From an optimization exercise on the open Yosys and OpenROAD flow, aimed at small area, a short achievable clock period and few clock cycles per item; shortcuts taken in it are not production practice.
At most, simulation tests tie the RTL to the original design; equivalence was not proved.
Some runs may be left out. An edit can pass the tests and still lose a function that they never use.
No functional check of the RTL was part of runs 2 and 3.

### design/flow/config.mk
export PLATFORM = sky130hd
export DESIGN_NAME = cordic_sqrt_seq
export DESIGN_NICKNAME = cordic_sqrt_seq
export VERILOG_FILES = /design/flow/design.v
export SDC_FILE = /design/flow/constraint.sdc
export NUM_CORES = 4
export LEC_CHECK = 0
export CAP_MARGIN = 20
export CORE_MARGIN = 2
export CORE_UTILIZATION = 40
export SLEW_MARGIN = 20
### design/flow/constraint.sdc
create_clock -name core_clock -period 6.0 [get_ports {clk}]
set_input_delay 1.2000 -clock core_clock [delete_from_list [all_inputs] [get_ports {clk}]]
set_output_delay 1.2000 -clock core_clock [all_outputs]
set_load 0.01 [all_outputs]
### design/flow/design.v
module mult(
 clk,
 rstx,
 mcand_is_signed,
 mlier_is_signed,
 start,
 mcand,
 mlier,
 prod,
 busy
);
parameter BW_CNT = 3,    
          BW_MCAND = 3,
          BW_MLIER = 4;
input                          clk;
input                          rstx;
input                          mcand_is_signed;
input                          mlier_is_signed;
input                          start;
input           [BW_MCAND-1:0] mcand;
input           [BW_MLIER-1:0] mlier;
output [BW_MCAND+BW_MLIER-1:0] prod;
output                         busy;
reg [BW_CNT-1:0] cnt;
wire cnt_eq_0 = (cnt == {BW_CNT{1'b0}});
always @(posedge clk or negedge rstx)
  if (~rstx)         cnt <= {BW_CNT{1'b0}};
  else if (start)    cnt <= BW_MLIER;
  else if (cnt_eq_0) cnt <= {BW_CNT{1'b0}};
  else               cnt <= cnt - {{(BW_CNT-1){1'b0}}, 1'd1};
wire cnt_eq_1 = (cnt == {{(BW_CNT-1){1'b0}}, 1'd1});
assign busy = ~cnt_eq_0;
wire last_stage_1 = cnt_eq_1 & mlier_is_signed;
reg [BW_MCAND+BW_MLIER-1:0] prod;
wire [BW_MCAND-1:0] prod1 = (prod[0] ? mcand : {BW_MCAND{1'b0}});
wire [BW_MCAND:0] sum = {   cnt_eq_1
                          ? mcand_is_signed | mlier_is_signed
                          : 1'b0
                        , prod[BW_MCAND+BW_MLIER-1:BW_MLIER] }
                      + { 1'b0
                        ,   {BW_MCAND{last_stage_1}}
                          ^ { prod1[BW_MCAND-1] ^ mcand_is_signed
                            , prod1[BW_MCAND-2:0] } }
                      + {{BW_MCAND{1'b0}}, last_stage_1};
always @(posedge clk or negedge rstx)
  if (~rstx)          prod <= {(BW_MCAND+BW_MLIER){1'b0}};
  else if (start)     prod <= {mcand_is_signed, {(BW_MCAND-1){1'b0}}, mlier};
  else if (~cnt_eq_0) prod <= {sum, prod[BW_MLIER-1:1]};
endmodule
module cordic_sqrt_seq (
 input         rstx,
 input         clk,
 input         start,
 input  [15:0] din,
 output        busy,
 output [15:0] dout
);
reg [3:0] cnt;
wire tracing = (cnt <= 4'd8);
always @(posedge clk or negedge rstx)
  if (!rstx)         cnt <= ~4'd0;
  else if (start)    cnt <=  4'd0;
  else if (!tracing) cnt <= ~4'd0;
  else               cnt <= cnt + 4'd1;
reg [3:0] shamt;
always @(*)
  case (cnt)
  4'd0: shamt = 4'd1;
  4'd1: shamt = 4'd2;
  4'd2: shamt = 4'd3;
  4'd3: shamt = 4'd4;
  4'd4: shamt = 4'd4;
  4'd5: shamt = 4'd5;
  4'd6: shamt = 4'd6;
  4'd7: shamt = 4'd7;
  4'd8: shamt = 4'd8;
  default: shamt = 4'd1;
  endcase
reg [21:0] coordy;
reg [21:0] coordx;
wire [29:0] coordy_shift = {{8{coordy[21]}}, coordy} >> shamt;
wire [29:0] coordx_shift = {{8{coordx[21]}}, coordx} >> shamt;
always @(posedge clk or negedge rstx)
  if (!rstx)        coordy <= 22'd0;
  else if (start)   coordy <= {{2'd0, din} - 18'h02000, 4'd0};
  else if (tracing) coordy <= coordy
                            + ( coordx_shift[21:0] ^ {22{~coordy[21]}} )
                            + {21'd0, ~coordy[21]};
always @(posedge clk or negedge rstx)
  if (!rstx)        coordx <= 22'd0;
  else if (start)   coordx <= {{2'd0, din} + 18'h02000, 4'd0};
  else if (tracing) coordx <= coordx
                            + ( coordy_shift[21:0] ^ {22{~coordy[21]}} )
                            + {21'd0, ~coordy[21]};
wire kick_mult = (cnt == 4'd9);
wire mult_busy;
wire [40:0] prod;
mult #(.BW_CNT(5), .BW_MCAND(22), .BW_MLIER(20)) i_mult (
 .mcand_is_signed (1'b1),
 .mlier_is_signed (1'b0),
 .rstx            (rstx),
 .clk             (clk),
 .start           (kick_mult),
 .mcand           (coordx),
 .mlier           (20'h9A8F3),
 .busy            (mult_busy),
 .prod            (prod)
);
assign busy = tracing | kick_mult | mult_busy;
assign dout = prod[38:23] + {15'd0, prod[22]};
endmodule
### design/flow/run.sh
#!/bin/bash
# synth_recipe.tcl (not shown) runs the flow's synth.tcl, then flattens the netlist and writes it again
# the make line also repeats each setting of config.mk as NAME=value (left out here)
make -C /OpenROAD-flow-scripts/flow DESIGN_CONFIG=/design/flow/config.mk WORK_HOME=/design/flow/orfs CLKGATE_MAP_FILE= SYNTH_SCRIPT=/design/flow/synth_recipe.tcl finish
Figure 1. The metal 3 layer (run 1).
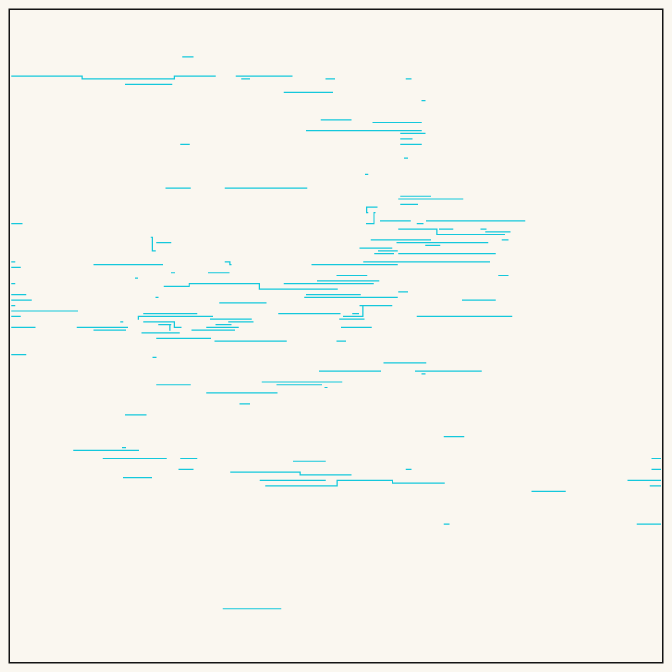
share of all routed wire: 4.0%
longest straight run: 31.3 um

Figure 2. Sequential cells grouped by signal name (run 1).
The bar under the picture is 50 um long. Other sequential cells in the stronger grey, the rest of the logic in the fainter grey.
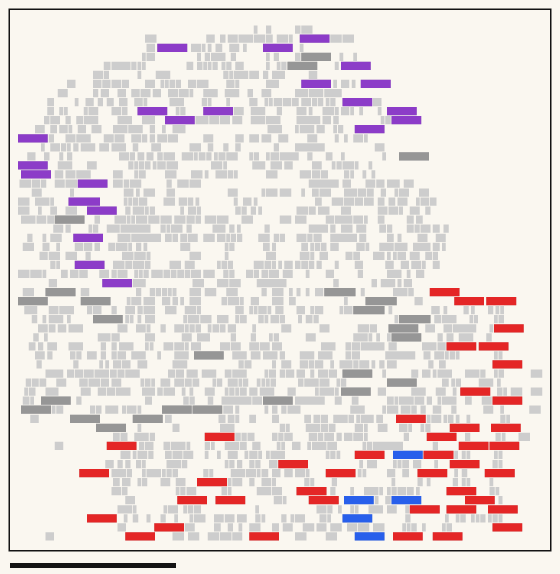
[coordy] purple | flops: 22
[i_mult.prod] red | flops: 42
[i_mult.cnt] blue | flops: 5

Figure 3. Selected gate families (run 1).
The bar under the picture is 50 um long.
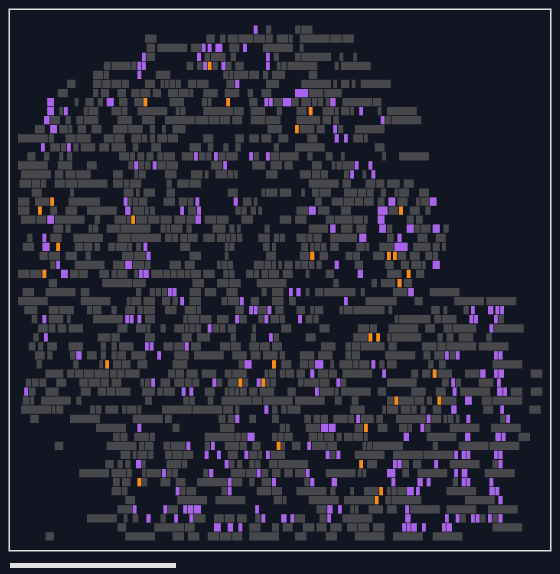
[NAND gates] purple | cells: 229 | most used: nand2_1 | where: spread over the die
[inverters] orange | cells: 31 | most used: inv_1 | where: spread over the die

Figure 4. Congestion heat map (run 1).
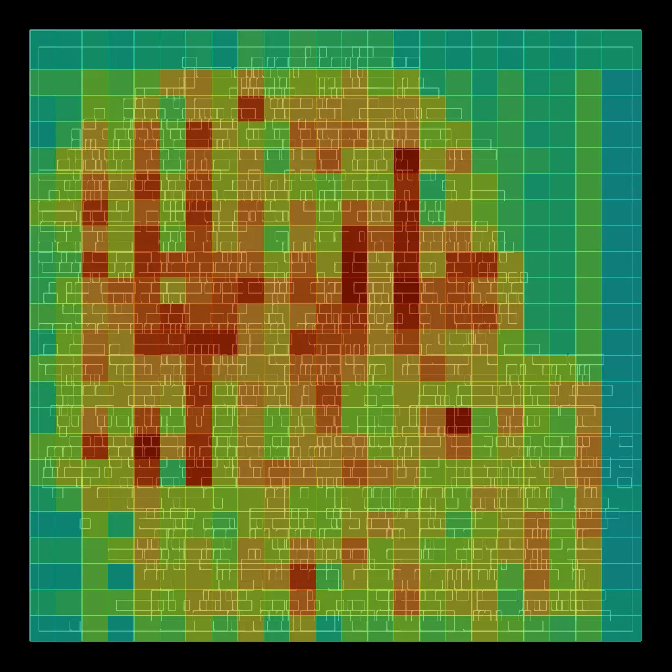
met3 usage: 2.43%
Overall Global Routing Usage: 22.8%
GRT Max-Usage Layer: met2
met2 Use GR: 36.1%

==> impl_metrics.tcl, run 1 <==
set metrics [dict create \
    vias 9247 \
    die_height_um 162 \
    cp.arrival_ns 5.79 \
    ys.flop_type "dfrtp_1" \
    cp-end-kind "flip-flop" \
    max_cap_violations 0 \
    cts_buffers 9 \
    dr.pass1.iters 6 \
    status "finished clean" \
    required_ns 6.25 \
    ant_nets 0 \
    fin_tns_setup_ns 0 \
    overflow 0 \
    fin_nets 1374 \
    antenna_cells 0 \
    port_buffers 35 \
    fin_skew_ns 0.0156 \
    remaining_drc_errors 0 \
    dp_hpwl_um 22200 \
    avgSynthCellArea_um2 7.84 \
    coreArea_um2 24500 \
    syn_inst 1278 \
    instances_no_fill 1605 \
    vias_per_cell 5.76 \
    wl_per_cell_um 18.5 \
    crit_type "reg -> reg" \
    rsz0062_at_grt "false" \
    fin_hold_ws_ns 0.495 \
    fin_crit_sh_pct 92.4 \
    worst_pin_slew_ns 0.882 \
    synth_top_cell_area_share_pct 22.7 \
    cts_hold_buf 0 \
    syn_area_um2 10000 \
    clk_pin_slew_ns 0.08 \
    synth_area_leaders "dfrtp_1 23%, ha_1 9.5%, xnor2_1 7.8%, mux2i_1 6.5%, a21oi_1 6.3%" \
    ys_types 77 \
    start_util_pct 41.0 \
    critPathLaunchType "flip-flop" \
    core.rowCount 57 \
    die_width_um 162 \
    grt_first_pass_wirelength_um 47600 \
    relSlewSlack_pct 41.2 \
    synth_seq_area_share_pct 23.8 \
    place_congestion 0.930 \
    clock-root-buffer "clkbuf_16" \
    crit_fanout 14 \
    first_global_vias 8620 \
    cts.sinks 95 \
    layout-drive-gt1-share_pct 7.10 \
    area_growth_pct 9.61 \
]
Testbench counts for the RTL of run 1, summed over its fixed seeds: cycles 248,000, items 8,000.
-- run 1: cell type report --
cell class | count | area (um^2)
Fill cell | 2419 | 13500
Timing Repair Buffer | 64 | 564
Clock buffer | 9 | 225
Multi-Input combinational cell | 1075 | 7210
Sequential cell | 95 | 2380
Clock inverter | 7 | 83.8
Inverter | 31 | 116
Tap cell | 324 | 405
-- run 1: synth_stat cells (all sizes together) (8+ instances only) --
| cell type | instances |
|---|---|
| a211o | 8 |
| a211oi | 20 |
| a21o | 34 |
| a21oi | 128 |
| a31oi | 10 |
| and2 | 26 |
| and3 | 12 |
| buf | 19 |
| clkbuf | 58 |
| dfrtp | 91 |
| ha | 76 |
| inv | 30 |
| mux2 | 14 |
| mux2i | 65 |
| nand2 | 169 |
| nand2b | 16 |
| nand3 | 29 |
| nand4 | 9 |
| nor2 | 111 |
| nor3 | 21 |
| o211ai | 14 |
| o21a | 8 |
| o21ai | 68 |
| o221ai | 19 |
| o22ai | 13 |
| or3 | 11 |
| xnor2 | 89 |
| xor2 | 23 |
-- run 1: cells by family after synthesis --
group                      after synthesis  synth area share [%]
and+or+nand+nor                        430                  19.5
AOI/OAI and AO/OA                      375                  24.3
xor gates and xnor gates               112                  9.79
buffers and inverters                  108                  4.51
DFF                                     95                  23.8
muxes                                   79                  8.06
adders and majority gates               79                  10.1
-- run 1: metal layers --
metal / vias to the layer above / part of all wire [%] / track usage, %
li1: 4603 / - / -
met1: 4388 / 49 / 32.4
met3: 42 / 4.0 / 2.43
met2: 214 / 45 / 36.1
met4: 0 / 2.9 / 7.60
met5: - / 0 / 0
-- run 1: state kept, by name, indices dropped and copies added, names as in the netlist --
name / count
i_mult.prod: 42
cnt: 4
coordy: 22
coordx: 22
i_mult.cnt: 5
-- run 1: metrics by stage --
stage / setup slack [ns] / cell area [um^2]
floorplan: 0.353 / 10000
global placement: 0.488 / 10700
detailed placement: 0.434 / 10700
CTS: 0.404 / 11000
global route: 0.0371 / 11000
finish: 0.459 / 11000
-- run 1: worst max-delay path, stage by stage, from the launching register on --
cell and delay, ns:
dfstp_2 0.41, inv_1 0.17, ha_1 0.34, nand2b_1 0.59, nor2_1 0.08, a211o_1 0.34, o32a_1 0.36, nand2_1 0.09
o21ai_0 0.15, nand2_1 0.12, o21ai_0 0.11, fa_1 0.42, nand3b_1 0.20, a21boi_0 0.15, o21ai_0 0.11, a21boi_0 0.33
o311a_1 0.23, o41ai_1 0.07, buf_4 0.15, o211ai_1 0.18, o211ai_1 0.16, o21ai_0 0.23, xor2_1 0.09, a221o_1 0.34
-- run 1: cell usage in the layout, fill, tap and decap left out, types with 4 or more instances in the layout --
cell type,n
a211o_1,8
a211oi_1,20
a21o_1,34
a21oi_1,126
a31oi_1,10
and2_1,26
and3_1,11
and4_1,4
buf_4,29
clkbuf_16,9
clkdlybuf4s50_1,33
dfrtp_1,90
dfstp_2,4
ha_1,76
inv_1,29
mux2_2,13
mux2i_1,64
nand2_1,168
nand2b_1,16
nand3_1,29
nand4_1,9
nor2_1,109
nor2b_1,5
nor3_1,21
o211a_1,4
o211ai_1,14
o21a_1,8
o21ai_0,67
o21bai_1,7
o221ai_1,17
o22ai_1,13
o31ai_1,7
or2_2,7
or3_1,11
xnor2_1,89
xor2_1,23
-- run 1: path summary, 6_finish.rpt --
kind	start	to	slack [ns]	cells past startpoint
min in group asynchronous	rstx	i_mult.prod[39]	0.82	1
worst max-delay path	cnt[0]	coordy[20]	0.46	23
worst max register to register	cnt[0]	coordy[20]	0.46	23
worst min register to register	i_mult.cnt[0]	i_mult.cnt[0]	0.50	1
worst min-delay path	i_mult.cnt[0]	i_mult.cnt[0]	0.50	1
max in group asynchronous	rstx	coordy[21]	4.00	2
## Run 2: what changed since run 1
--- a/design/flow/design.v
+++ b/design/flow/design.v
@@ -57,55 +57,58 @@
 );
-reg [3:0] cnt;
-wire tracing = (cnt <= 4'd8);
+reg [4:0] cnt;
 always @(posedge clk or negedge rstx)
-  if (!rstx)         cnt <= ~4'd0;
-  else if (start)    cnt <=  4'd0;
-  else if (!tracing) cnt <= ~4'd0;
-  else               cnt <= cnt + 4'd1;
-reg [3:0] shamt;
-always @(*)
+  if (!rstx)              cnt <= 5'd0;
+  else if (start)         cnt <= 5'd1;
+  else if (cnt == 5'd17)  cnt <= 5'd0;
+  else if (cnt != 5'd0)   cnt <= cnt + 5'd1;
+assign busy = (cnt != 5'd0);
+reg [3:0] sx;    
+reg [3:0] sy;    
+reg       mm;    
+always @(*) begin
+  sy = 4'd1;
   case (cnt)
-  4'd0: shamt = 4'd1;
-  4'd1: shamt = 4'd2;
-  4'd2: shamt = 4'd3;
-  4'd3: shamt = 4'd4;
-  4'd4: shamt = 4'd4;
-  4'd5: shamt = 4'd5;
-  4'd6: shamt = 4'd6;
-  4'd7: shamt = 4'd7;
-  4'd8: shamt = 4'd8;
-  default: shamt = 4'd1;
+  5'd1: sy = 4'd1;
+  5'd2: sy = 4'd2;
+  5'd3: sy = 4'd3;
+  5'd4: sy = 4'd4;
+  5'd5: sy = 4'd4;
+  5'd6: sy = 4'd5;
+  5'd7: sy = 4'd6;
+  5'd8: sy = 4'd7;
+  5'd9: sy = 4'd8;
+  default: sy = 4'd1;
   endcase
-reg [21:0] coordy;
-reg [21:0] coordx;
-wire [29:0] coordy_shift = {{8{coordy[21]}}, coordy} >> shamt;
-wire [29:0] coordx_shift = {{8{coordx[21]}}, coordx} >> shamt;
-always @(posedge clk or negedge rstx)
-  if (!rstx)        coordy <= 22'd0;
-  else if (start)   coordy <= {{2'd0, din} - 18'h02000, 4'd0};
-  else if (tracing) coordy <= coordy
-                            + ( coordx_shift[21:0] ^ {22{~coordy[21]}} )
-                            + {21'd0, ~coordy[21]};
-always @(posedge clk or negedge rstx)
-  if (!rstx)        coordx <= 22'd0;
-  else if (start)   coordx <= {{2'd0, din} + 18'h02000, 4'd0};
-  else if (tracing) coordx <= coordx
-                            + ( coordy_shift[21:0] ^ {22{~coordy[21]}} )
-                            + {21'd0, ~coordy[21]};
-wire kick_mult = (cnt == 4'd9);
-wire mult_busy;
-wire [40:0] prod;
-mult #(.BW_CNT(5), .BW_MCAND(22), .BW_MLIER(20)) i_mult (
- .mcand_is_signed (1'b1),
- .mlier_is_signed (1'b0),
- .rstx            (rstx),
- .clk             (clk),
- .start           (kick_mult),
- .mcand           (coordx),
- .mlier           (20'h9A8F3),
- .busy            (mult_busy),
- .prod            (prod)
-);
-assign busy = tracing | kick_mult | mult_busy;
-assign dout = prod[38:23] + {15'd0, prod[22]};
+  mm = 1'b0;
+  case (cnt)
+  5'd10: begin sx = 4'd1; mm = 1'b0; end
+  5'd11: begin sx = 4'd3; mm = 1'b1; end
+  5'd12: begin sx = 4'd4; mm = 1'b1; end
+  5'd13: begin sx = 4'd3; mm = 1'b0; end
+  5'd14: begin sx = 4'd2; mm = 1'b0; end
+  5'd15: begin sx = 4'd2; mm = 1'b1; end
+  5'd16: begin sx = 4'd2; mm = 1'b1; end
+  5'd17: begin sx = 4'd2; mm = 1'b0; end
+  default: sx = sy;
+  endcase
+end
+wire cordic = (cnt <= 5'd9);
+reg  [20:0] X;
+reg  [20:0] Y;
+wire        yneg = Y[20];
+wire        mx   = cordic ? ~yneg : mm;
+wire        cx   = cordic & ~yneg;
+wire [20:0] ysh  = $signed(Y) >>> sx;
+wire [20:0] xsh  = X >> sy;
+wire [20:0] xsum = X + (ysh ^ {21{mx}}) + {20'd0, cx};
+wire [20:0] ysum = Y + (xsh ^ {21{~yneg}}) + {20'd0, ~yneg};
+always @(posedge clk)
+  if (start) begin
+    X <= {{1'b0, din} + 17'h02000, 4'd0};
+    Y <= {{1'b0, din} - 17'h02000, 4'd0};
+  end else if (cnt != 5'd0) begin
+    if (cordic) X <= xsum;
+    Y <= (cnt >= 5'd9) ? xsum : ysum;
+  end
+assign dout = Y[19:4] + {15'd0, Y[3]};
 endmodule
Figure 5. Cell density map (run 2).
14 x 14 tiles, from white (low) to dark blue (high), 0 to 100% covered.
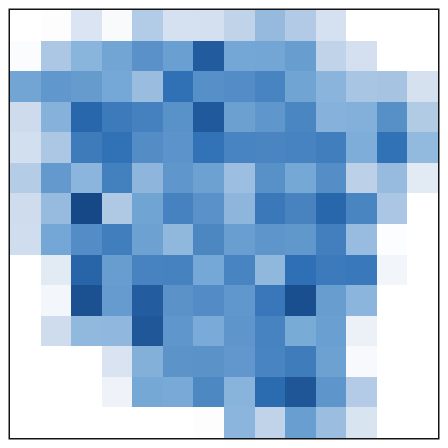
tiles over 75% full: 6.1%
emptiest ninth of the die: bottom left
nearly empty tiles: 19%
mean over tiles: 41%
fullest tile: 91%

Figure 6. Sequential cells grouped by signal name (run 2).
The bar under the picture is 50 um long. Other sequential cells in the stronger grey, the rest of the logic in the fainter grey.
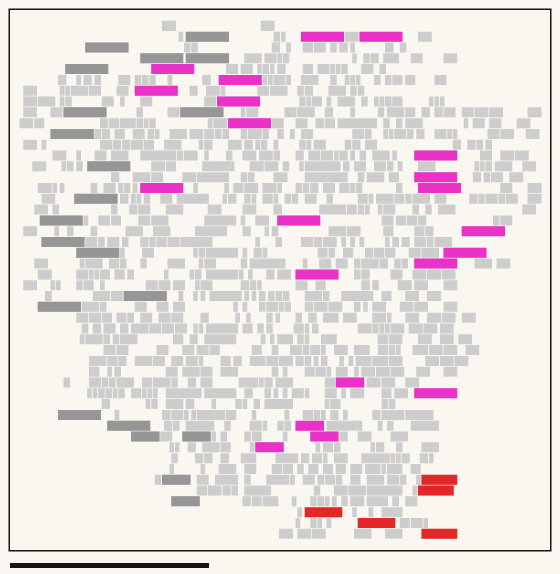
[Y] magenta | flops: 21
[cnt] red | flops: 5 | where: bottom right
not coloured: 21

==> run 2 against run 1 <==
Against the previous run:
- final cell count shrank 31%
- setup slack worse by 0.16 ns
- register-to-register slack got worse by 0.16 ns
- maximum frequency shrank 2.9%
==> impl_metrics.tcl, run 2 <==
set metrics [dict create \
    fin_crit_sh_pct 95.1 \
    antenna_cells 0 \
    cp-end-kind "flip-flop" \
    synth_most_common_cell "nand2_1" \
    placed_area_um2 7590 \
    die_height_um 136 \
    dr.pass1.iters 5 \
    status "finished clean" \
    ys.flop_type "edfxtp_1" \
    clk_pin_slew_ns 0.08 \
    crit_type "reg -> reg" \
    synth_seq_area_share_pct 18.8 \
    crit_fanout 22 \
    regArea_um2 1310 \
    gr-usage-all-layers_pct 25.4 \
    remaining_drc_errors 0 \
    pre_cts_ws_ns -0.0143 \
    cp.arrival_ns 5.78 \
    port_buffers 35 \
    ant_nets 0 \
    fin_tns_setup_ns 0 \
    start_util_pct 40.5 \
    syn_inst 848 \
    top_regs "X (21), Y (21), cnt (5)" \
    nFillCells 1704 \
    first_global_vias 6043 \
    layout-drive-gt1-share_pct 10.9 \
    dp_hpwl_um 18200 \
    syn_area_um2 6960 \
    critPathLaunchType "flip-flop" \
    cts.sinks 47 \
    synth_area_leaders "edfxtp_1 15%, mux2i_1 9.5%, ha_1 8.4%, xnor2_1 7.4%, nand2_1 5.4%" \
    fin_skew_ns 0.00971 \
    rsz0062_at_grt "false" \
    clock-root-buffer "clkbuf_16" \
    ys_types 82 \
]
-- run 2: cell count changes in the layout (fill, tap and decap cells not counted), moves of 11 or more --
cell	before	now
nor2_1	109	59
o22ai_1	13	2
o21ai_0	67	52
xnor2_1	89	59
mux4_2	0	13
a21oi_1	126	63
ha_1	76	46
nand2_1	168	101
and2_1	26	9
o221ai_1	17	4
edfxtp_1	0	34
dfrtp_1	90	3
a21o_1	34	15
a211oi_1	20	6
-- run 2: cell type report --
type / count / share of cell area, %
multi-input combinational: 736 / 69.2
sequential: 47 / 16.7
timing repair buffer: 62 / 7.36
tap: 225 / 3.59
clock buffer: 5 / 1.59
inverter: 22 / 1.05
clock inverter: 3 / 0.590
-- run 2: cells by family (layout without fill, tap and decap cells) --
family          count (synthesis)  in the layout  synth area share, %
fa+ha+maj                      50             50                 9.31
compound gates                223            223                 21.2
buf+inv                        65             92                 4.19
simple gates                  290            290                 20.5
xor+xnor                       83             83                 10.4
flops                          47             47                 18.8
mux                            90             90                 15.6
-- run 2: final timing paths --
| kind | from | endpoint | slack, ns | cells after the start |
|---|---|---|---|---|
| min reg2reg | Y[1] | Y[1] | 0.53 | 2 |
| max in group asynchronous | rstx | cnt[0] | 4.68 | 1 |
| min in group asynchronous | rstx | cnt[1] | 1.11 | 1 |
| max | cnt[0] | Y[18] | 0.29 | 22 |
| max reg2reg | cnt[0] | Y[18] | 0.29 | 22 |
| min | Y[1] | Y[1] | 0.53 | 2 |
-- run 2: critical path, cell delays in order (launching register included) --
cell	delay, ns
dfrtp_2	0.45
inv_1	0.10
ha_1	0.25
mux2_2	0.31
a211oi_4	0.31
o211ai_2	0.18
buf_12	0.20
mux2i_1	0.23
mux2i_1	0.15
mux2_2	0.31
a21oi_2	0.20
xnor2_1	0.11
fa_1	0.47
fa_1	0.42
nor2b_1	0.13
o21ai_0	0.12
a21oi_1	0.24
o21bai_1	0.15
a211o_1	0.35
a21oi_2	0.20
o31a_1	0.17
a21oi_1	0.07
a221o_1	0.33
-- run 2: layer usage --
metal | GRT usage [%] | up-vias | part of all wire, %
met4 | 6.83 | 0 | 2.5
met1 | 37.9 | 3229 | 47
li1 | - | 3190 | -
met3 | 3.06 | 28 | 7.8
met5 | 0 | - | 0
met2 | 38.6 | 291 | 43
-- run 2: metrics by stage --
| stage | hold WS [ns] | utilization [%] |
|---|---|---|
| floorplan | 0.461 | - |
| global placement | 0.510 | 44.2 |
| detailed placement | 0.520 | 44.2 |
| CTS | 0.531 | 45.2 |
| global route | 0.568 | 45.7 |
| finish | 0.531 | 45.7 |
-- run 2: repair_timing --
item                                    4_1_cts  5_1_grt
cloned                                        0        0
resized for setup                             1       16
pin swaps                                     0        2
endpoints found under the setup margin        1       14
setup buffers                                 0        3
--- run 3 (changed files replaced; the others as in run 2) ---
==> design/flow/design.v <==
module mult(
 clk,
 rstx,
 mcand_is_signed,
 mlier_is_signed,
 start,
 mcand,
 mlier,
 prod,
 busy
);
parameter BW_CNT = 3,    
          BW_MCAND = 3,
          BW_MLIER = 4;
input                          clk;
input                          rstx;
input                          mcand_is_signed;
input                          mlier_is_signed;
input                          start;
input           [BW_MCAND-1:0] mcand;
input           [BW_MLIER-1:0] mlier;
output [BW_MCAND+BW_MLIER-1:0] prod;
output                         busy;
reg [BW_CNT-1:0] cnt;
wire cnt_eq_0 = (cnt == {BW_CNT{1'b0}});
always @(posedge clk or negedge rstx)
  if (~rstx)         cnt <= {BW_CNT{1'b0}};
  else if (start)    cnt <= BW_MLIER;
  else if (cnt_eq_0) cnt <= {BW_CNT{1'b0}};
  else               cnt <= cnt - {{(BW_CNT-1){1'b0}}, 1'd1};
wire cnt_eq_1 = (cnt == {{(BW_CNT-1){1'b0}}, 1'd1});
assign busy = ~cnt_eq_0;
wire last_stage_1 = cnt_eq_1 & mlier_is_signed;
reg [BW_MCAND+BW_MLIER-1:0] prod;
wire [BW_MCAND-1:0] prod1 = (prod[0] ? mcand : {BW_MCAND{1'b0}});
wire [BW_MCAND:0] sum = {   cnt_eq_1
                          ? mcand_is_signed | mlier_is_signed
                          : 1'b0
                        , prod[BW_MCAND+BW_MLIER-1:BW_MLIER] }
                      + { 1'b0
                        ,   {BW_MCAND{last_stage_1}}
                          ^ { prod1[BW_MCAND-1] ^ mcand_is_signed
                            , prod1[BW_MCAND-2:0] } }
                      + {{BW_MCAND{1'b0}}, last_stage_1};
always @(posedge clk or negedge rstx)
  if (~rstx)          prod <= {(BW_MCAND+BW_MLIER){1'b0}};
  else if (start)     prod <= {mcand_is_signed, {(BW_MCAND-1){1'b0}}, mlier};
  else if (~cnt_eq_0) prod <= {sum, prod[BW_MLIER-1:1]};
endmodule
module cordic_sqrt_seq (
 input         rstx,
 input         clk,
 input         start,
 input  [15:0] din,
 output        busy,
 output [15:0] dout
);
reg  [4:0] cnt;
wire [4:0] ncnt = start ? 5'd1 :
                  ((cnt == 5'd17) || (cnt == 5'd0)) ? 5'd0 : cnt + 5'd1;
always @(posedge clk or negedge rstx)
  if (!rstx) cnt <= 5'd0;
  else       cnt <= ncnt;
assign busy = (cnt != 5'd0);
reg [7:0] selx_n;   
reg [7:0] sely_n;   
reg       mm_n;     
reg       cord_n;   
reg       yx_n;     
always @(*) begin
  sely_n = 8'b00000001;
  case (ncnt)
  5'd1: sely_n = 8'b00000001;
  5'd2: sely_n = 8'b00000010;
  5'd3: sely_n = 8'b00000100;
  5'd4: sely_n = 8'b00001000;
  5'd5: sely_n = 8'b00001000;
  5'd6: sely_n = 8'b00010000;
  5'd7: sely_n = 8'b00100000;
  5'd8: sely_n = 8'b01000000;
  5'd9: sely_n = 8'b10000000;
  default: sely_n = 8'b00000001;
  endcase
  mm_n = 1'b0;
  case (ncnt)
  5'd10: begin selx_n = 8'b00000001; mm_n = 1'b0; end
  5'd11: begin selx_n = 8'b00000100; mm_n = 1'b1; end
  5'd12: begin selx_n = 8'b00001000; mm_n = 1'b1; end
  5'd13: begin selx_n = 8'b00000100; mm_n = 1'b0; end
  5'd14: begin selx_n = 8'b00000010; mm_n = 1'b0; end
  5'd15: begin selx_n = 8'b00000010; mm_n = 1'b1; end
  5'd16: begin selx_n = 8'b00000010; mm_n = 1'b1; end
  5'd17: begin selx_n = 8'b00000010; mm_n = 1'b0; end
  default: selx_n = sely_n;
  endcase
  cord_n = (ncnt != 5'd0) && (ncnt <= 5'd9);
  yx_n   = (ncnt >= 5'd9);
end
reg [7:0] selx, sely;
reg       mm, cord, yx;
always @(posedge clk) begin
  selx <= selx_n;
  sely <= sely_n;
  mm   <= mm_n;
  cord <= cord_n;
  yx   <= yx_n;
end
reg  [20:0] X;
reg  [20:0] Y;
wire        yneg = Y[20];
wire [28:0] yext = {{8{Y[20]}}, Y};
wire [28:0] xext = {8'd0, X};
reg  [20:0] ysh, xsh;
integer i, k;
always @(*) begin
  for (i = 0; i < 21; i = i + 1) begin
    ysh[i] = 1'b0;
    xsh[i] = 1'b0;
    for (k = 0; k < 8; k = k + 1) begin
      ysh[i] = ysh[i] | (selx[k] & yext[i + k + 1]);
      xsh[i] = xsh[i] | (sely[k] & xext[i + k + 1]);
    end
  end
end
wire        mx   = cord ? ~yneg : mm;
wire        cx   = cord & ~yneg;
wire        my   = ~yneg;
wire [20:0] xsum, ysum;
pfx_add #(.W(21)) u_xadd (.a(X), .b(ysh ^ {21{mx}}), .ci(cx), .s(xsum));
pfx_add #(.W(21)) u_yadd (.a(Y), .b(xsh ^ {21{my}}), .ci(my), .s(ysum));
always @(posedge clk)
  if (start) begin
    X <= {{1'b0, din} + 17'h02000, 4'd0};
    Y <= {{1'b0, din} - 17'h02000, 4'd0};
  end else if (busy) begin
    if (cord) X <= xsum;
    Y <= yx ? xsum : ysum;
  end
assign dout = Y[19:4] + {15'd0, Y[3]};
endmodule
module pfx_add #(parameter W = 21) (
 input  [W-1:0] a,
 input  [W-1:0] b,
 input          ci,
 output [W-1:0] s
);
wire [W-1:0] p0 = a ^ b;
reg  [W:0]   g, p, gn, pn;
integer i, d;
always @(*) begin
  g = {a & b, ci};
  p = {p0, 1'b0};
  for (d = 1; d < W + 1; d = d * 2) begin
    gn = g;
    pn = p;
    for (i = d; i < W + 1; i = i + 1) begin
      gn[i] = g[i] | (p[i] & g[i - d]);
      pn[i] = p[i] & p[i - d];
    end
    g = gn;
    p = pn;
  end
end
assign s = p0 ^ g[W-1:0];
endmodule
Figure 7. Cell density map (run 3).
13 x 13 tiles, from white (low) to dark blue (high), 0 to 100% covered.
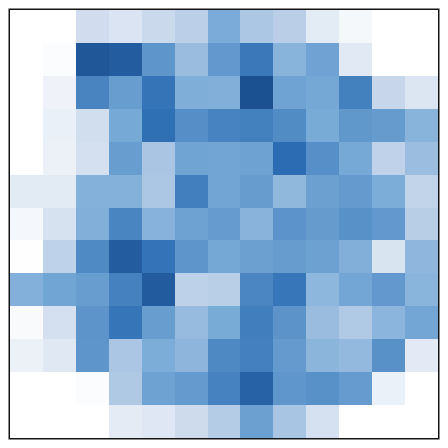
tiles over 75% full: 4.1%
fullest tile: 87%
nearly empty tiles: 12%
mean over tiles: 40%
emptiest ninth of the die: bottom left

Figure 8. Sequential cells grouped by signal name (run 3).
The bar under the picture is 50 um long. Other sequential cells in the stronger grey, the rest of the logic in the fainter grey.
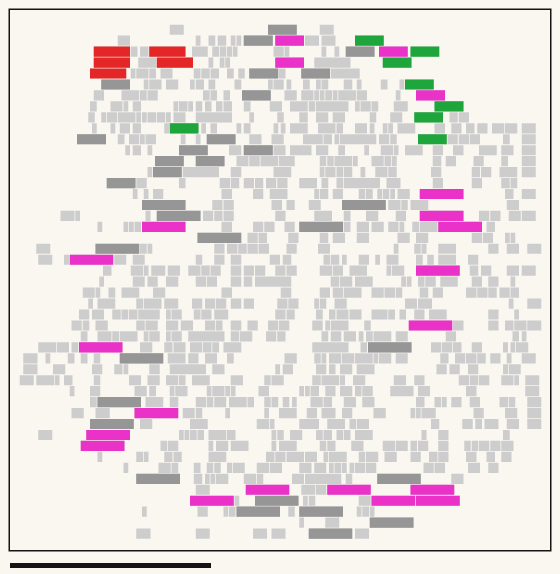
[selx] green | flops: 8 | where: top right
[Y] magenta | flops: 21 | where: spread over the die
[cnt] red | flops: 5 | where: top left

==> run 3 against run 2 <==
Against the previous run:
- clock-buffer cell count grew 7
- largest cell class unchanged
- synthesized cell count is 1.5% lower
- sequential cell count increased by 19
- clock skew shrank 0.0023 ns
- final area is 4.8% lower
- critical path depth fell by 10
- still clean on timing, DRC and antenna
- core utilization down 0.64 points
==> impl_metrics.tcl, run 3 <==
set metrics [dict create \
    fin_util_pct 45.1 \
    syn_area_um2 6770 \
    layout-drive-gt1-share_pct 5.12 \
    area_growth_pct 10.4 \
    status "finished clean" \
    grt_first_pass_wirelength_um 35700 \
    cts_buffers 9 \
    core.rowCount 47 \
    crit_fanout 20 \
    cts_hold_buf 0 \
    cp.arrival_ns 4.36 \
    worst_pin_slew_ns 0.959 \
    synth_most_common_cell "a22oi_1" \
    reg2reg_to "Y[15]" \
    critPathLaunchType "flip-flop" \
    rr_startpoint "cord" \
    final_common_cell "a22oi_1" \
    overflow 0 \
    dr.pass1.iters 6 \
    ys.flop_type "edfxtp_1" \
    use_met3_pct 3.33 \
    fin_nets 884 \
    met2_usage_pct 40.2 \
    synth_top_cell_area_share_pct 15.1 \
    required_ns 6.06 \
    pre_cts_ws_ns 1.73 \
    min-delay-start "X[1]" \
    remaining_drc_errors 0 \
]
[run 3: cell type report]
| type | count | area (um^2) |
|---|---|---|
| clock buffers | 12 | 278 |
| well taps | 220 | 275 |
| multi-input cells | 677 | 4730 |
| clock inverters | 4 | 28.8 |
| fillers | 1700 | 9110 |
| flip-flops and latches | 66 | 1690 |
| inverters | 19 | 71.3 |
| repair buffers | 42 | 403 |
[run 3: cell families after synthesis]
| kind of cell | count (synthesis) | synth area share (%) |
|---|---|---|
| AND/OR/NAND/NOR | 238 | 16.9 |
| adder cells (fa/ha/maj) | 50 | 9.35 |
| flip-flops | 66 | 24.9 |
| XOR/XNOR | 95 | 12.4 |
| multiplexers | 6 | 0.906 |
| buffers and inverters | 92 | 5.38 |
| AO/OA/AOI/OAI | 288 | 30.1 |
[run 3: per-stage QoR]
step / instances / hold WS [ns] / area [um^2]
global placement: 1024 / 0.508 / 7170
finish: 1040 / 0.521 / 7470
global route: 1040 / 0.553 / 7470
floorplan: 835 / 0.449 / 6770
CTS: 1040 / 0.517 / 7470
detailed placement: 1024 / 0.509 / 7170
[run 3: worst max-delay path by stage]
stage	from	to
final	cord	Y[15]
after global routing	cord	Y[15]
after CTS	cord	Y[15]
after detailed placement	cord	Y[15]
after global placement	cord	Y[15]
after floorplan	Y[20]	Y[15]
[run 3: tightest hold or removal path, cell delays in order (launching register included)]
cell and delay [ns]:
dfxtp_1 0.34, nand2_1 0.06, o21ai_0 0.06
[run 3: metal layers]
layer,vias up,routed length (um)
li1,3131,-
met1,3199,10200
met2,302,10400
met3,19,1880
met4,0,332
met5,-,0
## Run 4: what changed since run 3
--- a/design/flow/design.v
+++ b/design/flow/design.v
@@ -109,3 +109,2 @@
 reg  [20:0] Y;
-wire        yneg = Y[20];
 wire [28:0] yext = {{8{Y[20]}}, Y};
@@ -124,5 +123,3 @@
 end
-wire        mx   = cord ? ~yneg : mm;
-wire        cx   = cord & ~yneg;
-wire        my   = ~yneg;
+reg         mx, cx, my;
 wire [20:0] xsum, ysum;
@@ -130,6 +127,14 @@
 pfx_add #(.W(21)) u_yadd (.a(Y), .b(xsh ^ {21{my}}), .ci(my), .s(ysum));
+wire [20:0] x0 = {{1'b0, din} + 17'h02000, 4'd0};
+wire [20:0] y0 = {{1'b0, din} - 17'h02000, 4'd0};
+wire        ny_pos = start ? ~y0[20] : busy ? ~(yx ? xsum[20] : ysum[20]) : ~Y[20];
+always @(posedge clk) begin
+  mx <= cord_n ? ny_pos : mm_n;
+  cx <= cord_n & ny_pos;
+  my <= ny_pos;
+end
 always @(posedge clk)
   if (start) begin
-    X <= {{1'b0, din} + 17'h02000, 4'd0};
-    Y <= {{1'b0, din} - 17'h02000, 4'd0};
+    X <= x0;
+    Y <= y0;
   end else if (busy) begin
--- a/design/flow/config.mk
+++ b/design/flow/config.mk
@@ -9,3 +9,4 @@
 export CORE_MARGIN = 2
-export CORE_UTILIZATION = 40
+export CORE_UTILIZATION = 60
+export SETUP_SLACK_MARGIN = 3.0
 export SLEW_MARGIN = 20
Figure 9. The metal 3 layer (run 4).
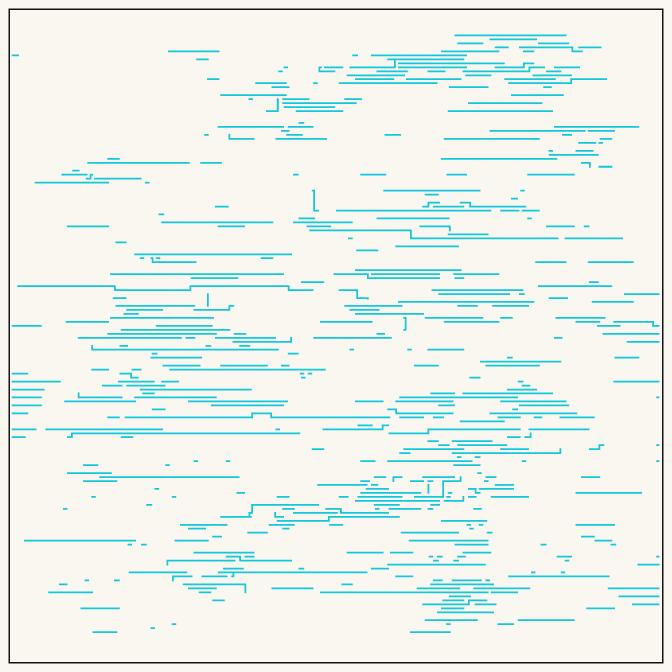
wire length on this layer: 2680 um
main direction: horizontal
nets with wire on the layer: 237
longest straight run: 38.9 um
share of all routed wire: 9.7%

Figure 10. Selected gate families (run 4).
The bar under the picture is 20 um long.
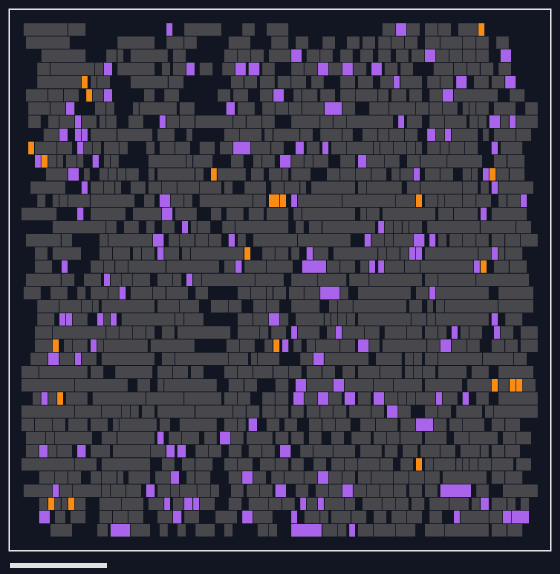
[NAND gates] purple | cells: 134 | most used: nand2_1 | where: spread over the die
[inverters] orange | cells: 21 | most used: inv_1 | where: spread over the die

==> run 4 against run 3 <==
Against the previous run:
- setup slack improved by 0.56 ns
- critical path depth rose by 3
- final cell count increased by 7.1%
==> impl_metrics.tcl, run 4 <==
set metrics [dict create \
    coreArea_um2 11300 \
    relSlewSlack_pct 45.9 \
    ant_nets 0 \
    dp_hpwl_um 16400 \
    grt_util_met1_pct 47.5 \
    fin_crit_sh_pct 62.2 \
    fin_hold_ws_ns 0.503 \
    rr_worst_depth 15 \
    required_ns 6.10 \
    vias_per_cell 7.35 \
    nFillCells 682 \
    synth_top_cell_area_share_pct 14.7 \
    cts.sinks 68 \
    synth_area_leaders "edfxtp_1 15%, a22oi_1 12%, ha_1 8.5%, dfxtp_1 8.4%, xor2_1 6.8%" \
    grt_first_pass_wirelength_um 39400 \
    final_common_cell "buf_4" \
    crit_fanout 7 \
    status "finished clean" \
    core.rowCount 39 \
    use_met3_pct 8.06 \
    layout_common_cells "121 x buf_4, 98 x a22oi_1, 65 x nand2_1, 52 x xor2_1, 38 x nor2_1" \
    synth_most_common_cell "a22oi_1" \
    vias 8186 \
    first_global_vias 7354 \
    die_height_um 111 \
    worst_pin_slew_ns 0.811 \
    critPathLaunchType "flip-flop" \
    met2_usage_pct 64.8 \
]
Testbench counts for the RTL of run 4, summed over its fixed seeds: cycles 144,000, items 8,000.
## run 4: metal layers
metal  routed length, um  vias to the layer above
met5                   0                        -
met4                2680                        0
met3                2680                      205
met2               12800                      698
met1                9630                     3832
li1                    -                     3451
## run 4: repair_timing
| item | CTS | global route |
|---|---|---|
| hold endpoints to repair | 0 | 0 |
| buffers inserted | 104 | 40 |
| pin swaps | 51 | 71 |
| setup endpoints to repair | 95 | 64 |
| gates resized for setup | 124 | 105 |
## run 4: stage by stage
| stage | setup slack [ns] | util, % | std cells |
|---|---|---|---|
| after detailed placement | 1.78 | 63.6 | 954 |
| after global placement | 1.81 | 63.6 | 954 |
| after floorplan | 2.88 | - | 850 |
| final | 2.27 | 81.9 | 1114 |
| after global routing | 2.22 | 81.9 | 1114 |
| after CTS | 2.55 | 75.9 | 1074 |
## run 4: final timing paths
check | to | slack [ns] | startpoint
worst max-delay path | Y[18] | 2.27 | Y[10]
worst min-delay path | Y[0] | 0.50 | Y[0]
worst max register to register | Y[18] | 2.27 | Y[10]
worst min register to register | Y[0] | 0.50 | Y[0]
max in group asynchronous | cnt[3] | 4.76 | rstx
min in group asynchronous | cnt[0] | 1.07 | rstx
## run 4: cells by family (layout without fill, tap and decap cells)
| family | Yosys count | in the layout | share of synthesized area, % |
|---|---|---|---|
| xor+xnor | 97 | 97 | 12.3 |
| compound gates | 306 | 306 | 31.3 |
| mux | 9 | 9 | 1.32 |
| fa+ha+maj | 48 | 48 | 8.78 |
| flops | 68 | 68 | 24.9 |
| simple gates | 224 | 224 | 15.9 |
| buf+inv | 98 | 219 | 5.54 |
## run 4: worst max-delay path: stages (launching register included)
cell and delay [ns]:
edfxtp_1 0.54, buf_6 0.21, a22oi_2 0.17, nand4_1 0.20, xor2_1 0.21, ha_1 0.37
o21ai_4 0.08, nor4_2 0.26, nor2_1 0.07, buf_4 0.16, o21ai_4 0.25, a31oi_4 0.13
o21bai_1 0.20, a21oi_2 0.11, xnor2_2 0.18, a221o_1 0.35
## run 4: final cells by class
cell class	count	area [um^2]	area share, %
repair buffers	182	1490	16.0
clock inverters	2	10.0	0.108
flip-flops and latches	68	1750	18.9
well taps	143	179	1.93
inverters	21	81.3	0.878
multi-input cells	684	5490	59.2
clock buffers	14	275	2.97
## Run 5: what changed since run 4
--- a/design/flow/config.mk
+++ b/design/flow/config.mk
@@ -10,3 +10,2 @@
 export CORE_UTILIZATION = 60
-export SETUP_SLACK_MARGIN = 3.0
 export SLEW_MARGIN = 20
Figure 11. The metal 3 layer (run 5).
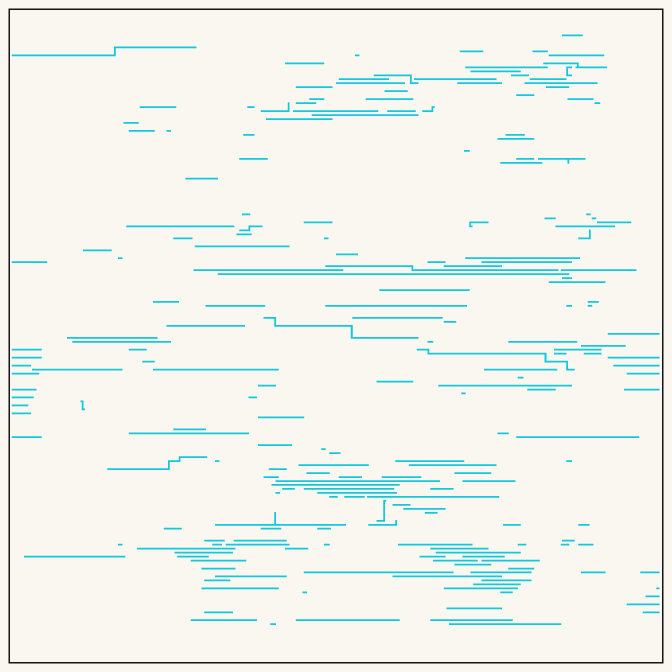
share of all routed wire: 7.6%
main direction: horizontal

Figure 12. Sequential cells grouped by signal name (run 5).
The bar under the picture is 20 um long. Other sequential cells in the stronger grey, the rest of the logic in the fainter grey.
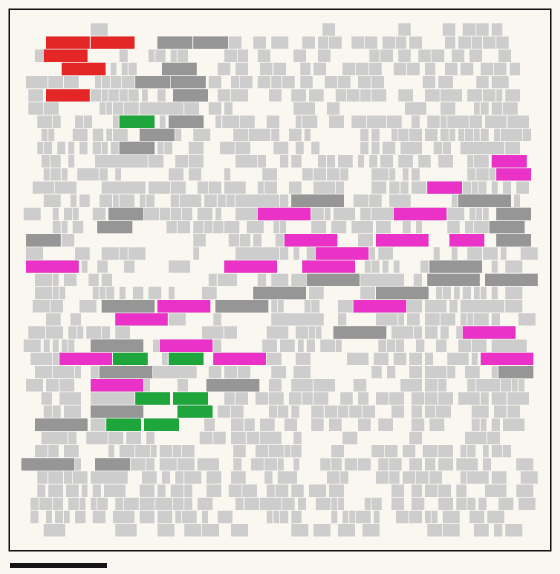
[cnt] red | flops: 5 | where: top left
[selx] green | flops: 8
[Y] magenta | flops: 21

==> run 5 against run 4 <==
Against the previous run:
- via count decreased by 15%
- sequential cell count did not move
- critical path depth fell by 1
- final cell count decreased by 13%
- maximum frequency fell by 6.1%
- area after synthesis did not move
- critical endpoint is now Y[19]
- setup slack got worse by 0.24 ns
- non-clock buffer count fell by 144
- global-route usage fell by 4.6 points
==> impl_metrics.tcl, run 5 <==
set metrics [dict create \
    synth-simple-area-share_pct 15.9 \
    fin_skew_ns 0.00891 \
    vias_per_cell 7.15 \
    start_util_pct 61.2 \
    synth_xor_area_share_pct 12.3 \
    fin_tns_setup_ns 0 \
    status "finished clean" \
    ys.flop_type "edfxtp_1" \
    post_cts_buffers 0 \
    cts_buffers 9 \
    area_growth_pct 8.11 \
    min_path_cells 2 \
    clock-root-buffer "clkbuf_16" \
    die_height_um 111 \
    cts_hold_buf 0 \
    cp-end-kind "flip-flop" \
    clk_pin_slew_ns 0.06 \
    syn_inst 850 \
    placed_area_um2 7170 \
    path_cells "a22oi_1 > nand4_1 > xor2_1 > inv_1 > fa_1 > nor2b_4 > o31a_2 > nor4_2 > o31ai_2 > o21ai_2 > a31oi_4 > mux2i_1 > a2111oi_2 > o211ai_1" \
    fin_ws_ns 2.02 \
    critPathLaunchType "flip-flop" \
    slowest_stage "dfxtp_1" \
    gr-usage-all-layers_pct 35.3 \
    layout_common_cells "115 x a22oi_1, 69 x nand2_1, 54 x xor2_1, 47 x ha_1, 45 x o21ai_0" \
    synth_compound_area_share_pct 31.3 \
    first_global_vias 6660 \
    core.rowCount 39 \
    antenna_cells 0 \
    final_common_cell "a22oi_1" \
    grt_first_pass_wirelength_um 35300 \
    ys_types 68 \
    dp_hpwl_um 16600 \
    crit_fanout 20 \
    syn_area_um2 6930 \
]
[run 5: cell counts after synthesis]
No cell type changed its count.
[run 5: area by class of cell]
type | instances | area [um^2]
multi-input cells | 684 | 4820
clock buffers | 9 | 225
well taps | 143 | 179
fillers | 986 | 3830
clock inverters | 7 | 90.1
inverters | 21 | 78.8
repair buffers | 38 | 373
flip-flops and latches | 68 | 1730
[run 5: worst paths after layout]
check,to,start,slack (ns)
worst max-delay path,Y[19],selx[1],2.02
worst min-delay path,Y[0],Y[0],0.50
worst max register to register,Y[19],selx[1],2.02
worst min register to register,Y[0],Y[0],0.50
max in group asynchronous,cnt[1],rstx,4.74
min in group asynchronous,cnt[2],rstx,1.07
[run 5: worst max-delay path, delay by kind of cell, from the launching register on]
kind,cells,cell delay [ns]
flops,1,0.83
mux,1,0.11
fa+ha+maj,1,0.44
compound gates,7,1.73
buf+inv,1,0.08
simple gates,3,0.31
xor+xnor,1,0.22
[run 5: cell families (layout without fill, tap and decap cells)]
group / after synthesis / count (layout)
compound gates: 306 / 306
flops: 68 / 68
xor+xnor: 97 / 97
mux: 9 / 9
fa+ha+maj: 48 / 48
buf+inv: 98 / 75
simple gates: 224 / 224
[run 5: per-layer routing]
metal  routed length, um  up-vias  track usage [%]
li1                    -     3178                -
met1                8820     3306             44.6
met2               10600      391             60.0
met3                1670       64             4.90
met4                 898        0             16.4
met5                   0        -                0
[run 5: through the flow]
step	cells	util [%]
after global routing	970	66.2
after global placement	954	63.4
after CTS	970	66.2
final	970	66.2
after detailed placement	954	63.4
after floorplan	850	-
## Run 6: what changed since run 5
--- a/design/flow/config.mk
+++ b/design/flow/config.mk
@@ -9,3 +9,5 @@
 export CORE_MARGIN = 2
-export CORE_UTILIZATION = 60
+export CORE_UTILIZATION = 70
+export PLACE_DENSITY = 0.8
+export SETUP_SLACK_MARGIN = 3.5
 export SLEW_MARGIN = 20
==> run 6 against run 5 <==
Against the previous run:
- the flow now stops in global routing
- area after synthesis unchanged
- synthesized cell count unchanged
==> impl_metrics.tcl, run 6 <==
set metrics [dict create \
    status "aborted with a tool error" \
    haltStage "global routing" \
    firstError "[ERROR DPL-0038] Utilization greater than 100%, impossible to legalize" \
    start_util_pct 71.5 \
    dp_hpwl_um 16400 \
    synth_fa_ha_area_share_pct 8.78 \
    die_width_um 103 \
    synth_seq_cells 68 \
    place_congestion 1.07 \
    synth_warnings 2 \
    synth_xor_area_share_pct 12.3 \
    die_height_um 103 \
    syn_inst 850 \
    cts.path.max_buffers 2 \
    cts_buffers 9 \
    cts.sinks 68 \
    synth_most_common_cell "a22oi_1" \
    avgSynthCellArea_um2 8.15 \
    syn_area_um2 6930 \
    syn-num-nets 917 \
    crit_endpoint "Y[19]$_DFFE_PP_/D" \
    worst-ep-kind "register input" \
    synth_seq_area_share_pct 24.9 \
    async_flop_share_pct 7.35 \
    synth_edf_count 34 \
    synth-simple-area-share_pct 15.9 \
    port_buffers 35 \
    netlist_top_cells_count "115 x a22oi_1, 69 x nand2_1, 56 x clkbuf_1, 54 x xor2_1, 47 x ha_1" \
    yosys.area.top_type "edfxtp_1" \
    clock-root-buffer "clkbuf_8" \
    muxShareOfSynthArea_pct 1.32 \
    ys.flop_type "edfxtp_1" \
    synth_compound_area_share_pct 31.3 \
    synth_area_leaders "edfxtp_1 15%, a22oi_1 12%, ha_1 8.5%, dfxtp_1 8.4%, xor2_1 6.8%" \
    cts_max_level 3 \
    ios 36 \
    synth_top_cell_area_share_pct 14.7 \
    ys_types 68 \
    synth_top_family_by_area "compound AO/OA/AOI/OAI gates" \
    core.rowCount 36 \
    grt_start_max_net_pins 24 \
]
-- run 6: cell counts after synthesis --
Identical to the previous run, type by type.
-- run 6: worst min-delay path by stage --
stage               startpoint  endpoint  slack [ns]  cells past startpoint
floorplan                 Y[0]      Y[0]        0.45                      2
global placement          Y[0]      Y[0]        0.47                      2
detailed placement        Y[0]      Y[0]        0.48                      2
CTS                       Y[0]      Y[0]        0.49                      2
-- run 6: timing repair --
item / CTS
cloned: 1
endpoints found under the setup margin: 114
gates resized for setup: 197
hold buffers: 0
setup buffers: 123
pin swaps: 67
-- run 6: logic make-up after synthesis --
| family | after synthesis |
|---|---|
| compound gates | 306 |
| simple gates | 224 |
| buf+inv | 98 |
| xor+xnor | 97 |
| flops | 68 |
| fa+ha+maj | 48 |
| mux | 9 |
-- run 6: through the flow --
stage / setup slack, ns / instances / area, um^2
floorplan: 2.88 / 850 / 7250
global placement: 2.30 / 943 / 7300
detailed placement: 2.16 / 943 / 7300
CTS: 2.47 / 1083 / 8950
## Run 7: what changed since run 6
--- a/design/flow/config.mk
+++ b/design/flow/config.mk
@@ -9,5 +9,3 @@
 export CORE_MARGIN = 2
-export CORE_UTILIZATION = 70
-export PLACE_DENSITY = 0.8
-export SETUP_SLACK_MARGIN = 3.5
-export SLEW_MARGIN = 20
+export CORE_UTILIZATION = 40
+export SLEW_MARGIN = 70
Figure 13. Selected gate families (run 7).
The bar under the picture is 50 um long.
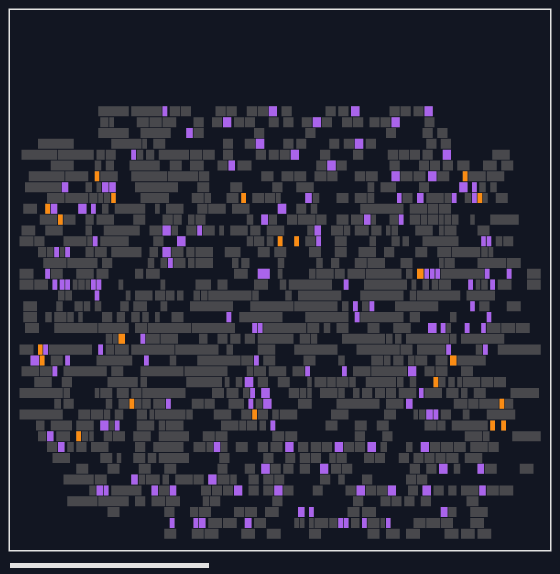
[inverters] orange | cells: 21 | most used: inv_1
[NAND gates] purple | cells: 134 | most used: nand2_1 | where: spread over the die

Figure 14. The metal 3 layer (run 7).
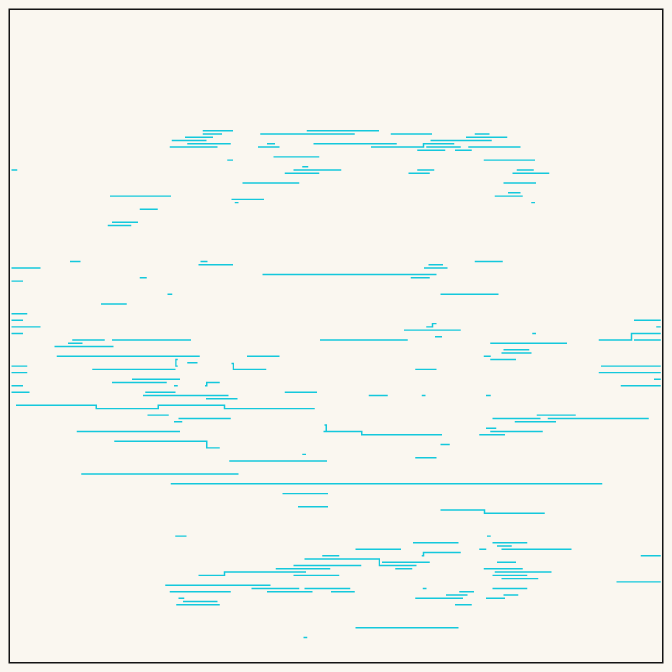
main direction: horizontal
longest straight run: 89.5 um
nets with wire on the layer: 125

==> run 7 against run 6 <==
Against the previous run:
- now clean on timing, DRC and antenna
- area after synthesis is the same
- synthesized cell count is the same
==> impl_metrics.tcl, run 7 <==
set metrics [dict create \
    worst_pin_slew_ns 0.435 \
    cts_hold_buf 0 \
    relSlewSlack_pct 71.0 \
    cts.path.max_buffers 2 \
    start_util_pct 40.5 \
    post_cts_buffers 0 \
    synth_seq_area_share_pct 24.9 \
    die_height_um 136 \
    vias 6795 \
    syn_area_um2 6930 \
    layout_common_cells "115 x a22oi_1, 68 x nand2_1, 52 x xor2_1, 47 x ha_1, 44 x o21ai_0" \
    cp.arrival_ns 2.70 \
    cp-end-kind "output pin" \
    yosys.area.top_type "edfxtp_1" \
    avgSynthCellArea_um2 8.15 \
    pre_cts_ws_ns 2.22 \
    first_global_vias 6230 \
    place_congestion 0.905 \
    postCtsResizedCells 0 \
    fin_crit_sh_pct 65.1 \
    required_ns 4.80 \
    r2r_slack_ns 2.21 \
    syn-num-nets 917 \
    synth_warnings 2 \
    overflow 0 \
    fin_util_pct 46.1 \
    rsz0062_at_grt "false" \
    ys_types 68 \
    cts.sinks 68 \
    area_growth_pct 13.9 \
    dp_hpwl_um 16700 \
    synth_edf_count 34 \
    cts_max_level 3 \
    fin_hold_ws_ns 0.501 \
    status "finished clean" \
    ant_nets 0 \
    wl_per_cell_um 20.5 \
    synth_seq_cells 68 \
    crit_fanout 6 \
    fin_ws_ns 2.10 \
    gr-usage-all-layers_pct 24.4 \
    crit_type "reg -> out" \
    die_width_um 136 \
    netlist_top_cells_count "115 x a22oi_1, 69 x nand2_1, 56 x clkbuf_1, 54 x xor2_1, 47 x ha_1" \
    grt_first_pass_wirelength_um 34700 \
    port_buffers 35 \
    grt_start_max_net_pins 29 \
    vias_per_cell 6.30 \
    core.rowCount 48 \
    antenna_cells 0 \
    instances_no_fill 1078 \
    critPathLaunchType "flip-flop" \
    clk_pin_slew_ns 0.06 \
]
## run 7: cell counts after synthesis
No cell type changed its count.
## run 7: worst paths after layout
kind,cells past startpoint,endpoint,startpoint
worst max-delay path,8,dout[15],Y[8]
worst min-delay path,2,Y[0],Y[0]
worst max register to register,14,X[19],Y[9]
worst min register to register,2,Y[0],Y[0]
max in group asynchronous,1,cnt[4],rstx
min in group asynchronous,1,cnt[3],rstx
## run 7: worst max-delay path, stage by stage, from the launching register on
cell and delay (ns):
edfxtp_1 0.52, buf_2 0.24, and3_1 0.19, and3_1 0.24, nand2_1 0.08, nor2_1 0.24, nand3_1 0.13, xnor2_1 0.15
clkdlybuf4s50_1 0.56
## run 7: cells by family (layout without fill, tap and decap cells)
group | after synthesis | count (layout) | synth area share (%)
AOI/OAI and AO/OA | 306 | 306 | 31.3
xor gates and xnor gates | 97 | 97 | 12.3
adders and majority gates | 48 | 48 | 8.78
buffers and inverters | 98 | 101 | 5.54
DFF | 68 | 68 | 24.9
muxes | 9 | 9 | 1.32
and+or+nand+nor | 224 | 224 | 15.9
## run 7: area by class of cell
type	count	area (um^2)
repair buffers	64	536
flip-flops and latches	68	1750
fillers	1704	9220
clock inverters	6	113
multi-input cells	684	4900
well taps	225	282
clock buffers	10	229
inverters	21	82.6
## run 7: routing by layer
metal | global-route usage [%] | up-vias | share of wire (%)
li1 | - | 3224 | -
met5 | 0 | - | 0
met3 | 4.12 | 31 | 6.5
met1 | 33.6 | 3219 | 45
met4 | 7.99 | 0 | 2.2
met2 | 38.8 | 321 | 47
## run 7: stage by stage
step	cell area [um^2]
3_3_place_gp	7280
4_1_cts	7780
2_1_floorplan	6930
5_1_grt	7890
3_5_place_dp	7440
6_report	7890
## Run 8: what changed since run 7
--- a/design/flow/config.mk
+++ b/design/flow/config.mk
@@ -7,5 +7,6 @@
 export LEC_CHECK = 0
-export CAP_MARGIN = 20
+export CAP_MARGIN = 60
 export CORE_MARGIN = 2
 export CORE_UTILIZATION = 40
-export SLEW_MARGIN = 70
+export SETUP_SLACK_MARGIN = 2.0
+export SLEW_MARGIN = 75
Figure 15. Congestion heat map (run 8).
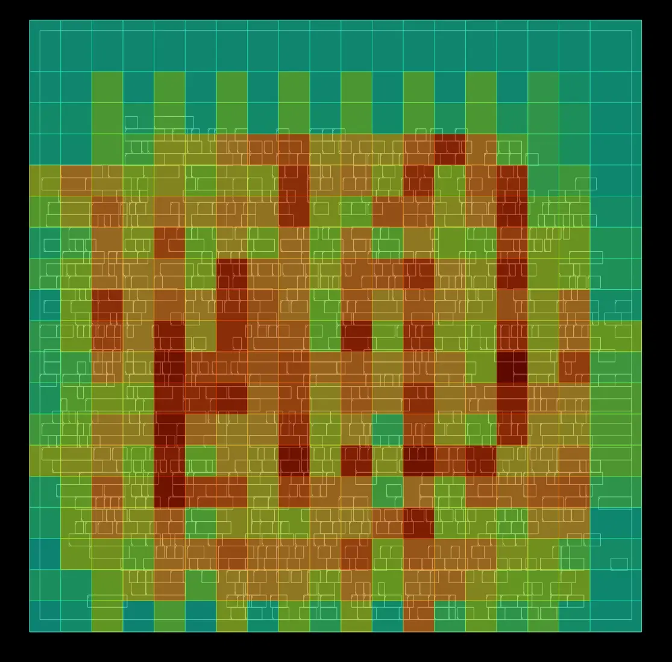
Finished Core Util: 47.3%
global-route met1 utilization: 33.3%
met2 Use GR: 37.6%

Figure 16. Cell density map (run 8).
14 x 14 tiles, from white (low) to dark blue (high), 0 to 100% covered.
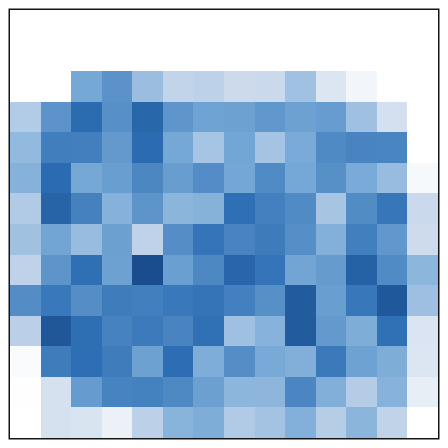
densest ninth of the die: middle
tiles over 75% full: 6.6%
mean over tiles: 43%
nearly empty tiles: 19%

==> run 8 against run 7 <==
Against the previous run:
- die area unchanged
- sequential cell count unchanged
- final cell count increased by 2.2%
==> impl_metrics.tcl, run 8 <==
set metrics [dict create \
    die_width_um 136 \
    crit_fanout 6 \
    place_congestion 0.905 \
    final_common_cell "a22oi_1" \
    ys.flop_type "edfxtp_1" \
    synth_seq_cells 68 \
    remaining_drc_errors 0 \
    core.rowCount 48 \
    die_height_um 136 \
    antenna_cells 0 \
    max_cap_violations 0 \
    yosys.area.top_type "edfxtp_1" \
    vias 6916 \
    ys_types 68 \
    syn_area_um2 6930 \
    synth_area_leaders "edfxtp_1 15%, a22oi_1 12%, ha_1 8.5%, dfxtp_1 8.4%, xor2_1 6.8%" \
    dp_hpwl_um 17100 \
    required_ns 4.80 \
    area_growth_pct 17.0 \
    netlist_top_cells_count "115 x a22oi_1, 69 x nand2_1, 56 x clkbuf_1, 54 x xor2_1, 47 x ha_1" \
    crit_type "reg -> out" \
    fin_crit_sh_pct 63.3 \
    synth_edf_count 34 \
    cts_hold_buf 0 \
    fin_nets 939 \
    async_flop_share_pct 7.35 \
    first_global_vias 6283 \
    synth_seq_area_share_pct 24.9 \
    overflow 0 \
    wl_per_cell_um 20.3 \
    cts_buffers 9 \
    status "finished clean" \
    grt_first_pass_wirelength_um 34500 \
    synth_top_cell_area_share_pct 14.7 \
    relSlewSlack_pct 75.9 \
    post_cts_buffers 0 \
    coreArea_um2 17100 \
    ios 36 \
    syn_inst 850 \
    synth_warnings 2 \
]
==> run 8: cell counts after synthesis <==
No cell type changed its count.
==> run 8: per-layer routing <==
metal	wire [um]	up-vias	GRT usage [%]
met4	745	0	10.2
li1	-	3271	-
met3	1730	42	4.64
met1	9560	3267	33.3
met5	0	-	0
met2	10300	336	37.6
==> run 8: worst max-delay path, cell delays in order (launching register included) <==
cell and delay, ns:
edfxtp_1 0.37, buf_2 0.19, buf_2 0.20, and3_1 0.19, and3_1 0.23, nand2_1 0.11, nor2_4 0.15, nand3_1 0.10
xnor2_1 0.15, clkdlybuf4s50_1 0.56
==> run 8: logic make-up (layout without fill, tap and decap cells) <==
family,Yosys count,in the layout,synth area share (%)
AOI/OAI and AO/OA,306,306,31.3
buffers and inverters,98,125,5.54
DFF,68,68,24.9
muxes,9,9,1.32
adders and majority gates,48,48,8.78
xor gates and xnor gates,97,97,12.3
and+or+nand+nor,224,224,15.9
==> run 8: layout make-up <==
cell class | instances | area share [%]
clock buffers | 10 | 2.95
clock inverters | 6 | 1.08
inverters | 21 | 1.05
repair buffers | 88 | 7.74
flip-flops and latches | 68 | 21.9
multi-input cells | 684 | 61.8
well taps | 225 | 3.47
==> run 8: final timing paths <==
kind / start / end / slack (ns) / cells past startpoint
setup / recovery: Y[8] / dout[15] / 2.20 / 9
hold / removal: Y[0] / Y[0] / 0.49 / 2
setup reg to reg: X[13] / Y[19] / 2.23 / 15
hold reg to reg: Y[0] / Y[0] / 0.49 / 2
max in group asynchronous: rstx / cnt[4] / 4.75 / 1
min in group asynchronous: rstx / cnt[0] / 1.06 / 1
==> run 8: what timing repair did <==
action,CTS,global route
endpoints found under the setup margin,0,3
endpoints found under the hold margin,0,0
gates resized for setup,0,2
==> run 8: through the flow <==
| step | hold WS [ns] | worst slack [ns] | util (%) | area [um^2] |
|---|---|---|---|---|
| after floorplan | 0.449 | 2.37 | - | 6930 |
| after global placement | 0.492 | 2.13 | 42.5 | 7280 |
| after detailed placement | 0.492 | 2.21 | 44.8 | 7670 |
| after CTS | 0.501 | 2.10 | 46.7 | 7990 |
| after global routing | 0.529 | 2.01 | 47.3 | 8100 |
| final | 0.490 | 2.20 | 47.3 | 8100 |
## Run 9: what changed since run 8
--- a/design/flow/design.v
+++ b/design/flow/design.v
@@ -99,3 +99,3 @@
 reg [7:0] selx, sely;
-reg       mm, cord, yx;
+reg       cord, yx, rnd;
 always @(posedge clk) begin
@@ -103,5 +103,5 @@
   sely <= sely_n;
-  mm   <= mm_n;
   cord <= cord_n;
   yx   <= yx_n;
+  rnd  <= (ncnt == 5'd11);
 end
@@ -122,2 +122,3 @@
   end
+  ysh[18] = ysh[18] | rnd;
 end
@@ -143,3 +144,3 @@
   end
-assign dout = Y[19:4] + {15'd0, Y[3]};
+assign dout = Y[19:4];
 endmodule
--- a/design/flow/config.mk
+++ b/design/flow/config.mk
@@ -7,6 +7,5 @@
 export LEC_CHECK = 0
-export CAP_MARGIN = 60
+export CAP_MARGIN = 20
 export CORE_MARGIN = 2
 export CORE_UTILIZATION = 40
-export SETUP_SLACK_MARGIN = 2.0
-export SLEW_MARGIN = 75
+export SLEW_MARGIN = 20
Figure 17. Selected gate families (run 9).
The bar under the picture is 50 um long.
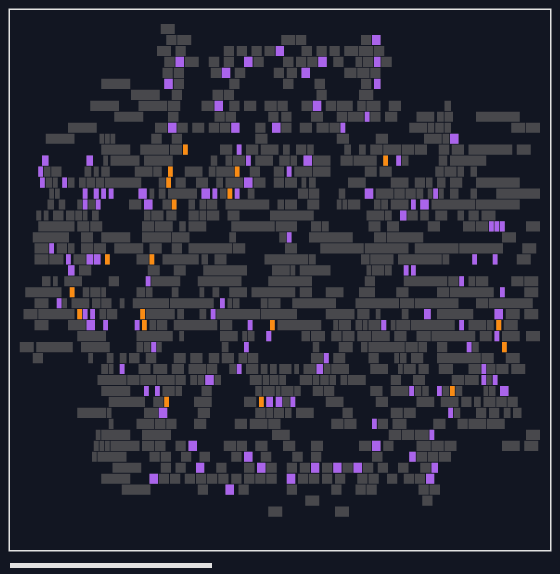
[NAND gates] purple | cells: 113 | most used: nand2_1 | where: spread over the die
[inverters] orange | cells: 19 | most used: inv_1

Figure 18. Sequential cells grouped by signal name (run 9).
The bar under the picture is 50 um long. Other sequential cells in the stronger grey, the rest of the logic in the fainter grey.
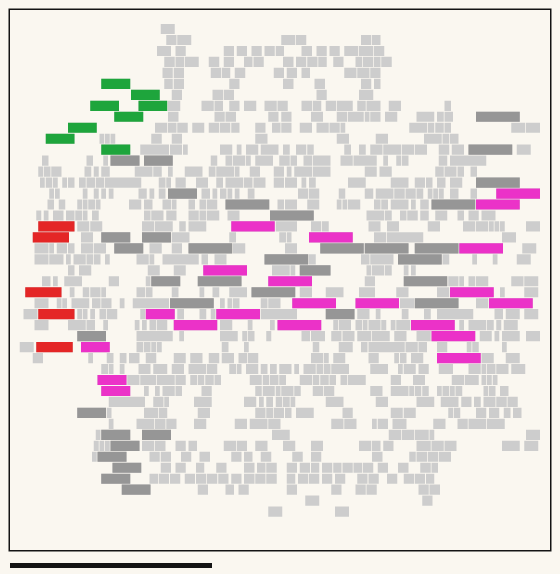
[Y] magenta | flops: 21
[selx] green | flops: 8 | where: top left
[cnt] red | flops: 5 | where: left middle
not coloured: 35

==> run 9 against run 8 <==
Against the previous run:
- still clean
- sequential share of layout area grew 1.9 points
- worst hold slack improved by 0.0034 ns
- synthesized cell count shrank 3.6%
- global-route usage shrank 0.18 points
- area after synthesis down 2.5%
- sequential cell count is 1 higher
- critical path type is now reg -> reg
- largest cell class unchanged
==> impl_metrics.tcl, run 9 <==
set metrics [dict create \
    nFillCells 1619 \
    pre_cts_ws_ns 2.00 \
    crit_start "selx[0]" \
    cts_hold_buf 0 \
    first_global_vias 6088 \
    ys.flop_type "edfxtp_1" \
    clock-root-buffer "clkbuf_16" \
    ant_nets 0 \
    fin_skew_ns 0.00761 \
    cp.arrival_ns 4.16 \
    gr-usage-all-layers_pct 24.2 \
    instances_no_fill 1010 \
    yosys.area.top_type "edfxtp_1" \
    area_growth_pct 8.49 \
    synth_seq_area_share_pct 25.9 \
    postCtsResizedCells 0 \
    core.rowCount 47 \
    top_regs "X (21), Y (21)" \
    port_buffers 35 \
    cp-end-kind "flip-flop" \
    rsz0062_at_grt "false" \
    synth_most_common_cell "a22oi_1" \
    fin_crit_sh_pct 68.2 \
    start_util_pct 40.9 \
    ys_types 69 \
    cts_buffers 9 \
    required_ns 6.07 \
    dr.pass1.iters 6 \
    cts.sinks 69 \
    vias 6680 \
    worst_pin_slew_ns 0.827 \
    rr_worst_depth 12 \
    status "finished clean" \
    grt_start_max_net_pins 25 \
    reg2reg_to "Y[18]" \
    fin_ws_ns 1.91 \
    clk_pin_slew_ns 0.06 \
    fin_nets 850 \
    rr_startpoint "selx[0]" \
    synth_warnings 2 \
    remaining_drc_errors 0 \
]
Testbench counts for the RTL of run 9, summed over its fixed seeds: cycles 144,000, items 8,000.
-- run 9: worst min-delay path by stage --
stage               from   end  slack (ns)  cells after the start
global route        Y[0]  Y[0]        0.53                      2
CTS                 Y[0]  Y[0]        0.49                      2
finish              Y[0]  Y[0]        0.49                      2
floorplan           Y[0]  Y[0]        0.46                      2
detailed placement  Y[0]  Y[0]        0.49                      2
global placement    Y[0]  Y[0]        0.49                      2
-- run 9: area by class of cell --
cell class	count	area (um^2)	share of cell area, %
Sequential cell	69	1750	23.9
Clock inverter	5	38.8	0.530
Timing Repair Buffer	39	380	5.19
Multi-Input combinational cell	647	4560	62.2
Tap cell	220	275	3.76
Inverter	19	71.3	0.974
Clock buffer	11	254	3.47
-- run 9: logic make-up (layout without fill, tap and decap cells) --
| logic type | after synthesis | after routing | share of synthesized area [%] |
|---|---|---|---|
| adders and majority gates | 46 | 46 | 8.64 |
| xor gates and xnor gates | 88 | 88 | 11.6 |
| muxes | 5 | 5 | 0.760 |
| buffers and inverters | 103 | 74 | 6.63 |
| and+or+nand+nor | 194 | 194 | 13.9 |
| AOI/OAI and AO/OA | 314 | 314 | 32.6 |
| DFF | 69 | 69 | 25.9 |
-- run 9: worst max-delay path, cell delays in order (launching register included) --
cell	delay [ns]
dfxtp_1	0.85
a22oi_1	0.21
nand4_1	0.15
xor2_1	0.24
ha_1	0.33
o21a_1	0.18
o21ai_0	0.24
a21oi_1	0.16
a2111oi_2	0.63
a211oi_1	0.21
o22ai_1	0.19
xor2_1	0.29
o211ai_1	0.14
-- run 9: per-stage QoR --
step,hold slack (ns),utilization [%],area [um^2]
after floorplan,0.459,-,6750
after global placement,0.492,42.5,7030
after detailed placement,0.486,42.5,7030
after CTS,0.494,44.3,7320
after global routing,0.535,44.3,7320
final,0.494,44.3,7320
-- run 9: routing by layer --
layer / global-route usage [%] / vias to the layer above / part of all wire, %
li1: - / 3049 / -
met1: 30.9 / 3199 / 41
met2: 40.9 / 390 / 48
met3: 4.38 / 42 / 7.7
met4: 8.69 / 0 / 3.3
met5: 0 / - / 0
## Run 10: what changed since run 9
--- a/design/flow/config.mk
+++ b/design/flow/config.mk
@@ -10,2 +10,3 @@
 export CORE_UTILIZATION = 40
+export SETUP_SLACK_MARGIN = 2.3
 export SLEW_MARGIN = 20
Figure 19. Congestion heat map (run 10).
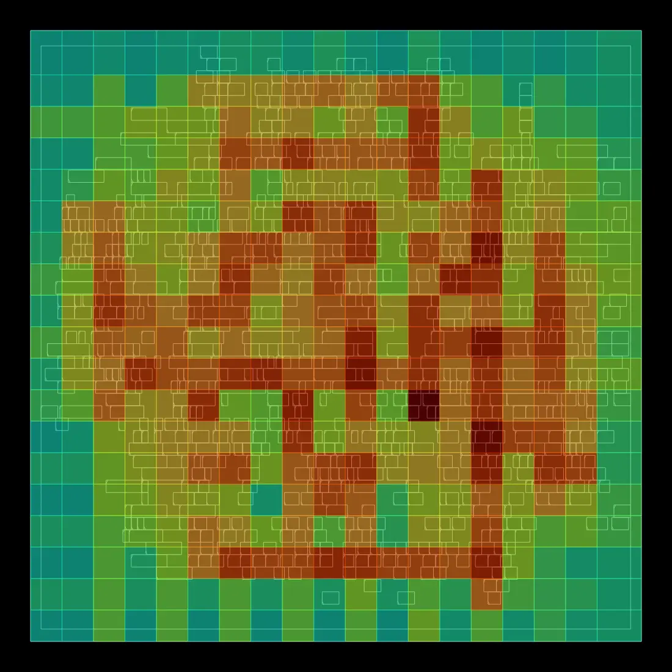
global-route met1 utilization: 31.6%
met3 usage: 4.31%
met2 Use GR: 41.5%

Figure 20. Sequential cells grouped by signal name (run 10).
The bar under the picture is 50 um long. Other sequential cells in the stronger grey, the rest of the logic in the fainter grey.
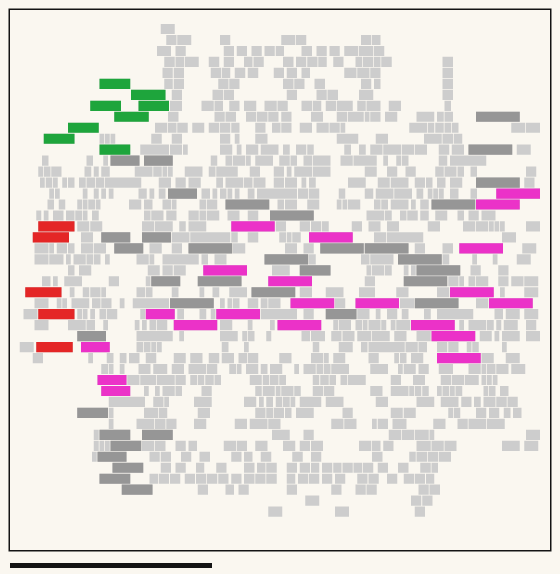
[cnt] red | flops: 5 | where: left middle
[Y] magenta | flops: 21
[selx] green | flops: 8 | where: top left
not coloured: 35

==> run 10 against run 9 <==
Against the previous run:
- final cell count rose by 4.0%
- global-route usage rose by 0.35 points
- via count is 3.1% higher
- setup slack improved by 0.44 ns
- clock skew decreased by 0.00079 ns
- synthesized cell count unchanged
- largest cell class unchanged
- highest routed layer unchanged
==> impl_metrics.tcl, run 10 <==
set metrics [dict create \
    top_regs "X (21), Y (21)" \
    cpMostUsedCell "nand4_1" \
    port_buffers 35 \
    dp_cells 994 \
    dp_hpwl_um 16700 \
    wl_per_cell_um 22.0 \
    cts.path.max_buffers 2 \
    ys.flop_type "edfxtp_1" \
    r2r_slack_ns 2.35 \
    start_util_pct 40.9 \
    fin_crit_sh_pct 60.8 \
    yosys.area.top_type "edfxtp_1" \
    status "finished clean" \
    muxShareOfSynthArea_pct 0.760 \
    core.rowCount 47 \
    layout_common_cells "115 x a22oi_1, 61 x nand2_1, 59 x xor2_1, 47 x a21oi_1, 46 x nor2_1" \
    min-delay-start "Y[0]" \
    synth_top_cell_area_share_pct 15.1 \
    max_stage_delay_ns 0.63 \
    first_global_vias 6123 \
    grt_start_max_net_pins 25 \
    netlist_top_cells_count "115 x a22oi_1, 61 x nand2_1, 59 x xor2_1, 49 x a21oi_1, 48 x clkbuf_1" \
    syn-num-nets 884 \
    synth_seq_cells 69 \
    syn_inst 819 \
    synth_fa_ha_area_share_pct 8.64 \
    whs_endpoint "Y[0]" \
]
-- run 10: cell counts after synthesis --
No cell type changed its count.
-- run 10: timing repair --
action	4_1_cts	5_1_grt
cloned	0	0
gates resized for setup	10	25
setup buffers	9	31
setup endpoints to repair	13	19
pin swaps	0	7
-- run 10: cell type report --
| cell class | instances | area (um^2) | area share (%) |
|---|---|---|---|
| clock inverter | 5 | 38.8 | 0.503 |
| clock buffer | 11 | 254 | 3.29 |
| inverter | 19 | 71.3 | 0.924 |
| sequential | 69 | 1770 | 23.0 |
| tap | 220 | 275 | 3.57 |
| timing repair buffer | 79 | 681 | 8.82 |
| multi-input combinational | 647 | 4620 | 59.9 |
-- run 10: metal layers --
metal / track usage, % / vias to the layer above / share of wire, %
met2: 41.5 / 394 / 48
met3: 4.31 / 56 / 7.5
li1: - / 3127 / -
met1: 31.6 / 3307 / 41
met4: 8.45 / 0 / 3.6
met5: 0 / - / 0
-- run 10: kinds of logic (layout without fill, tap and decap cells) --
logic type | Yosys count | in the layout
AO/OA/AOI/OAI | 314 | 314
AND/OR/NAND/NOR | 194 | 194
buffers and inverters | 103 | 114
XOR/XNOR | 88 | 88
flip-flops | 69 | 69
adder cells (fa/ha/maj) | 46 | 46
multiplexers | 5 | 5
-- run 10: critical path: cells and delay by family (launching register included) --
family / cells / cell delay (ns)
flops: 1 / 0.58
compound gates: 5 / 1.34
xor+xnor: 1 / 0.20
mux: 1 / 0.14
simple gates: 3 / 0.79
fa+ha+maj: 1 / 0.32
-- run 10: how the worst max path moves through the flow --
stage | startpoint | end | slack, ns
after CTS | Y[7] | Y[18] | 2.30
after floorplan | mx | Y[20] | 2.31
after detailed placement | mx | Y[18] | 2.00
after global routing | selx[4] | Y[20] | 2.18
final | X[8] | Y[20] | 2.35
after global placement | mx | cx | 2.06
-- run 10: stage by stage --
stage | setup slack, ns | hold slack (ns) | utilization (%) | cell area, um^2
after global placement | 2.06 | 0.492 | 42.5 | 7030
after floorplan | 2.31 | 0.459 | - | 6750
final | 2.35 | 0.492 | 46.7 | 7710
after CTS | 2.30 | 0.494 | 44.9 | 7410
after detailed placement | 2.00 | 0.486 | 42.5 | 7030
after global routing | 2.18 | 0.535 | 46.7 | 7710
## Run 11: what changed since run 10
--- a/design/flow/config.mk
+++ b/design/flow/config.mk
@@ -7,2 +7,3 @@
 export LEC_CHECK = 0
+export ABC_AREA = 1
 export CAP_MARGIN = 20
@@ -10,3 +11,2 @@
 export CORE_UTILIZATION = 40
-export SETUP_SLACK_MARGIN = 2.3
 export SLEW_MARGIN = 20
Figure 21. Selected gate families (run 11).
The bar under the picture is 50 um long.
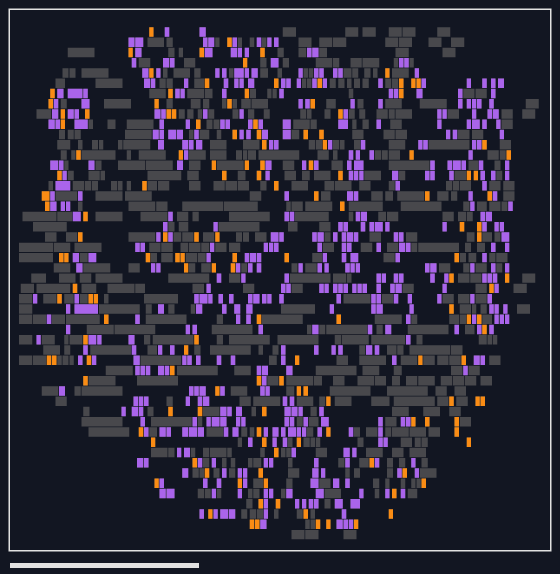
[inverters] orange | cells: 147 | most used: inv_1 | where: spread over the die
[NAND gates] purple | cells: 490 | most used: nand2_1 | where: spread over the die

Figure 22. Sequential cells grouped by signal name (run 11).
The bar under the picture is 50 um long. Other sequential cells in the stronger grey, the rest of the logic in the fainter grey.
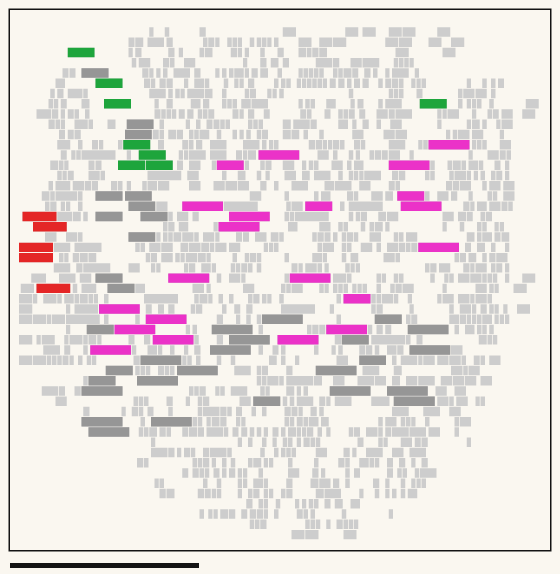
[selx] green | flops: 8 | where: top left
[cnt] red | flops: 5 | where: left middle
[Y] magenta | flops: 21

==> run 11 against run 10 <==
Against the previous run:
- clock skew hardly changed
- still clean on timing, DRC and antenna
- final cell count is 39% higher
- critical path type unchanged
- synthesized cell count is 48% higher
- highest routed layer unchanged
- sequential cell count stayed put
==> impl_metrics.tcl, run 11 <==
set metrics [dict create \
    status "finished clean" \
    yosys.area.top_type "nand2_1" \
    dp_hpwl_um 23400 \
    dr.pass1.iters 8 \
    grt_start_max_net_pins 24 \
    max_cap_violations 0 \
    synth_edf_count 34 \
    antenna_cells 0 \
    worst_pin_slew_ns 0.949 \
    ys.flop_type "edfxtp_1" \
    fin_skew_ns 0.00661 \
    fin_crit_sh_pct 64.7 \
    vias_per_cell 5.82 \
    clock-root-buffer "clkbuf_16" \
    dp_cells 1447 \
    cts.path.max_buffers 2 \
    overflow 0 \
    crit_family "simple AND/OR/NAND/NOR gates" \
    ant_nets 0 \
    async_flop_share_pct 7.25 \
    cts_buffers 9 \
    r2r_slack_ns 2.12 \
    crit_fanout 14 \
    path_cells "inv_1 > o21ai_0 > a221oi_1 > o21ai_0 > a21oi_1 > nand3_1 > xor2_1 > ha_1 > nand3_1 > nand2_1 > a21boi_1 > nand3b_1 > nand2_1 > nand2_1 > nand2_1 > o21ai_0 > inv_1 > nand2_1 > nand2_1" \
    cts.sinks 69 \
    remaining_drc_errors 0 \
    clk_pin_slew_ns 0.06 \
    rsz0062_at_grt "false" \
    fin_ws_ns 2.12 \
    cts_hold_buf 0 \
    cp-end-kind "flip-flop" \
    fin_nets 1263 \
    ios 36 \
    top_regs "X (21), Y (21)" \
    cp.arrival_ns 3.96 \
    postCtsResizedCells 0 \
    layout-drive-gt1-share_pct 3.99 \
    slowest_stage "dfxtp_1" \
    crit_buf_inv 2 \
    vias 8515 \
    cts_max_level 3 \
    max_stage_delay_ns 0.75 \
    syn_area_um2 7750 \
    coreArea_um2 18800 \
    fin_tns_setup_ns 0 \
    synth_most_common_cell "nand2_1" \
    pre_cts_ws_ns 2.03 \
    cpMostUsedCell "nand2_1" \
    synth_warnings 2 \
    crit_type "reg -> reg" \
    die_height_um 143 \
    first_global_vias 8011 \
    area_growth_pct 8.43 \
    synth_area_leaders "nand2_1 18%, edfxtp_1 13%, dfxtp_1 7.8%, ha_1 7.3%, inv_1 6.7%" \
    netlist_top_cells_count "374 x nand2_1, 138 x inv_1, 82 x nor2_1, 81 x nand3_1, 65 x o21ai_0" \
]
[run 11: cell families after synthesis]
kind of cell / after synthesis / synth area share (%)
compound gates: 220 / 18.1
xor+xnor: 59 / 6.67
fa+ha+maj: 46 / 7.53
buf+inv: 211 / 11.3
flops: 69 / 22.5
simple gates: 608 / 33.9
[run 11: worst reg2reg max path: stages (launching register included)]
cell and delay [ns]:
dfxtp_1 0.75, inv_1 0.34, o21ai_0 0.23, a221oi_1 0.06
o21ai_0 0.12, a21oi_1 0.08, nand3_1 0.16, xor2_1 0.19
ha_1 0.34, nand3_1 0.12, nand2_1 0.14, a21boi_1 0.29
nand3b_1 0.18, nand2_1 0.06, nand2_1 0.05, nand2_1 0.13
o21ai_0 0.19, inv_1 0.06, nand2_1 0.06, nand2_1 0.08
[run 11: cell type report]
class / count / area (um^2)
Clock inverter: 5 / 32.5
Sequential cell: 69 / 1750
Clock buffer: 11 / 243
Timing Repair Buffer: 38 / 373
Tap cell: 260 / 325
Inverter: 147 / 554
Multi-Input combinational cell: 933 / 5130
Fill cell: 2005 / 10400
[run 11: metal layers]
layer  wire (um)  GRT usage [%]  vias up
met4        1460           14.0        0
met3        2880           4.83       94
li1            -              -     4020
met2       13300           46.7      543
met1       12500           40.5     3858
met5           0              0        -
[run 11: final timing paths]
check / end / start / cells after the start
max: Y[13] / selx[0] / 19
min: X[1] / X[1] / 2
max reg2reg: Y[13] / selx[0] / 19
min reg2reg: X[1] / X[1] / 2
max in group asynchronous: cnt[3] / rstx / 1
min in group asynchronous: cnt[1] / rstx / 1
[run 11: per-stage QoR]
stage          instance area (um^2)  util (%)  hold slack (ns)
2_1_floorplan                  7750         -            0.468
5_1_grt                        8400      44.6            0.552
3_5_place_dp                   8130      43.1            0.522
3_3_place_gp                   8130      43.1            0.527
4_1_cts                        8400      44.6            0.530
6_report                       8400      44.6            0.527
## Run 12: what changed since run 11
--- a/design/flow/config.mk
+++ b/design/flow/config.mk
@@ -7,3 +7,2 @@
 export LEC_CHECK = 0
-export ABC_AREA = 1
 export CAP_MARGIN = 20
@@ -11,2 +10,3 @@
 export CORE_UTILIZATION = 40
+export SETUP_SLACK_MARGIN = 2.6
 export SLEW_MARGIN = 20
Figure 23. The metal 3 layer (run 12).
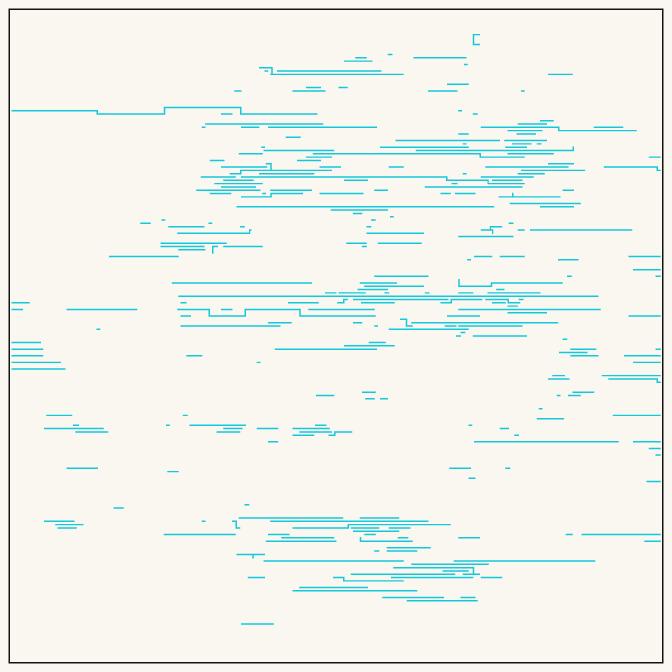
nets with wire on the layer: 181
share of all routed wire: 8.6%
main direction: horizontal

Figure 24. Sequential cells grouped by signal name (run 12).
The bar under the picture is 50 um long. Other sequential cells in the stronger grey, the rest of the logic in the fainter grey.
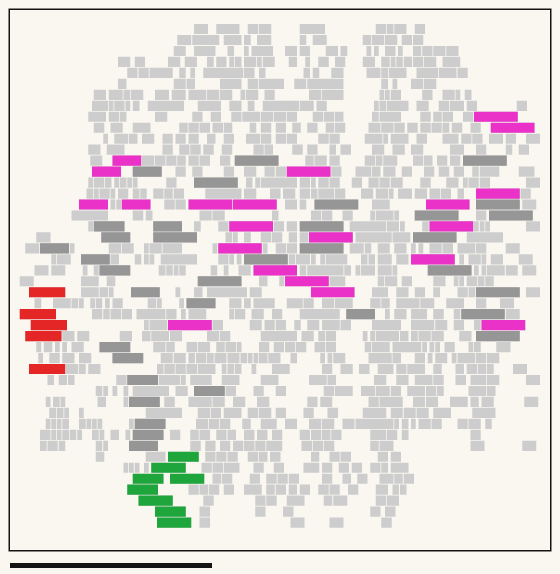
[Y] magenta | flops: 21
[selx] green | flops: 8
[cnt] red | flops: 5 | where: left middle
not coloured: 35

==> run 12 against run 11 <==
Against the previous run:
- via count shrank 14%
- critical path type unchanged
- sequential share of layout area shrank 0.30 points
- still clean on timing, DRC and antenna
- critical endpoint is now Y[20]
- sequential cell count is the same
==> impl_metrics.tcl, run 12 <==
set metrics [dict create \
    die_height_um 134 \
    place_congestion 0.962 \
    status "finished clean" \
    antenna_cells 0 \
    worst_pin_slew_ns 0.900 \
    layout-drive-gt1-share_pct 25.5 \
    cp-end-kind "flip-flop" \
    remaining_drc_errors 0 \
    fin_skew_ns 0.00833 \
    crit_end "Y[20]" \
    max_cap_violations 0 \
    yosys.area.top_type "edfxtp_1" \
    dp_hpwl_um 17600 \
    path_cells "buf_6 > a22oi_1 > nand4_1 > xor2_1 > ha_1 > o21a_1 > o21ai_2 > a21oi_2 > a2111oi_4 > buf_4 > a211oi_4 > o211ai_1 > or3b_4" \
    dr.pass1.iters 14 \
    critPathLaunchType "flip-flop" \
    fin_ws_ns 2.50 \
    die_width_um 134 \
    first_global_vias 6948 \
    rr_startpoint "Y[5]" \
    vias 7313 \
    ys.flop_type "edfxtp_1" \
    top_regs "X (21), Y (21)" \
    overflow 0 \
]
[run 12: what timing repair did]
action                                  in CTS  in global routing
gates resized for setup                     60                 74
endpoints found under the hold margin        0                  0
pin swaps                                   17                 58
buffers inserted                            82                 31
endpoints found under the setup margin      69                 36
hold buffers                                 0                  0
cloned                                       0                  0
[run 12: logic make-up (layout without fill, tap and decap cells)]
logic type	Yosys count	in the layout	synth area share, %
buf+inv	103	186	6.63
flops	69	69	25.9
simple gates	194	194	13.9
compound gates	314	314	32.6
fa+ha+maj	46	46	8.64
xor+xnor	88	88	11.6
mux	5	5	0.760
[run 12: critical path, delay by kind of cell (launching register included)]
kind	cells	cell delay [ns]
flops	1	0.49
buf+inv	2	0.36
simple gates	2	0.58
compound gates	7	1.26
xor+xnor	1	0.17
fa+ha+maj	1	0.36
[run 12: layout make-up]
class / instances / area, um^2 / share of cell area (%)
inverter: 19 / 71.3 / 0.822
timing repair buffer: 151 / 1250 / 14.4
clock inverter: 3 / 22.5 / 0.260
clock buffer: 13 / 292 / 3.36
multi-input combinational: 647 / 4990 / 57.5
tap: 220 / 275 / 3.17
sequential: 69 / 1780 / 20.5
[run 12: metal layers]
metal / vias to the layer above / routed length [um] / GRT usage [%]
met4: 0 / 1660 / 16.4
met1: 3462 / 9840 / 33.0
met5: - / 0 / 0
met3: 105 / 2280 / 5.82
li1: 3276 / - / -
met2: 470 / 12600 / 48.6
[run 12: worst min path at each step]
stage          from   end  depth (start not counted)
2_1_floorplan  Y[0]  Y[0]                          2
3_3_place_gp   Y[0]  Y[0]                          2
3_5_place_dp   Y[0]  Y[0]                          2
4_1_cts        Y[0]  Y[0]                          2
5_1_grt        Y[0]  Y[0]                          2
6_report       Y[0]  Y[0]                          2
[run 12: metrics by stage]
stage               area, um^2  instances
floorplan                 6760        819
global placement          7020        993
detailed placement        7020        993
CTS                       8100       1091
global route              8670       1122
finish                    8670       1122
## Run 13: what changed since run 12
--- a/design/flow/config.mk
+++ b/design/flow/config.mk
@@ -10,3 +10,3 @@
 export CORE_UTILIZATION = 40
-export SETUP_SLACK_MARGIN = 2.6
+export SETUP_SLACK_MARGIN = 2.9
 export SLEW_MARGIN = 20
Figure 25. Selected gate families (run 13).
The bar under the picture is 50 um long.
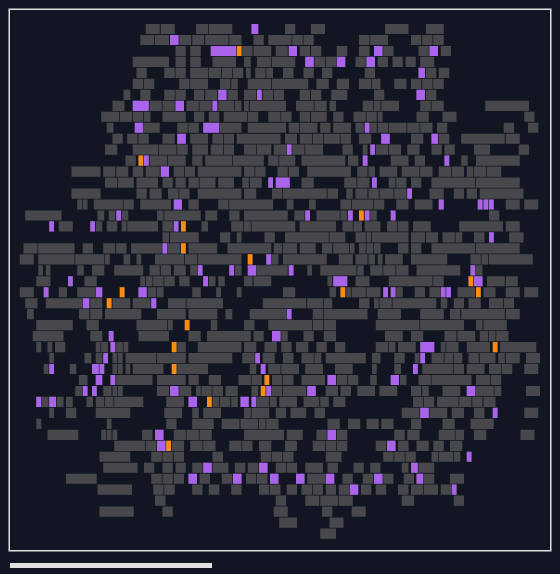
[inverters] orange | cells: 19 | most used: inv_1
[NAND gates] purple | cells: 113 | most used: nand2_1 | where: spread over the die

Figure 26. Cell density map (run 13).
13 x 13 tiles, from white (low) to dark blue (high), 0 to 100% covered.
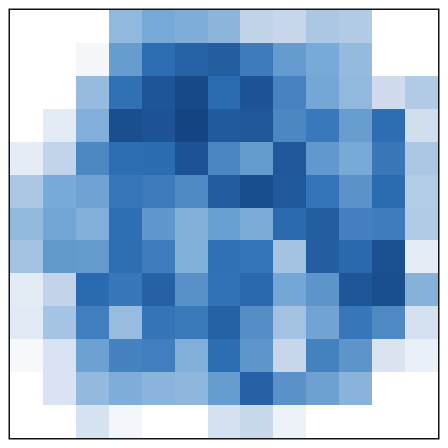
nearly empty tiles: 14%
tiles over 75% full: 20%
mean over tiles: 47%
fullest tile: 92%

==> run 13 against run 12 <==
Against the previous run:
- still clean on timing, DRC and antenna
- global-route usage about the same
- worst hold slack improved by 0.015 ns
- sequential share of layout area decreased by 0.24 points
- routed wire length increased by 0.51%
- synthesized cell count unchanged
- maximum frequency decreased by 2.3%
==> impl_metrics.tcl, run 13 <==
set metrics [dict create \
    crit_type "reg -> reg" \
    synth_edf_count 34 \
    cp-end-kind "flip-flop" \
    synth_area_leaders "edfxtp_1 15%, a22oi_1 13%, dfxtp_1 8.9%, ha_1 8.3%, xor2_1 7.7%" \
    die_width_um 134 \
    required_ns 6.07 \
    syn_inst 819 \
    remaining_drc_errors 0 \
    ant_nets 0 \
    cpMostUsedCell "or4_4" \
    synth_warnings 2 \
    yosys.area.top_type "edfxtp_1" \
    top_regs "X (21), Y (21)" \
    die_height_um 134 \
    clock-root-buffer "clkbuf_16" \
    port_buffers 35 \
    synth_seq_cells 69 \
    cts_hold_buf 0 \
    async_flop_share_pct 7.25 \
    coreArea_um2 16500 \
    fin_skew_ns 0.0110 \
    cts_max_level 3 \
    place_congestion 0.996 \
    use_met3_pct 6.39 \
    final_common_cell "a22oi_1" \
    crit_buf_inv 0 \
    synth_most_common_cell "a22oi_1" \
    vias_per_cell 6.52 \
    synth_seq_area_share_pct 25.9 \
    avgSynthCellArea_um2 8.24 \
    dp_hpwl_um 17300 \
    area_growth_pct 30.1 \
    syn-num-nets 884 \
    overflow 0 \
    cts.path.max_buffers 2 \
    grt_first_pass_wirelength_um 39600 \
    slowest_stage "or4_4" \
    ios 36 \
    gr-usage-all-layers_pct 28.5 \
    met2_usage_pct 48.5 \
    ys_types 69 \
    grt_start_max_net_pins 25 \
    synth_top_cell_area_share_pct 15.1 \
    fin_nets 962 \
    status "finished clean" \
    first_global_vias 6981 \
    worst_pin_slew_ns 0.828 \
    fin_crit_sh_pct 59.7 \
    vias 7313 \
    layout_common_cells "105 x a22oi_1, 96 x buf_4, 57 x nand2_1, 55 x xor2_1, 44 x nor2_1" \
    max_stage_delay_ns 0.54 \
    syn_area_um2 6750 \
]
==> run 13: final cells by class <==
class,instances,area [um^2]
repair buffers,151,1290
multi-input cells,647,5080
fillers,1501,7740
flip-flops and latches,69,1780
clock inverters,7,66.3
well taps,220,275
clock buffers,9,225
inverters,19,71.3
==> run 13: metrics by stage <==
stage | worst slack [ns] | hold WS [ns] | utilization (%) | instances | cell area (um^2)
final | 2.42 | 0.514 | 53.2 | 1122 | 8780
after global routing | 2.25 | 0.563 | 53.2 | 1122 | 8780
after CTS | 2.46 | 0.508 | 51.0 | 1105 | 8430
after detailed placement | 1.98 | 0.500 | 42.8 | 993 | 7070
after global placement | 2.09 | 0.486 | 42.8 | 993 | 7070
after floorplan | 2.74 | 0.459 | - | 819 | 6920
==> run 13: worst paths after layout <==
path / from / to / slack [ns] / cells after the start
setup / recovery: selx[4] / Y[20] / 2.42 / 10
hold / removal: Y[0] / Y[0] / 0.51 / 2
setup reg to reg: selx[4] / Y[20] / 2.42 / 10
hold reg to reg: Y[0] / Y[0] / 0.51 / 2
max in group asynchronous: rstx / cnt[3] / 4.72 / 1
min in group asynchronous: rstx / cnt[2] / 1.09 / 1
==> run 13: cell families after synthesis <==
| logic type | after synthesis | share of synthesized area [%] |
|---|---|---|
| adders and majority gates | 46 | 8.64 |
| xor gates and xnor gates | 88 | 11.6 |
| muxes | 5 | 0.760 |
| DFF | 69 | 25.9 |
| buffers and inverters | 103 | 6.63 |
| and+or+nand+nor | 194 | 13.9 |
| AOI/OAI and AO/OA | 314 | 32.6 |
==> run 13: layer usage <==
layer | share of wire, % | wire, um | vias to the layer above
met1 | 38 | 10000 | 3538
met4 | 5.9 | 1570 | 0
met3 | 8.3 | 2200 | 98
met5 | 0 | 0 | -
li1 | - | - | 3264
met2 | 48 | 12700 | 413
==> run 13: timing repair <==
| action | in CTS | in global routing |
|---|---|---|
| endpoints found under the setup margin | 92 | 65 |
| setup buffers | 96 | 17 |
| cloned | 0 | 0 |
| pin swaps | 60 | 50 |
| resized for setup | 100 | 53 |
==> run 13: tightest hold or removal path, cell delays in order (launching register included) <==
cell     delay [ns]
dfxtp_1        0.35
nand2_1        0.07
a21oi_1        0.05
## Run 14: what changed since run 13
--- a/design/flow/design.v
+++ b/design/flow/design.v
@@ -99,3 +99,3 @@
 reg [7:0] selx, sely;
-reg       cord, yx, rnd;
+reg       mm, cord, yx;
 always @(posedge clk) begin
@@ -103,5 +103,5 @@
   sely <= sely_n;
+  mm   <= mm_n;
   cord <= cord_n;
   yx   <= yx_n;
-  rnd  <= (ncnt == 5'd11);
 end
@@ -122,3 +122,2 @@
   end
-  ysh[18] = ysh[18] | rnd;
 end
@@ -144,3 +143,3 @@
   end
-assign dout = Y[19:4];
+assign dout = Y[19:4] + {15'd0, Y[3]};
 endmodule
--- a/design/flow/config.mk
+++ b/design/flow/config.mk
@@ -10,3 +10,2 @@
 export CORE_UTILIZATION = 40
-export SETUP_SLACK_MARGIN = 2.9
 export SLEW_MARGIN = 20
Figure 27. Sequential cells grouped by signal name (run 14).
The bar under the picture is 50 um long. Other sequential cells in the stronger grey, the rest of the logic in the fainter grey.
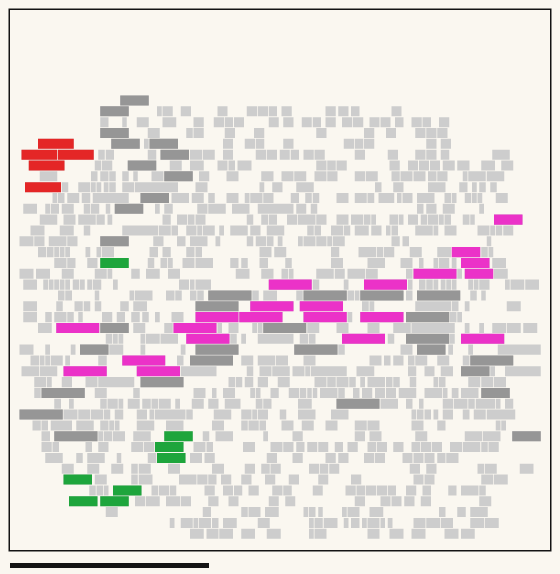
[cnt] red | flops: 5 | where: top left
[selx] green | flops: 8 | where: bottom left
[Y] magenta | flops: 21
not coloured: 34

Figure 28. Selected gate families (run 14).
The bar under the picture is 50 um long.
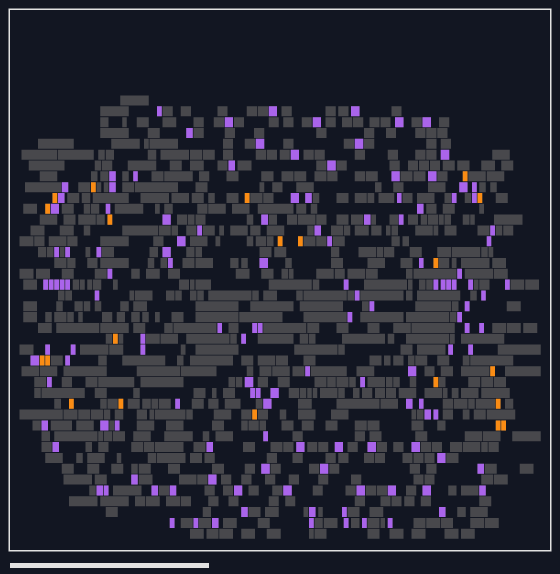
[inverters] orange | cells: 21 | most used: inv_1
[NAND gates] purple | cells: 134 | most used: nand2_1

==> run 14 against run 13 <==
Against the previous run:
- die area grew 2.5%
- clock-buffer cell count grew 1
- area after synthesis grew 2.6%
- sequential cell count shrank 1
- global-route usage shrank 4.1 points
- core utilization shrank 8.7 points
- maximum frequency shrank 8.2%
- largest cell class unchanged
- register-to-register slack lost 0.32 ns
==> impl_metrics.tcl, run 14 <==
set metrics [dict create \
    synth_compound_area_share_pct 31.3 \
    avgSynthCellArea_um2 8.15 \
    netlist_top_cells_count "115 x a22oi_1, 69 x nand2_1, 56 x clkbuf_1, 54 x xor2_1, 47 x ha_1" \
    fin_skew_ns 0.00941 \
    layout-drive-gt1-share_pct 4.11 \
    nFillCells 1744 \
    final_common_cell "a22oi_1" \
    vias 6617 \
    layout_common_cells "115 x a22oi_1, 69 x nand2_1, 54 x xor2_1, 47 x ha_1, 45 x o21ai_0" \
    status "finished clean" \
    dr.pass1.iters 7 \
    required_ns 6.07 \
    instances_no_fill 1052 \
    worst_pin_slew_ns 1.05 \
    fin_tns_setup_ns 0 \
    async_flop_share_pct 7.35 \
    synth_seq_cells 68 \
    postCtsResizedCells 0 \
    ant_nets 0 \
    cts.path.max_buffers 2 \
    cts.sinks 68 \
    multi_input_area_um2 4820 \
    syn_area_um2 6930 \
    yosys.area.top_type "edfxtp_1" \
    cts_hold_buf 0 \
]
Testbench counts for the RTL of run 14, summed over its fixed seeds: cycles 144,000, items 8,000.
==> run 14: routing by layer <==
metal / vias to the layer above / GRT usage, % / wire length, um
li1: 3161 / - / -
met1: 3166 / 33.7 / 9990
met2: 255 / 38.2 / 10100
met3: 35 / 4.90 / 1350
met4: 0 / 7.64 / 604
met5: - / 0 / 0
==> run 14: final timing paths <==
check / start / endpoint / slack (ns) / cells past startpoint
setup / recovery: selx[1] / X[19] / 2.10 / 14
hold / removal: Y[0] / Y[0] / 0.49 / 2
setup reg to reg: selx[1] / X[19] / 2.10 / 14
hold reg to reg: Y[0] / Y[0] / 0.49 / 2
max in group asynchronous: rstx / cnt[4] / 4.75 / 1
min in group asynchronous: rstx / cnt[3] / 1.07 / 1
==> run 14: layout make-up <==
| cell class | count | area share, % |
|---|---|---|
| Clock inverter | 6 | 1.45 |
| Multi-Input combinational cell | 684 | 63.2 |
| Clock buffer | 10 | 3.01 |
| Sequential cell | 68 | 22.7 |
| Inverter | 21 | 1.03 |
| Tap cell | 225 | 3.70 |
| Timing Repair Buffer | 38 | 4.90 |
==> run 14: cell families (layout without fill, tap and decap cells) <==
group,Yosys count,in the layout
multiplexers,9,9
AO/OA/AOI/OAI,306,306
flip-flops,68,68
adder cells (fa/ha/maj),48,48
AND/OR/NAND/NOR,224,224
buffers and inverters,98,75
XOR/XNOR,97,97
==> run 14: metrics by stage <==
| step | worst slack [ns] | hold slack [ns] | instance area [um^2] | util [%] |
|---|---|---|---|---|
| 6_report | 2.10 | 0.487 | 7620 | 44.5 |
| 5_1_grt | 1.79 | 0.522 | 7620 | 44.5 |
| 4_1_cts | 2.13 | 0.494 | 7620 | 44.5 |
| 3_5_place_dp | 2.12 | 0.484 | 7280 | 42.5 |
| 3_3_place_gp | 2.13 | 0.492 | 7280 | 42.5 |
| 2_1_floorplan | 2.37 | 0.449 | 6930 | - |
==> run 14: worst max-delay path: stages (launching register included) <==
cell and delay, ns:
dfxtp_1 0.82, a22oi_1 0.19, nand4_1 0.12, xor2_1 0.22, inv_1 0.08, fa_1 0.43
nor2b_4 0.13, o31a_2 0.16, nor4_2 0.06, o31ai_2 0.43, o21ai_2 0.14, a31oi_4 0.21
mux2i_1 0.12, a2111oi_2 0.39, o21ai_0 0.13
## Run 15: what changed since run 14
--- a/design/flow/design.v
+++ b/design/flow/design.v
@@ -99,3 +99,3 @@
 reg [7:0] selx, sely;
-reg       mm, cord, yx;
+reg       cord, yx, rnd;
 always @(posedge clk) begin
@@ -103,5 +103,5 @@
   sely <= sely_n;
-  mm   <= mm_n;
   cord <= cord_n;
   yx   <= yx_n;
+  rnd  <= (ncnt == 5'd11);
 end
@@ -122,2 +122,3 @@
   end
+  ysh[18] = ysh[18] | rnd;
 end
@@ -143,3 +144,3 @@
   end
-assign dout = Y[19:4] + {15'd0, Y[3]};
+assign dout = Y[19:4];
 endmodule
==> design/flow/flow/run.sh (new file) <==
#!/bin/bash
# Standard layout, with the port buffers made of buf_1 cells instead of the default.
set -euo pipefail
bash standard.sh "BUFFER_PORTS_ARGS=-buffer_cell sky130_fd_sc_hd__buf_1" finish > standard_flow.log 2>&1
==> design/flow/standard.sh (new file) <==
#!/bin/bash
# synth_recipe.tcl (not shown) runs the flow's synth.tcl, then flattens the netlist and writes it again
# the make line also repeats each setting of config.mk as NAME=value (left out here)
make -C /OpenROAD-flow-scripts/flow DESIGN_CONFIG=/design/flow/config.mk WORK_HOME=/design/flow/orfs CLKGATE_MAP_FILE= SYNTH_SCRIPT=/design/flow/synth_recipe.tcl "${@:-finish}"
--- a/design/flow/config.mk
+++ b/design/flow/config.mk
@@ -10,2 +10,4 @@
 export CORE_UTILIZATION = 40
+export SETUP_SLACK_MARGIN = 2.6
 export SLEW_MARGIN = 20
+export TNS_END_PERCENT = 10
removed: design/flow/run.sh
Figure 29. The metal 3 layer (run 15).
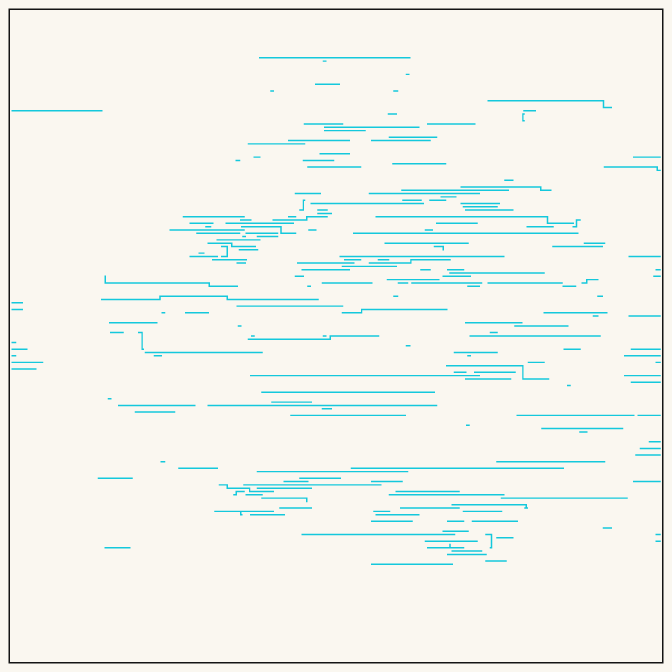
nets with wire on the layer: 139
wire length on this layer: 1910 um
main direction: horizontal

Figure 30. Congestion heat map (run 15).
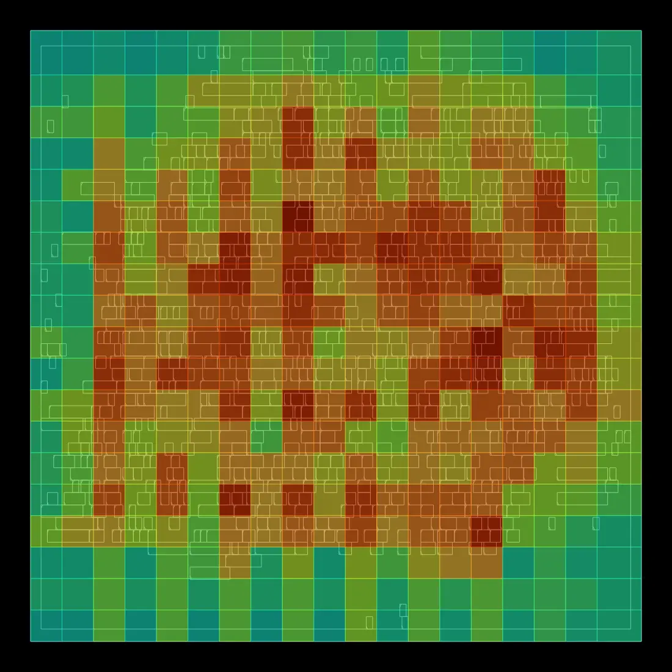
Overall Global Routing Usage: 27.2%
WL/cell: 22.8 um

==> run 15 against run 14 <==
Against the previous run:
- still clean on timing, DRC and antenna
- register-to-register slack better by 0.34 ns
- first-iteration DRC count up 54%
- area after synthesis down 2.5%
- non-clock buffer count up 76
- clock skew down 0.0041 ns
- clock-buffer cell count up 3
- core utilization up 3.0 points
- via count up 5.7%
- sequential share of layout area about the same
- final area up 3.0%
- highest routed layer unchanged
==> impl_metrics.tcl, run 15 <==
set metrics [dict create \
    dp_hpwl_um 16500 \
    cts.sinks 69 \
    syn_inst 819 \
    cts_buffers 9 \
    dr.pass1.iters 7 \
    die_width_um 134 \
    crit_start "X[9]" \
    synth_fa_ha_area_share_pct 8.64 \
    crit_fanout 6 \
    synth_most_common_cell "a22oi_1" \
    antenna_cells 0 \
    final_common_cell "a22oi_1" \
    vias_per_cell 6.45 \
    max_cap_violations 0 \
    layout_common_cells "111 x a22oi_1, 72 x buf_4, 61 x nand2_1, 58 x xor2_1, 47 x nor2_1" \
    synth_area_leaders "edfxtp_1 15%, a22oi_1 13%, dfxtp_1 8.9%, ha_1 8.3%, xor2_1 7.7%" \
    min_path_cells 2 \
    muxShareOfSynthArea_pct 0.760 \
    whs_endpoint "Y[0]" \
    grt_first_pass_wirelength_um 37600 \
    status "finished clean" \
    layout-drive-gt1-share_pct 17.1 \
    synth_compound_area_share_pct 32.6 \
    relSlewSlack_pct 28.0 \
    critPathLaunchType "flip-flop" \
    start_util_pct 40.9 \
    avgSynthCellArea_um2 8.24 \
    async_flop_share_pct 7.25 \
    ant_nets 0 \
    reg2reg_to "Y[19]" \
    cts.path.max_buffers 2 \
]
Testbench counts for the RTL of run 15, summed over its fixed seeds: cycles 144,000, items 8,000.
[run 15: cell count changes after synthesis, moves of 5 or more]
cell	previous run	this run
xnor2_1	43	27
clkbuf_1	56	48
and3_1	8	3
nand2_1	69	61
buf_2	5	0
buf_4	0	16
xor2_1	54	59
nand3_1	26	14
buf_1	13	19
a21oi_1	40	49
[run 15: per-stage QoR]
stage          cells  utilization (%)  area, um^2  hold WS (ns)  setup slack (ns)
2_1_floorplan    819                -        6760         0.459              2.57
3_3_place_gp     995             41.3        6820         0.488              1.92
3_5_place_dp     995             41.3        6820         0.491              1.95
4_1_cts         1080             47.2        7800         0.499              2.55
5_1_grt         1085             47.5        7850         0.526              2.33
6_report        1085             47.5        7850         0.500              2.44
[run 15: worst max-delay path by stage]
stage          endpoint
3_3_place_gp      Y[20]
3_5_place_dp      Y[20]
5_1_grt           Y[20]
4_1_cts           Y[20]
2_1_floorplan     Y[20]
6_report          Y[19]
[run 15: critical path: stages, from the launching register on]
cell	delay, ns
edfxtp_1	0.50
clkbuf_2	0.20
a22oi_1	0.21
nand4_1	0.14
xor2_1	0.17
ha_1	0.39
nand3_2	0.15
a31o_2	0.28
a31oi_1	0.19
a2bb2oi_2	0.25
a311oi_2	0.16
a21oi_1	0.22
xor2_1	0.10
a221o_1	0.35
[run 15: area by class of cell]
cell class                 instances  area, um^2
sequential                        69        1780
timing repair buffer             114         738
tap                              220         275
fill                            1651        8680
inverter                          19        71.3
clock inverter                     3        23.8
clock buffer                      13         272
multi-input combinational        647        4690
[run 15: per-layer routing]
layer | vias up | global-route usage (%) | wire, um
met5 | - | 0 | 0
met4 | 0 | 12.5 | 1140
met3 | 56 | 4.31 | 1910
met2 | 377 | 43.5 | 11300
met1 | 3370 | 36.1 | 10500
li1 | 3192 | - | -
[run 15: timing repair]
item                                   4_1_cts  5_1_grt
endpoints found under the hold margin        0        0
setup endpoints to repair                   27       25
buffers inserted                            68        5
pin swaps                                   26        5
gates cloned                                 1        0
resized for setup                           55        3
[run 15: cells by family (layout without fill, tap and decap cells)]
group / Yosys count / in the layout
multiplexers: 5 / 5
flip-flops: 69 / 69
XOR/XNOR: 88 / 88
AND/OR/NAND/NOR: 194 / 194
buffers and inverters: 103 / 149
AO/OA/AOI/OAI: 314 / 314
adder cells (fa/ha/maj): 46 / 46
## Run 16: what changed since run 15
--- a/design/flow/config.mk
+++ b/design/flow/config.mk
@@ -10,4 +10,3 @@
 export CORE_UTILIZATION = 40
-export SETUP_SLACK_MARGIN = 2.6
+export SETUP_SLACK_MARGIN = 2.3
 export SLEW_MARGIN = 20
-export TNS_END_PERCENT = 10
Figure 31. Selected gate families (run 16).
The bar under the picture is 50 um long.
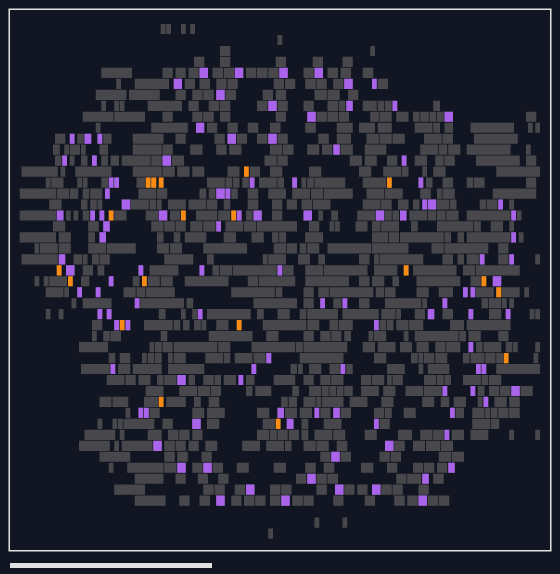
[inverters] orange | cells: 19 | most used: inv_1
[NAND gates] purple | cells: 113 | most used: nand2_1 | where: spread over the die

Figure 32. Congestion heat map (run 16).
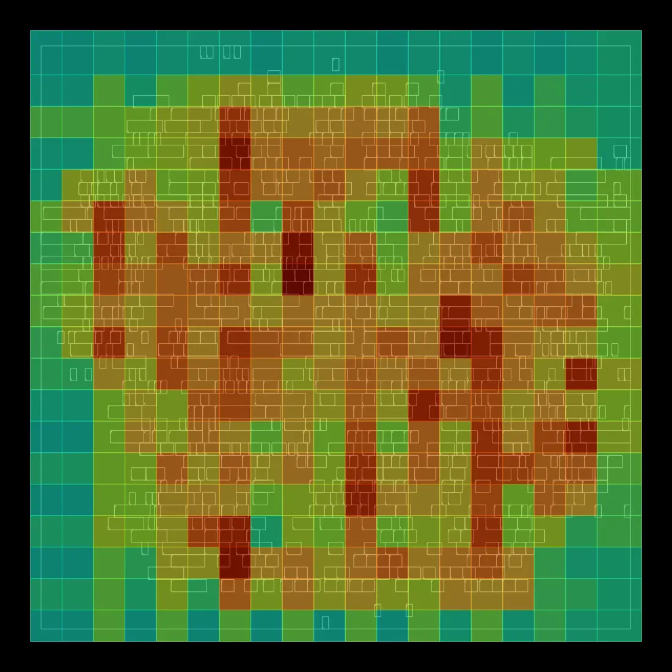
met3 usage: 3.82%
global-route met1 utilization: 32.1%
met2 Use GR: 41.3%
Finished Core Util: 45.2%
WL/cell: 21.4 um

==> run 16 against run 15 <==
Against the previous run:
- still clean on timing, DRC and antenna
- area after synthesis did not move
- non-clock buffer count fell by 36
- register-to-register slack got worse by 0.11 ns
- die area did not move
- maximum frequency fell by 3.0%
- sequential share of layout area rose by 1.0 points
- routed wire length fell by 9.4%
- via count fell by 5.1%
- synthesized cell count did not move
- setup slack got worse by 0.11 ns
==> impl_metrics.tcl, run 16 <==
set metrics [dict create \
    synth_most_common_cell "a22oi_1" \
    place_congestion 0.928 \
    cts_buffers 9 \
    dr.pass1.iters 6 \
    crit_end "Y[20]" \
    cts_max_level 3 \
    coreArea_um2 16500 \
    netlist_top_cells_count "115 x a22oi_1, 61 x nand2_1, 59 x xor2_1, 49 x a21oi_1, 48 x clkbuf_1" \
    grt-busiest-layer "met2" \
    synth_warnings 2 \
    rr_startpoint "Y[9]" \
    die_width_um 134 \
    fin_nets 889 \
    grt_first_pass_wirelength_um 34100 \
    crit_type "reg -> reg" \
    remaining_drc_errors 0 \
    die_height_um 134 \
    crit_fanout 6 \
    ys.flop_type "edfxtp_1" \
    core.rowCount 47 \
    relSlewSlack_pct 38.2 \
    synth_seq_area_share_pct 25.9 \
    synth_area_leaders "edfxtp_1 15%, a22oi_1 13%, dfxtp_1 8.9%, ha_1 8.3%, xor2_1 7.7%" \
    status "finished clean" \
    antenna_cells 0 \
    worst_pin_slew_ns 0.922 \
    dp_hpwl_um 16400 \
    synth_top_cell_area_share_pct 15.1 \
    fin_skew_ns 0.00599 \
    area_growth_pct 10.7 \
    fin_crit_sh_pct 61.2 \
    avgSynthCellArea_um2 8.24 \
    min-delay-start "Y[0]" \
    required_ns 6.08 \
]
-- run 16: cell counts after synthesis --
Identical to the previous run, type by type.
-- run 16: logic make-up (layout without fill, tap and decap cells) --
logic type               count (synthesis)  after routing  synth area share (%)
adder cells (fa/ha/maj)                 46             46                  8.64
flip-flops                              69             69                  25.9
buffers and inverters                  103            113                  6.63
AO/OA/AOI/OAI                          314            314                  32.6
XOR/XNOR                                88             88                  11.6
multiplexers                             5              5                 0.760
AND/OR/NAND/NOR                        194            194                  13.9
-- run 16: final cells by class --
| type | count | area (um^2) | share of cell area (%) |
|---|---|---|---|
| Inverter | 19 | 71.3 | 0.954 |
| Timing Repair Buffer | 78 | 449 | 6.01 |
| Sequential cell | 69 | 1770 | 23.7 |
| Tap cell | 220 | 275 | 3.68 |
| Clock buffer | 10 | 239 | 3.20 |
| Multi-Input combinational cell | 647 | 4640 | 62.0 |
| Clock inverter | 6 | 33.8 | 0.452 |
-- run 16: worst min path at each step --
stage | endpoint | slack, ns | depth (start not counted)
3_3_place_gp | Y[0] | 0.48 | 2
6_report | Y[0] | 0.50 | 2
2_1_floorplan | Y[0] | 0.46 | 2
3_5_place_dp | Y[0] | 0.49 | 2
4_1_cts | Y[0] | 0.50 | 2
5_1_grt | Y[0] | 0.52 | 2
-- run 16: stage by stage --
step,setup WS (ns),utilization [%],area [um^2]
2_1_floorplan,2.31,-,6750
3_3_place_gp,2.14,41.2,6810
3_5_place_dp,2.07,41.2,6810
4_1_cts,2.29,43.0,7110
5_1_grt,2.27,45.2,7480
6_report,2.33,45.2,7480
-- run 16: per-layer routing --
layer | vias to the layer above | part of all wire, % | routed length, um
li1 | 3122 | - | -
met1 | 3152 | 43 | 9610
met2 | 326 | 48 | 10800
met3 | 35 | 6.4 | 1430
met4 | 0 | 2.6 | 582
met5 | - | 0 | 0
-- run 16: worst max-delay path: stages, from the launching register on --
cell and delay (ns):
edfxtp_1 0.53, buf_4 0.20, a22oi_1 0.17, nand4_1 0.13, xor2_1 0.16, ha_1 0.36, a21o_1 0.22, a21o_1 0.18
a21o_1 0.20, a2111oi_4 0.31, buf_4 0.20, a211oi_2 0.09, o211ai_1 0.21, or3b_4 0.44
-- run 16: timing repair --
action	CTS	global route
setup buffers	0	40
gates resized for setup	9	30
setup endpoints to repair	10	20
pin swaps	0	5
hold buffers	0	0

port drivers added, routing unchanged:
The flow's constraints put no driver on any port. The routed layouts listed below were extracted and timed again, unchanged, in two steps.
Step 1 assumes that a clkbuf_16 drives the clock port and a buf_2 every other input.
Step 2 moves the port delays by t, midway between the first and last clock arrival at a register: inputs arrive t later, outputs are due t later. That takes back most of the time a late clock gives input paths.
Three values: ideal, step 1, step 2; two values: the first two.
run | t (ns) | slack for setup (ns) | hold WS [ns] | latest minus earliest clock arrival (ns) | worst register clock-pin slew, ns
run 1 | 0.409 | 0.459 / 0.459 / 0.459 | 0.495 / 0.495 / 0.495 | 0.016 / 0.015 | 0.09 / 0.09
run 2 | 0.354 | 0.294 / 0.294 / 0.294 | 0.531 / 0.531 / 0.531 | 0.009 / 0.010 | 0.08 / 0.08
run 3 | 0.381 | 1.704 / 1.704 / 1.704 | 0.521 / 0.521 / 0.521 | 0.008 / 0.008 | 0.06 / 0.06
run 4 | 0.380 | 2.266 / 2.266 / 2.266 | 0.503 / 0.503 / 0.503 | 0.010 / 0.011 | 0.06 / 0.06
run 5 | 0.380 | 2.025 / 2.025 / 2.025 | 0.496 / 0.496 / 0.496 | 0.009 / 0.009 | 0.06 / 0.06
run 7 | 0.381 | 2.096 / 2.057 / 2.208 | 0.501 / 0.501 / 0.501 | 0.010 / 0.010 | 0.06 / 0.06
run 8 | 0.390 | 2.205 / 2.161 / 2.229 | 0.490 / 0.490 / 0.490 | 0.009 / 0.009 | 0.06 / 0.06
run 9 | 0.388 | 1.910 / 1.910 / 1.910 | 0.494 / 0.494 / 0.494 | 0.008 / 0.007 | 0.06 / 0.06
run 10 | 0.391 | 2.354 / 2.354 / 2.258 | 0.492 / 0.492 / 0.492 | 0.007 / 0.007 | 0.06 / 0.06
run 11 | 0.377 | 2.120 / 2.120 / 1.972 | 0.527 / 0.527 / 0.527 | 0.006 / 0.006 | 0.06 / 0.06
run 12 | 0.386 | 2.503 / 2.503 / 2.503 | 0.499 / 0.499 / 0.499 | 0.009 / 0.009 | 0.06 / 0.06
run 13 | 0.376 | 2.420 / 2.420 / 2.420 | 0.514 / 0.514 / 0.514 | 0.011 / 0.011 | 0.06 / 0.06
run 14 | 0.383 | 2.099 / 2.069 / 1.987 | 0.487 / 0.487 / 0.487 | 0.009 / 0.009 | 0.06 / 0.06
run 15 | 0.386 | 2.440 / 2.440 / 2.178 | 0.500 / 0.500 / 0.500 | 0.005 / 0.005 | 0.06 / 0.06
run 16 | 0.385 | 2.328 / 2.328 / 2.324 | 0.503 / 0.503 / 0.503 | 0.006 / 0.006 | 0.06 / 0.06
After both steps every run listed still meets setup and hold. For run 15, which loses most, drivers alone change the setup slack by 0.000 ns; drivers and shift together by -0.262 ns.
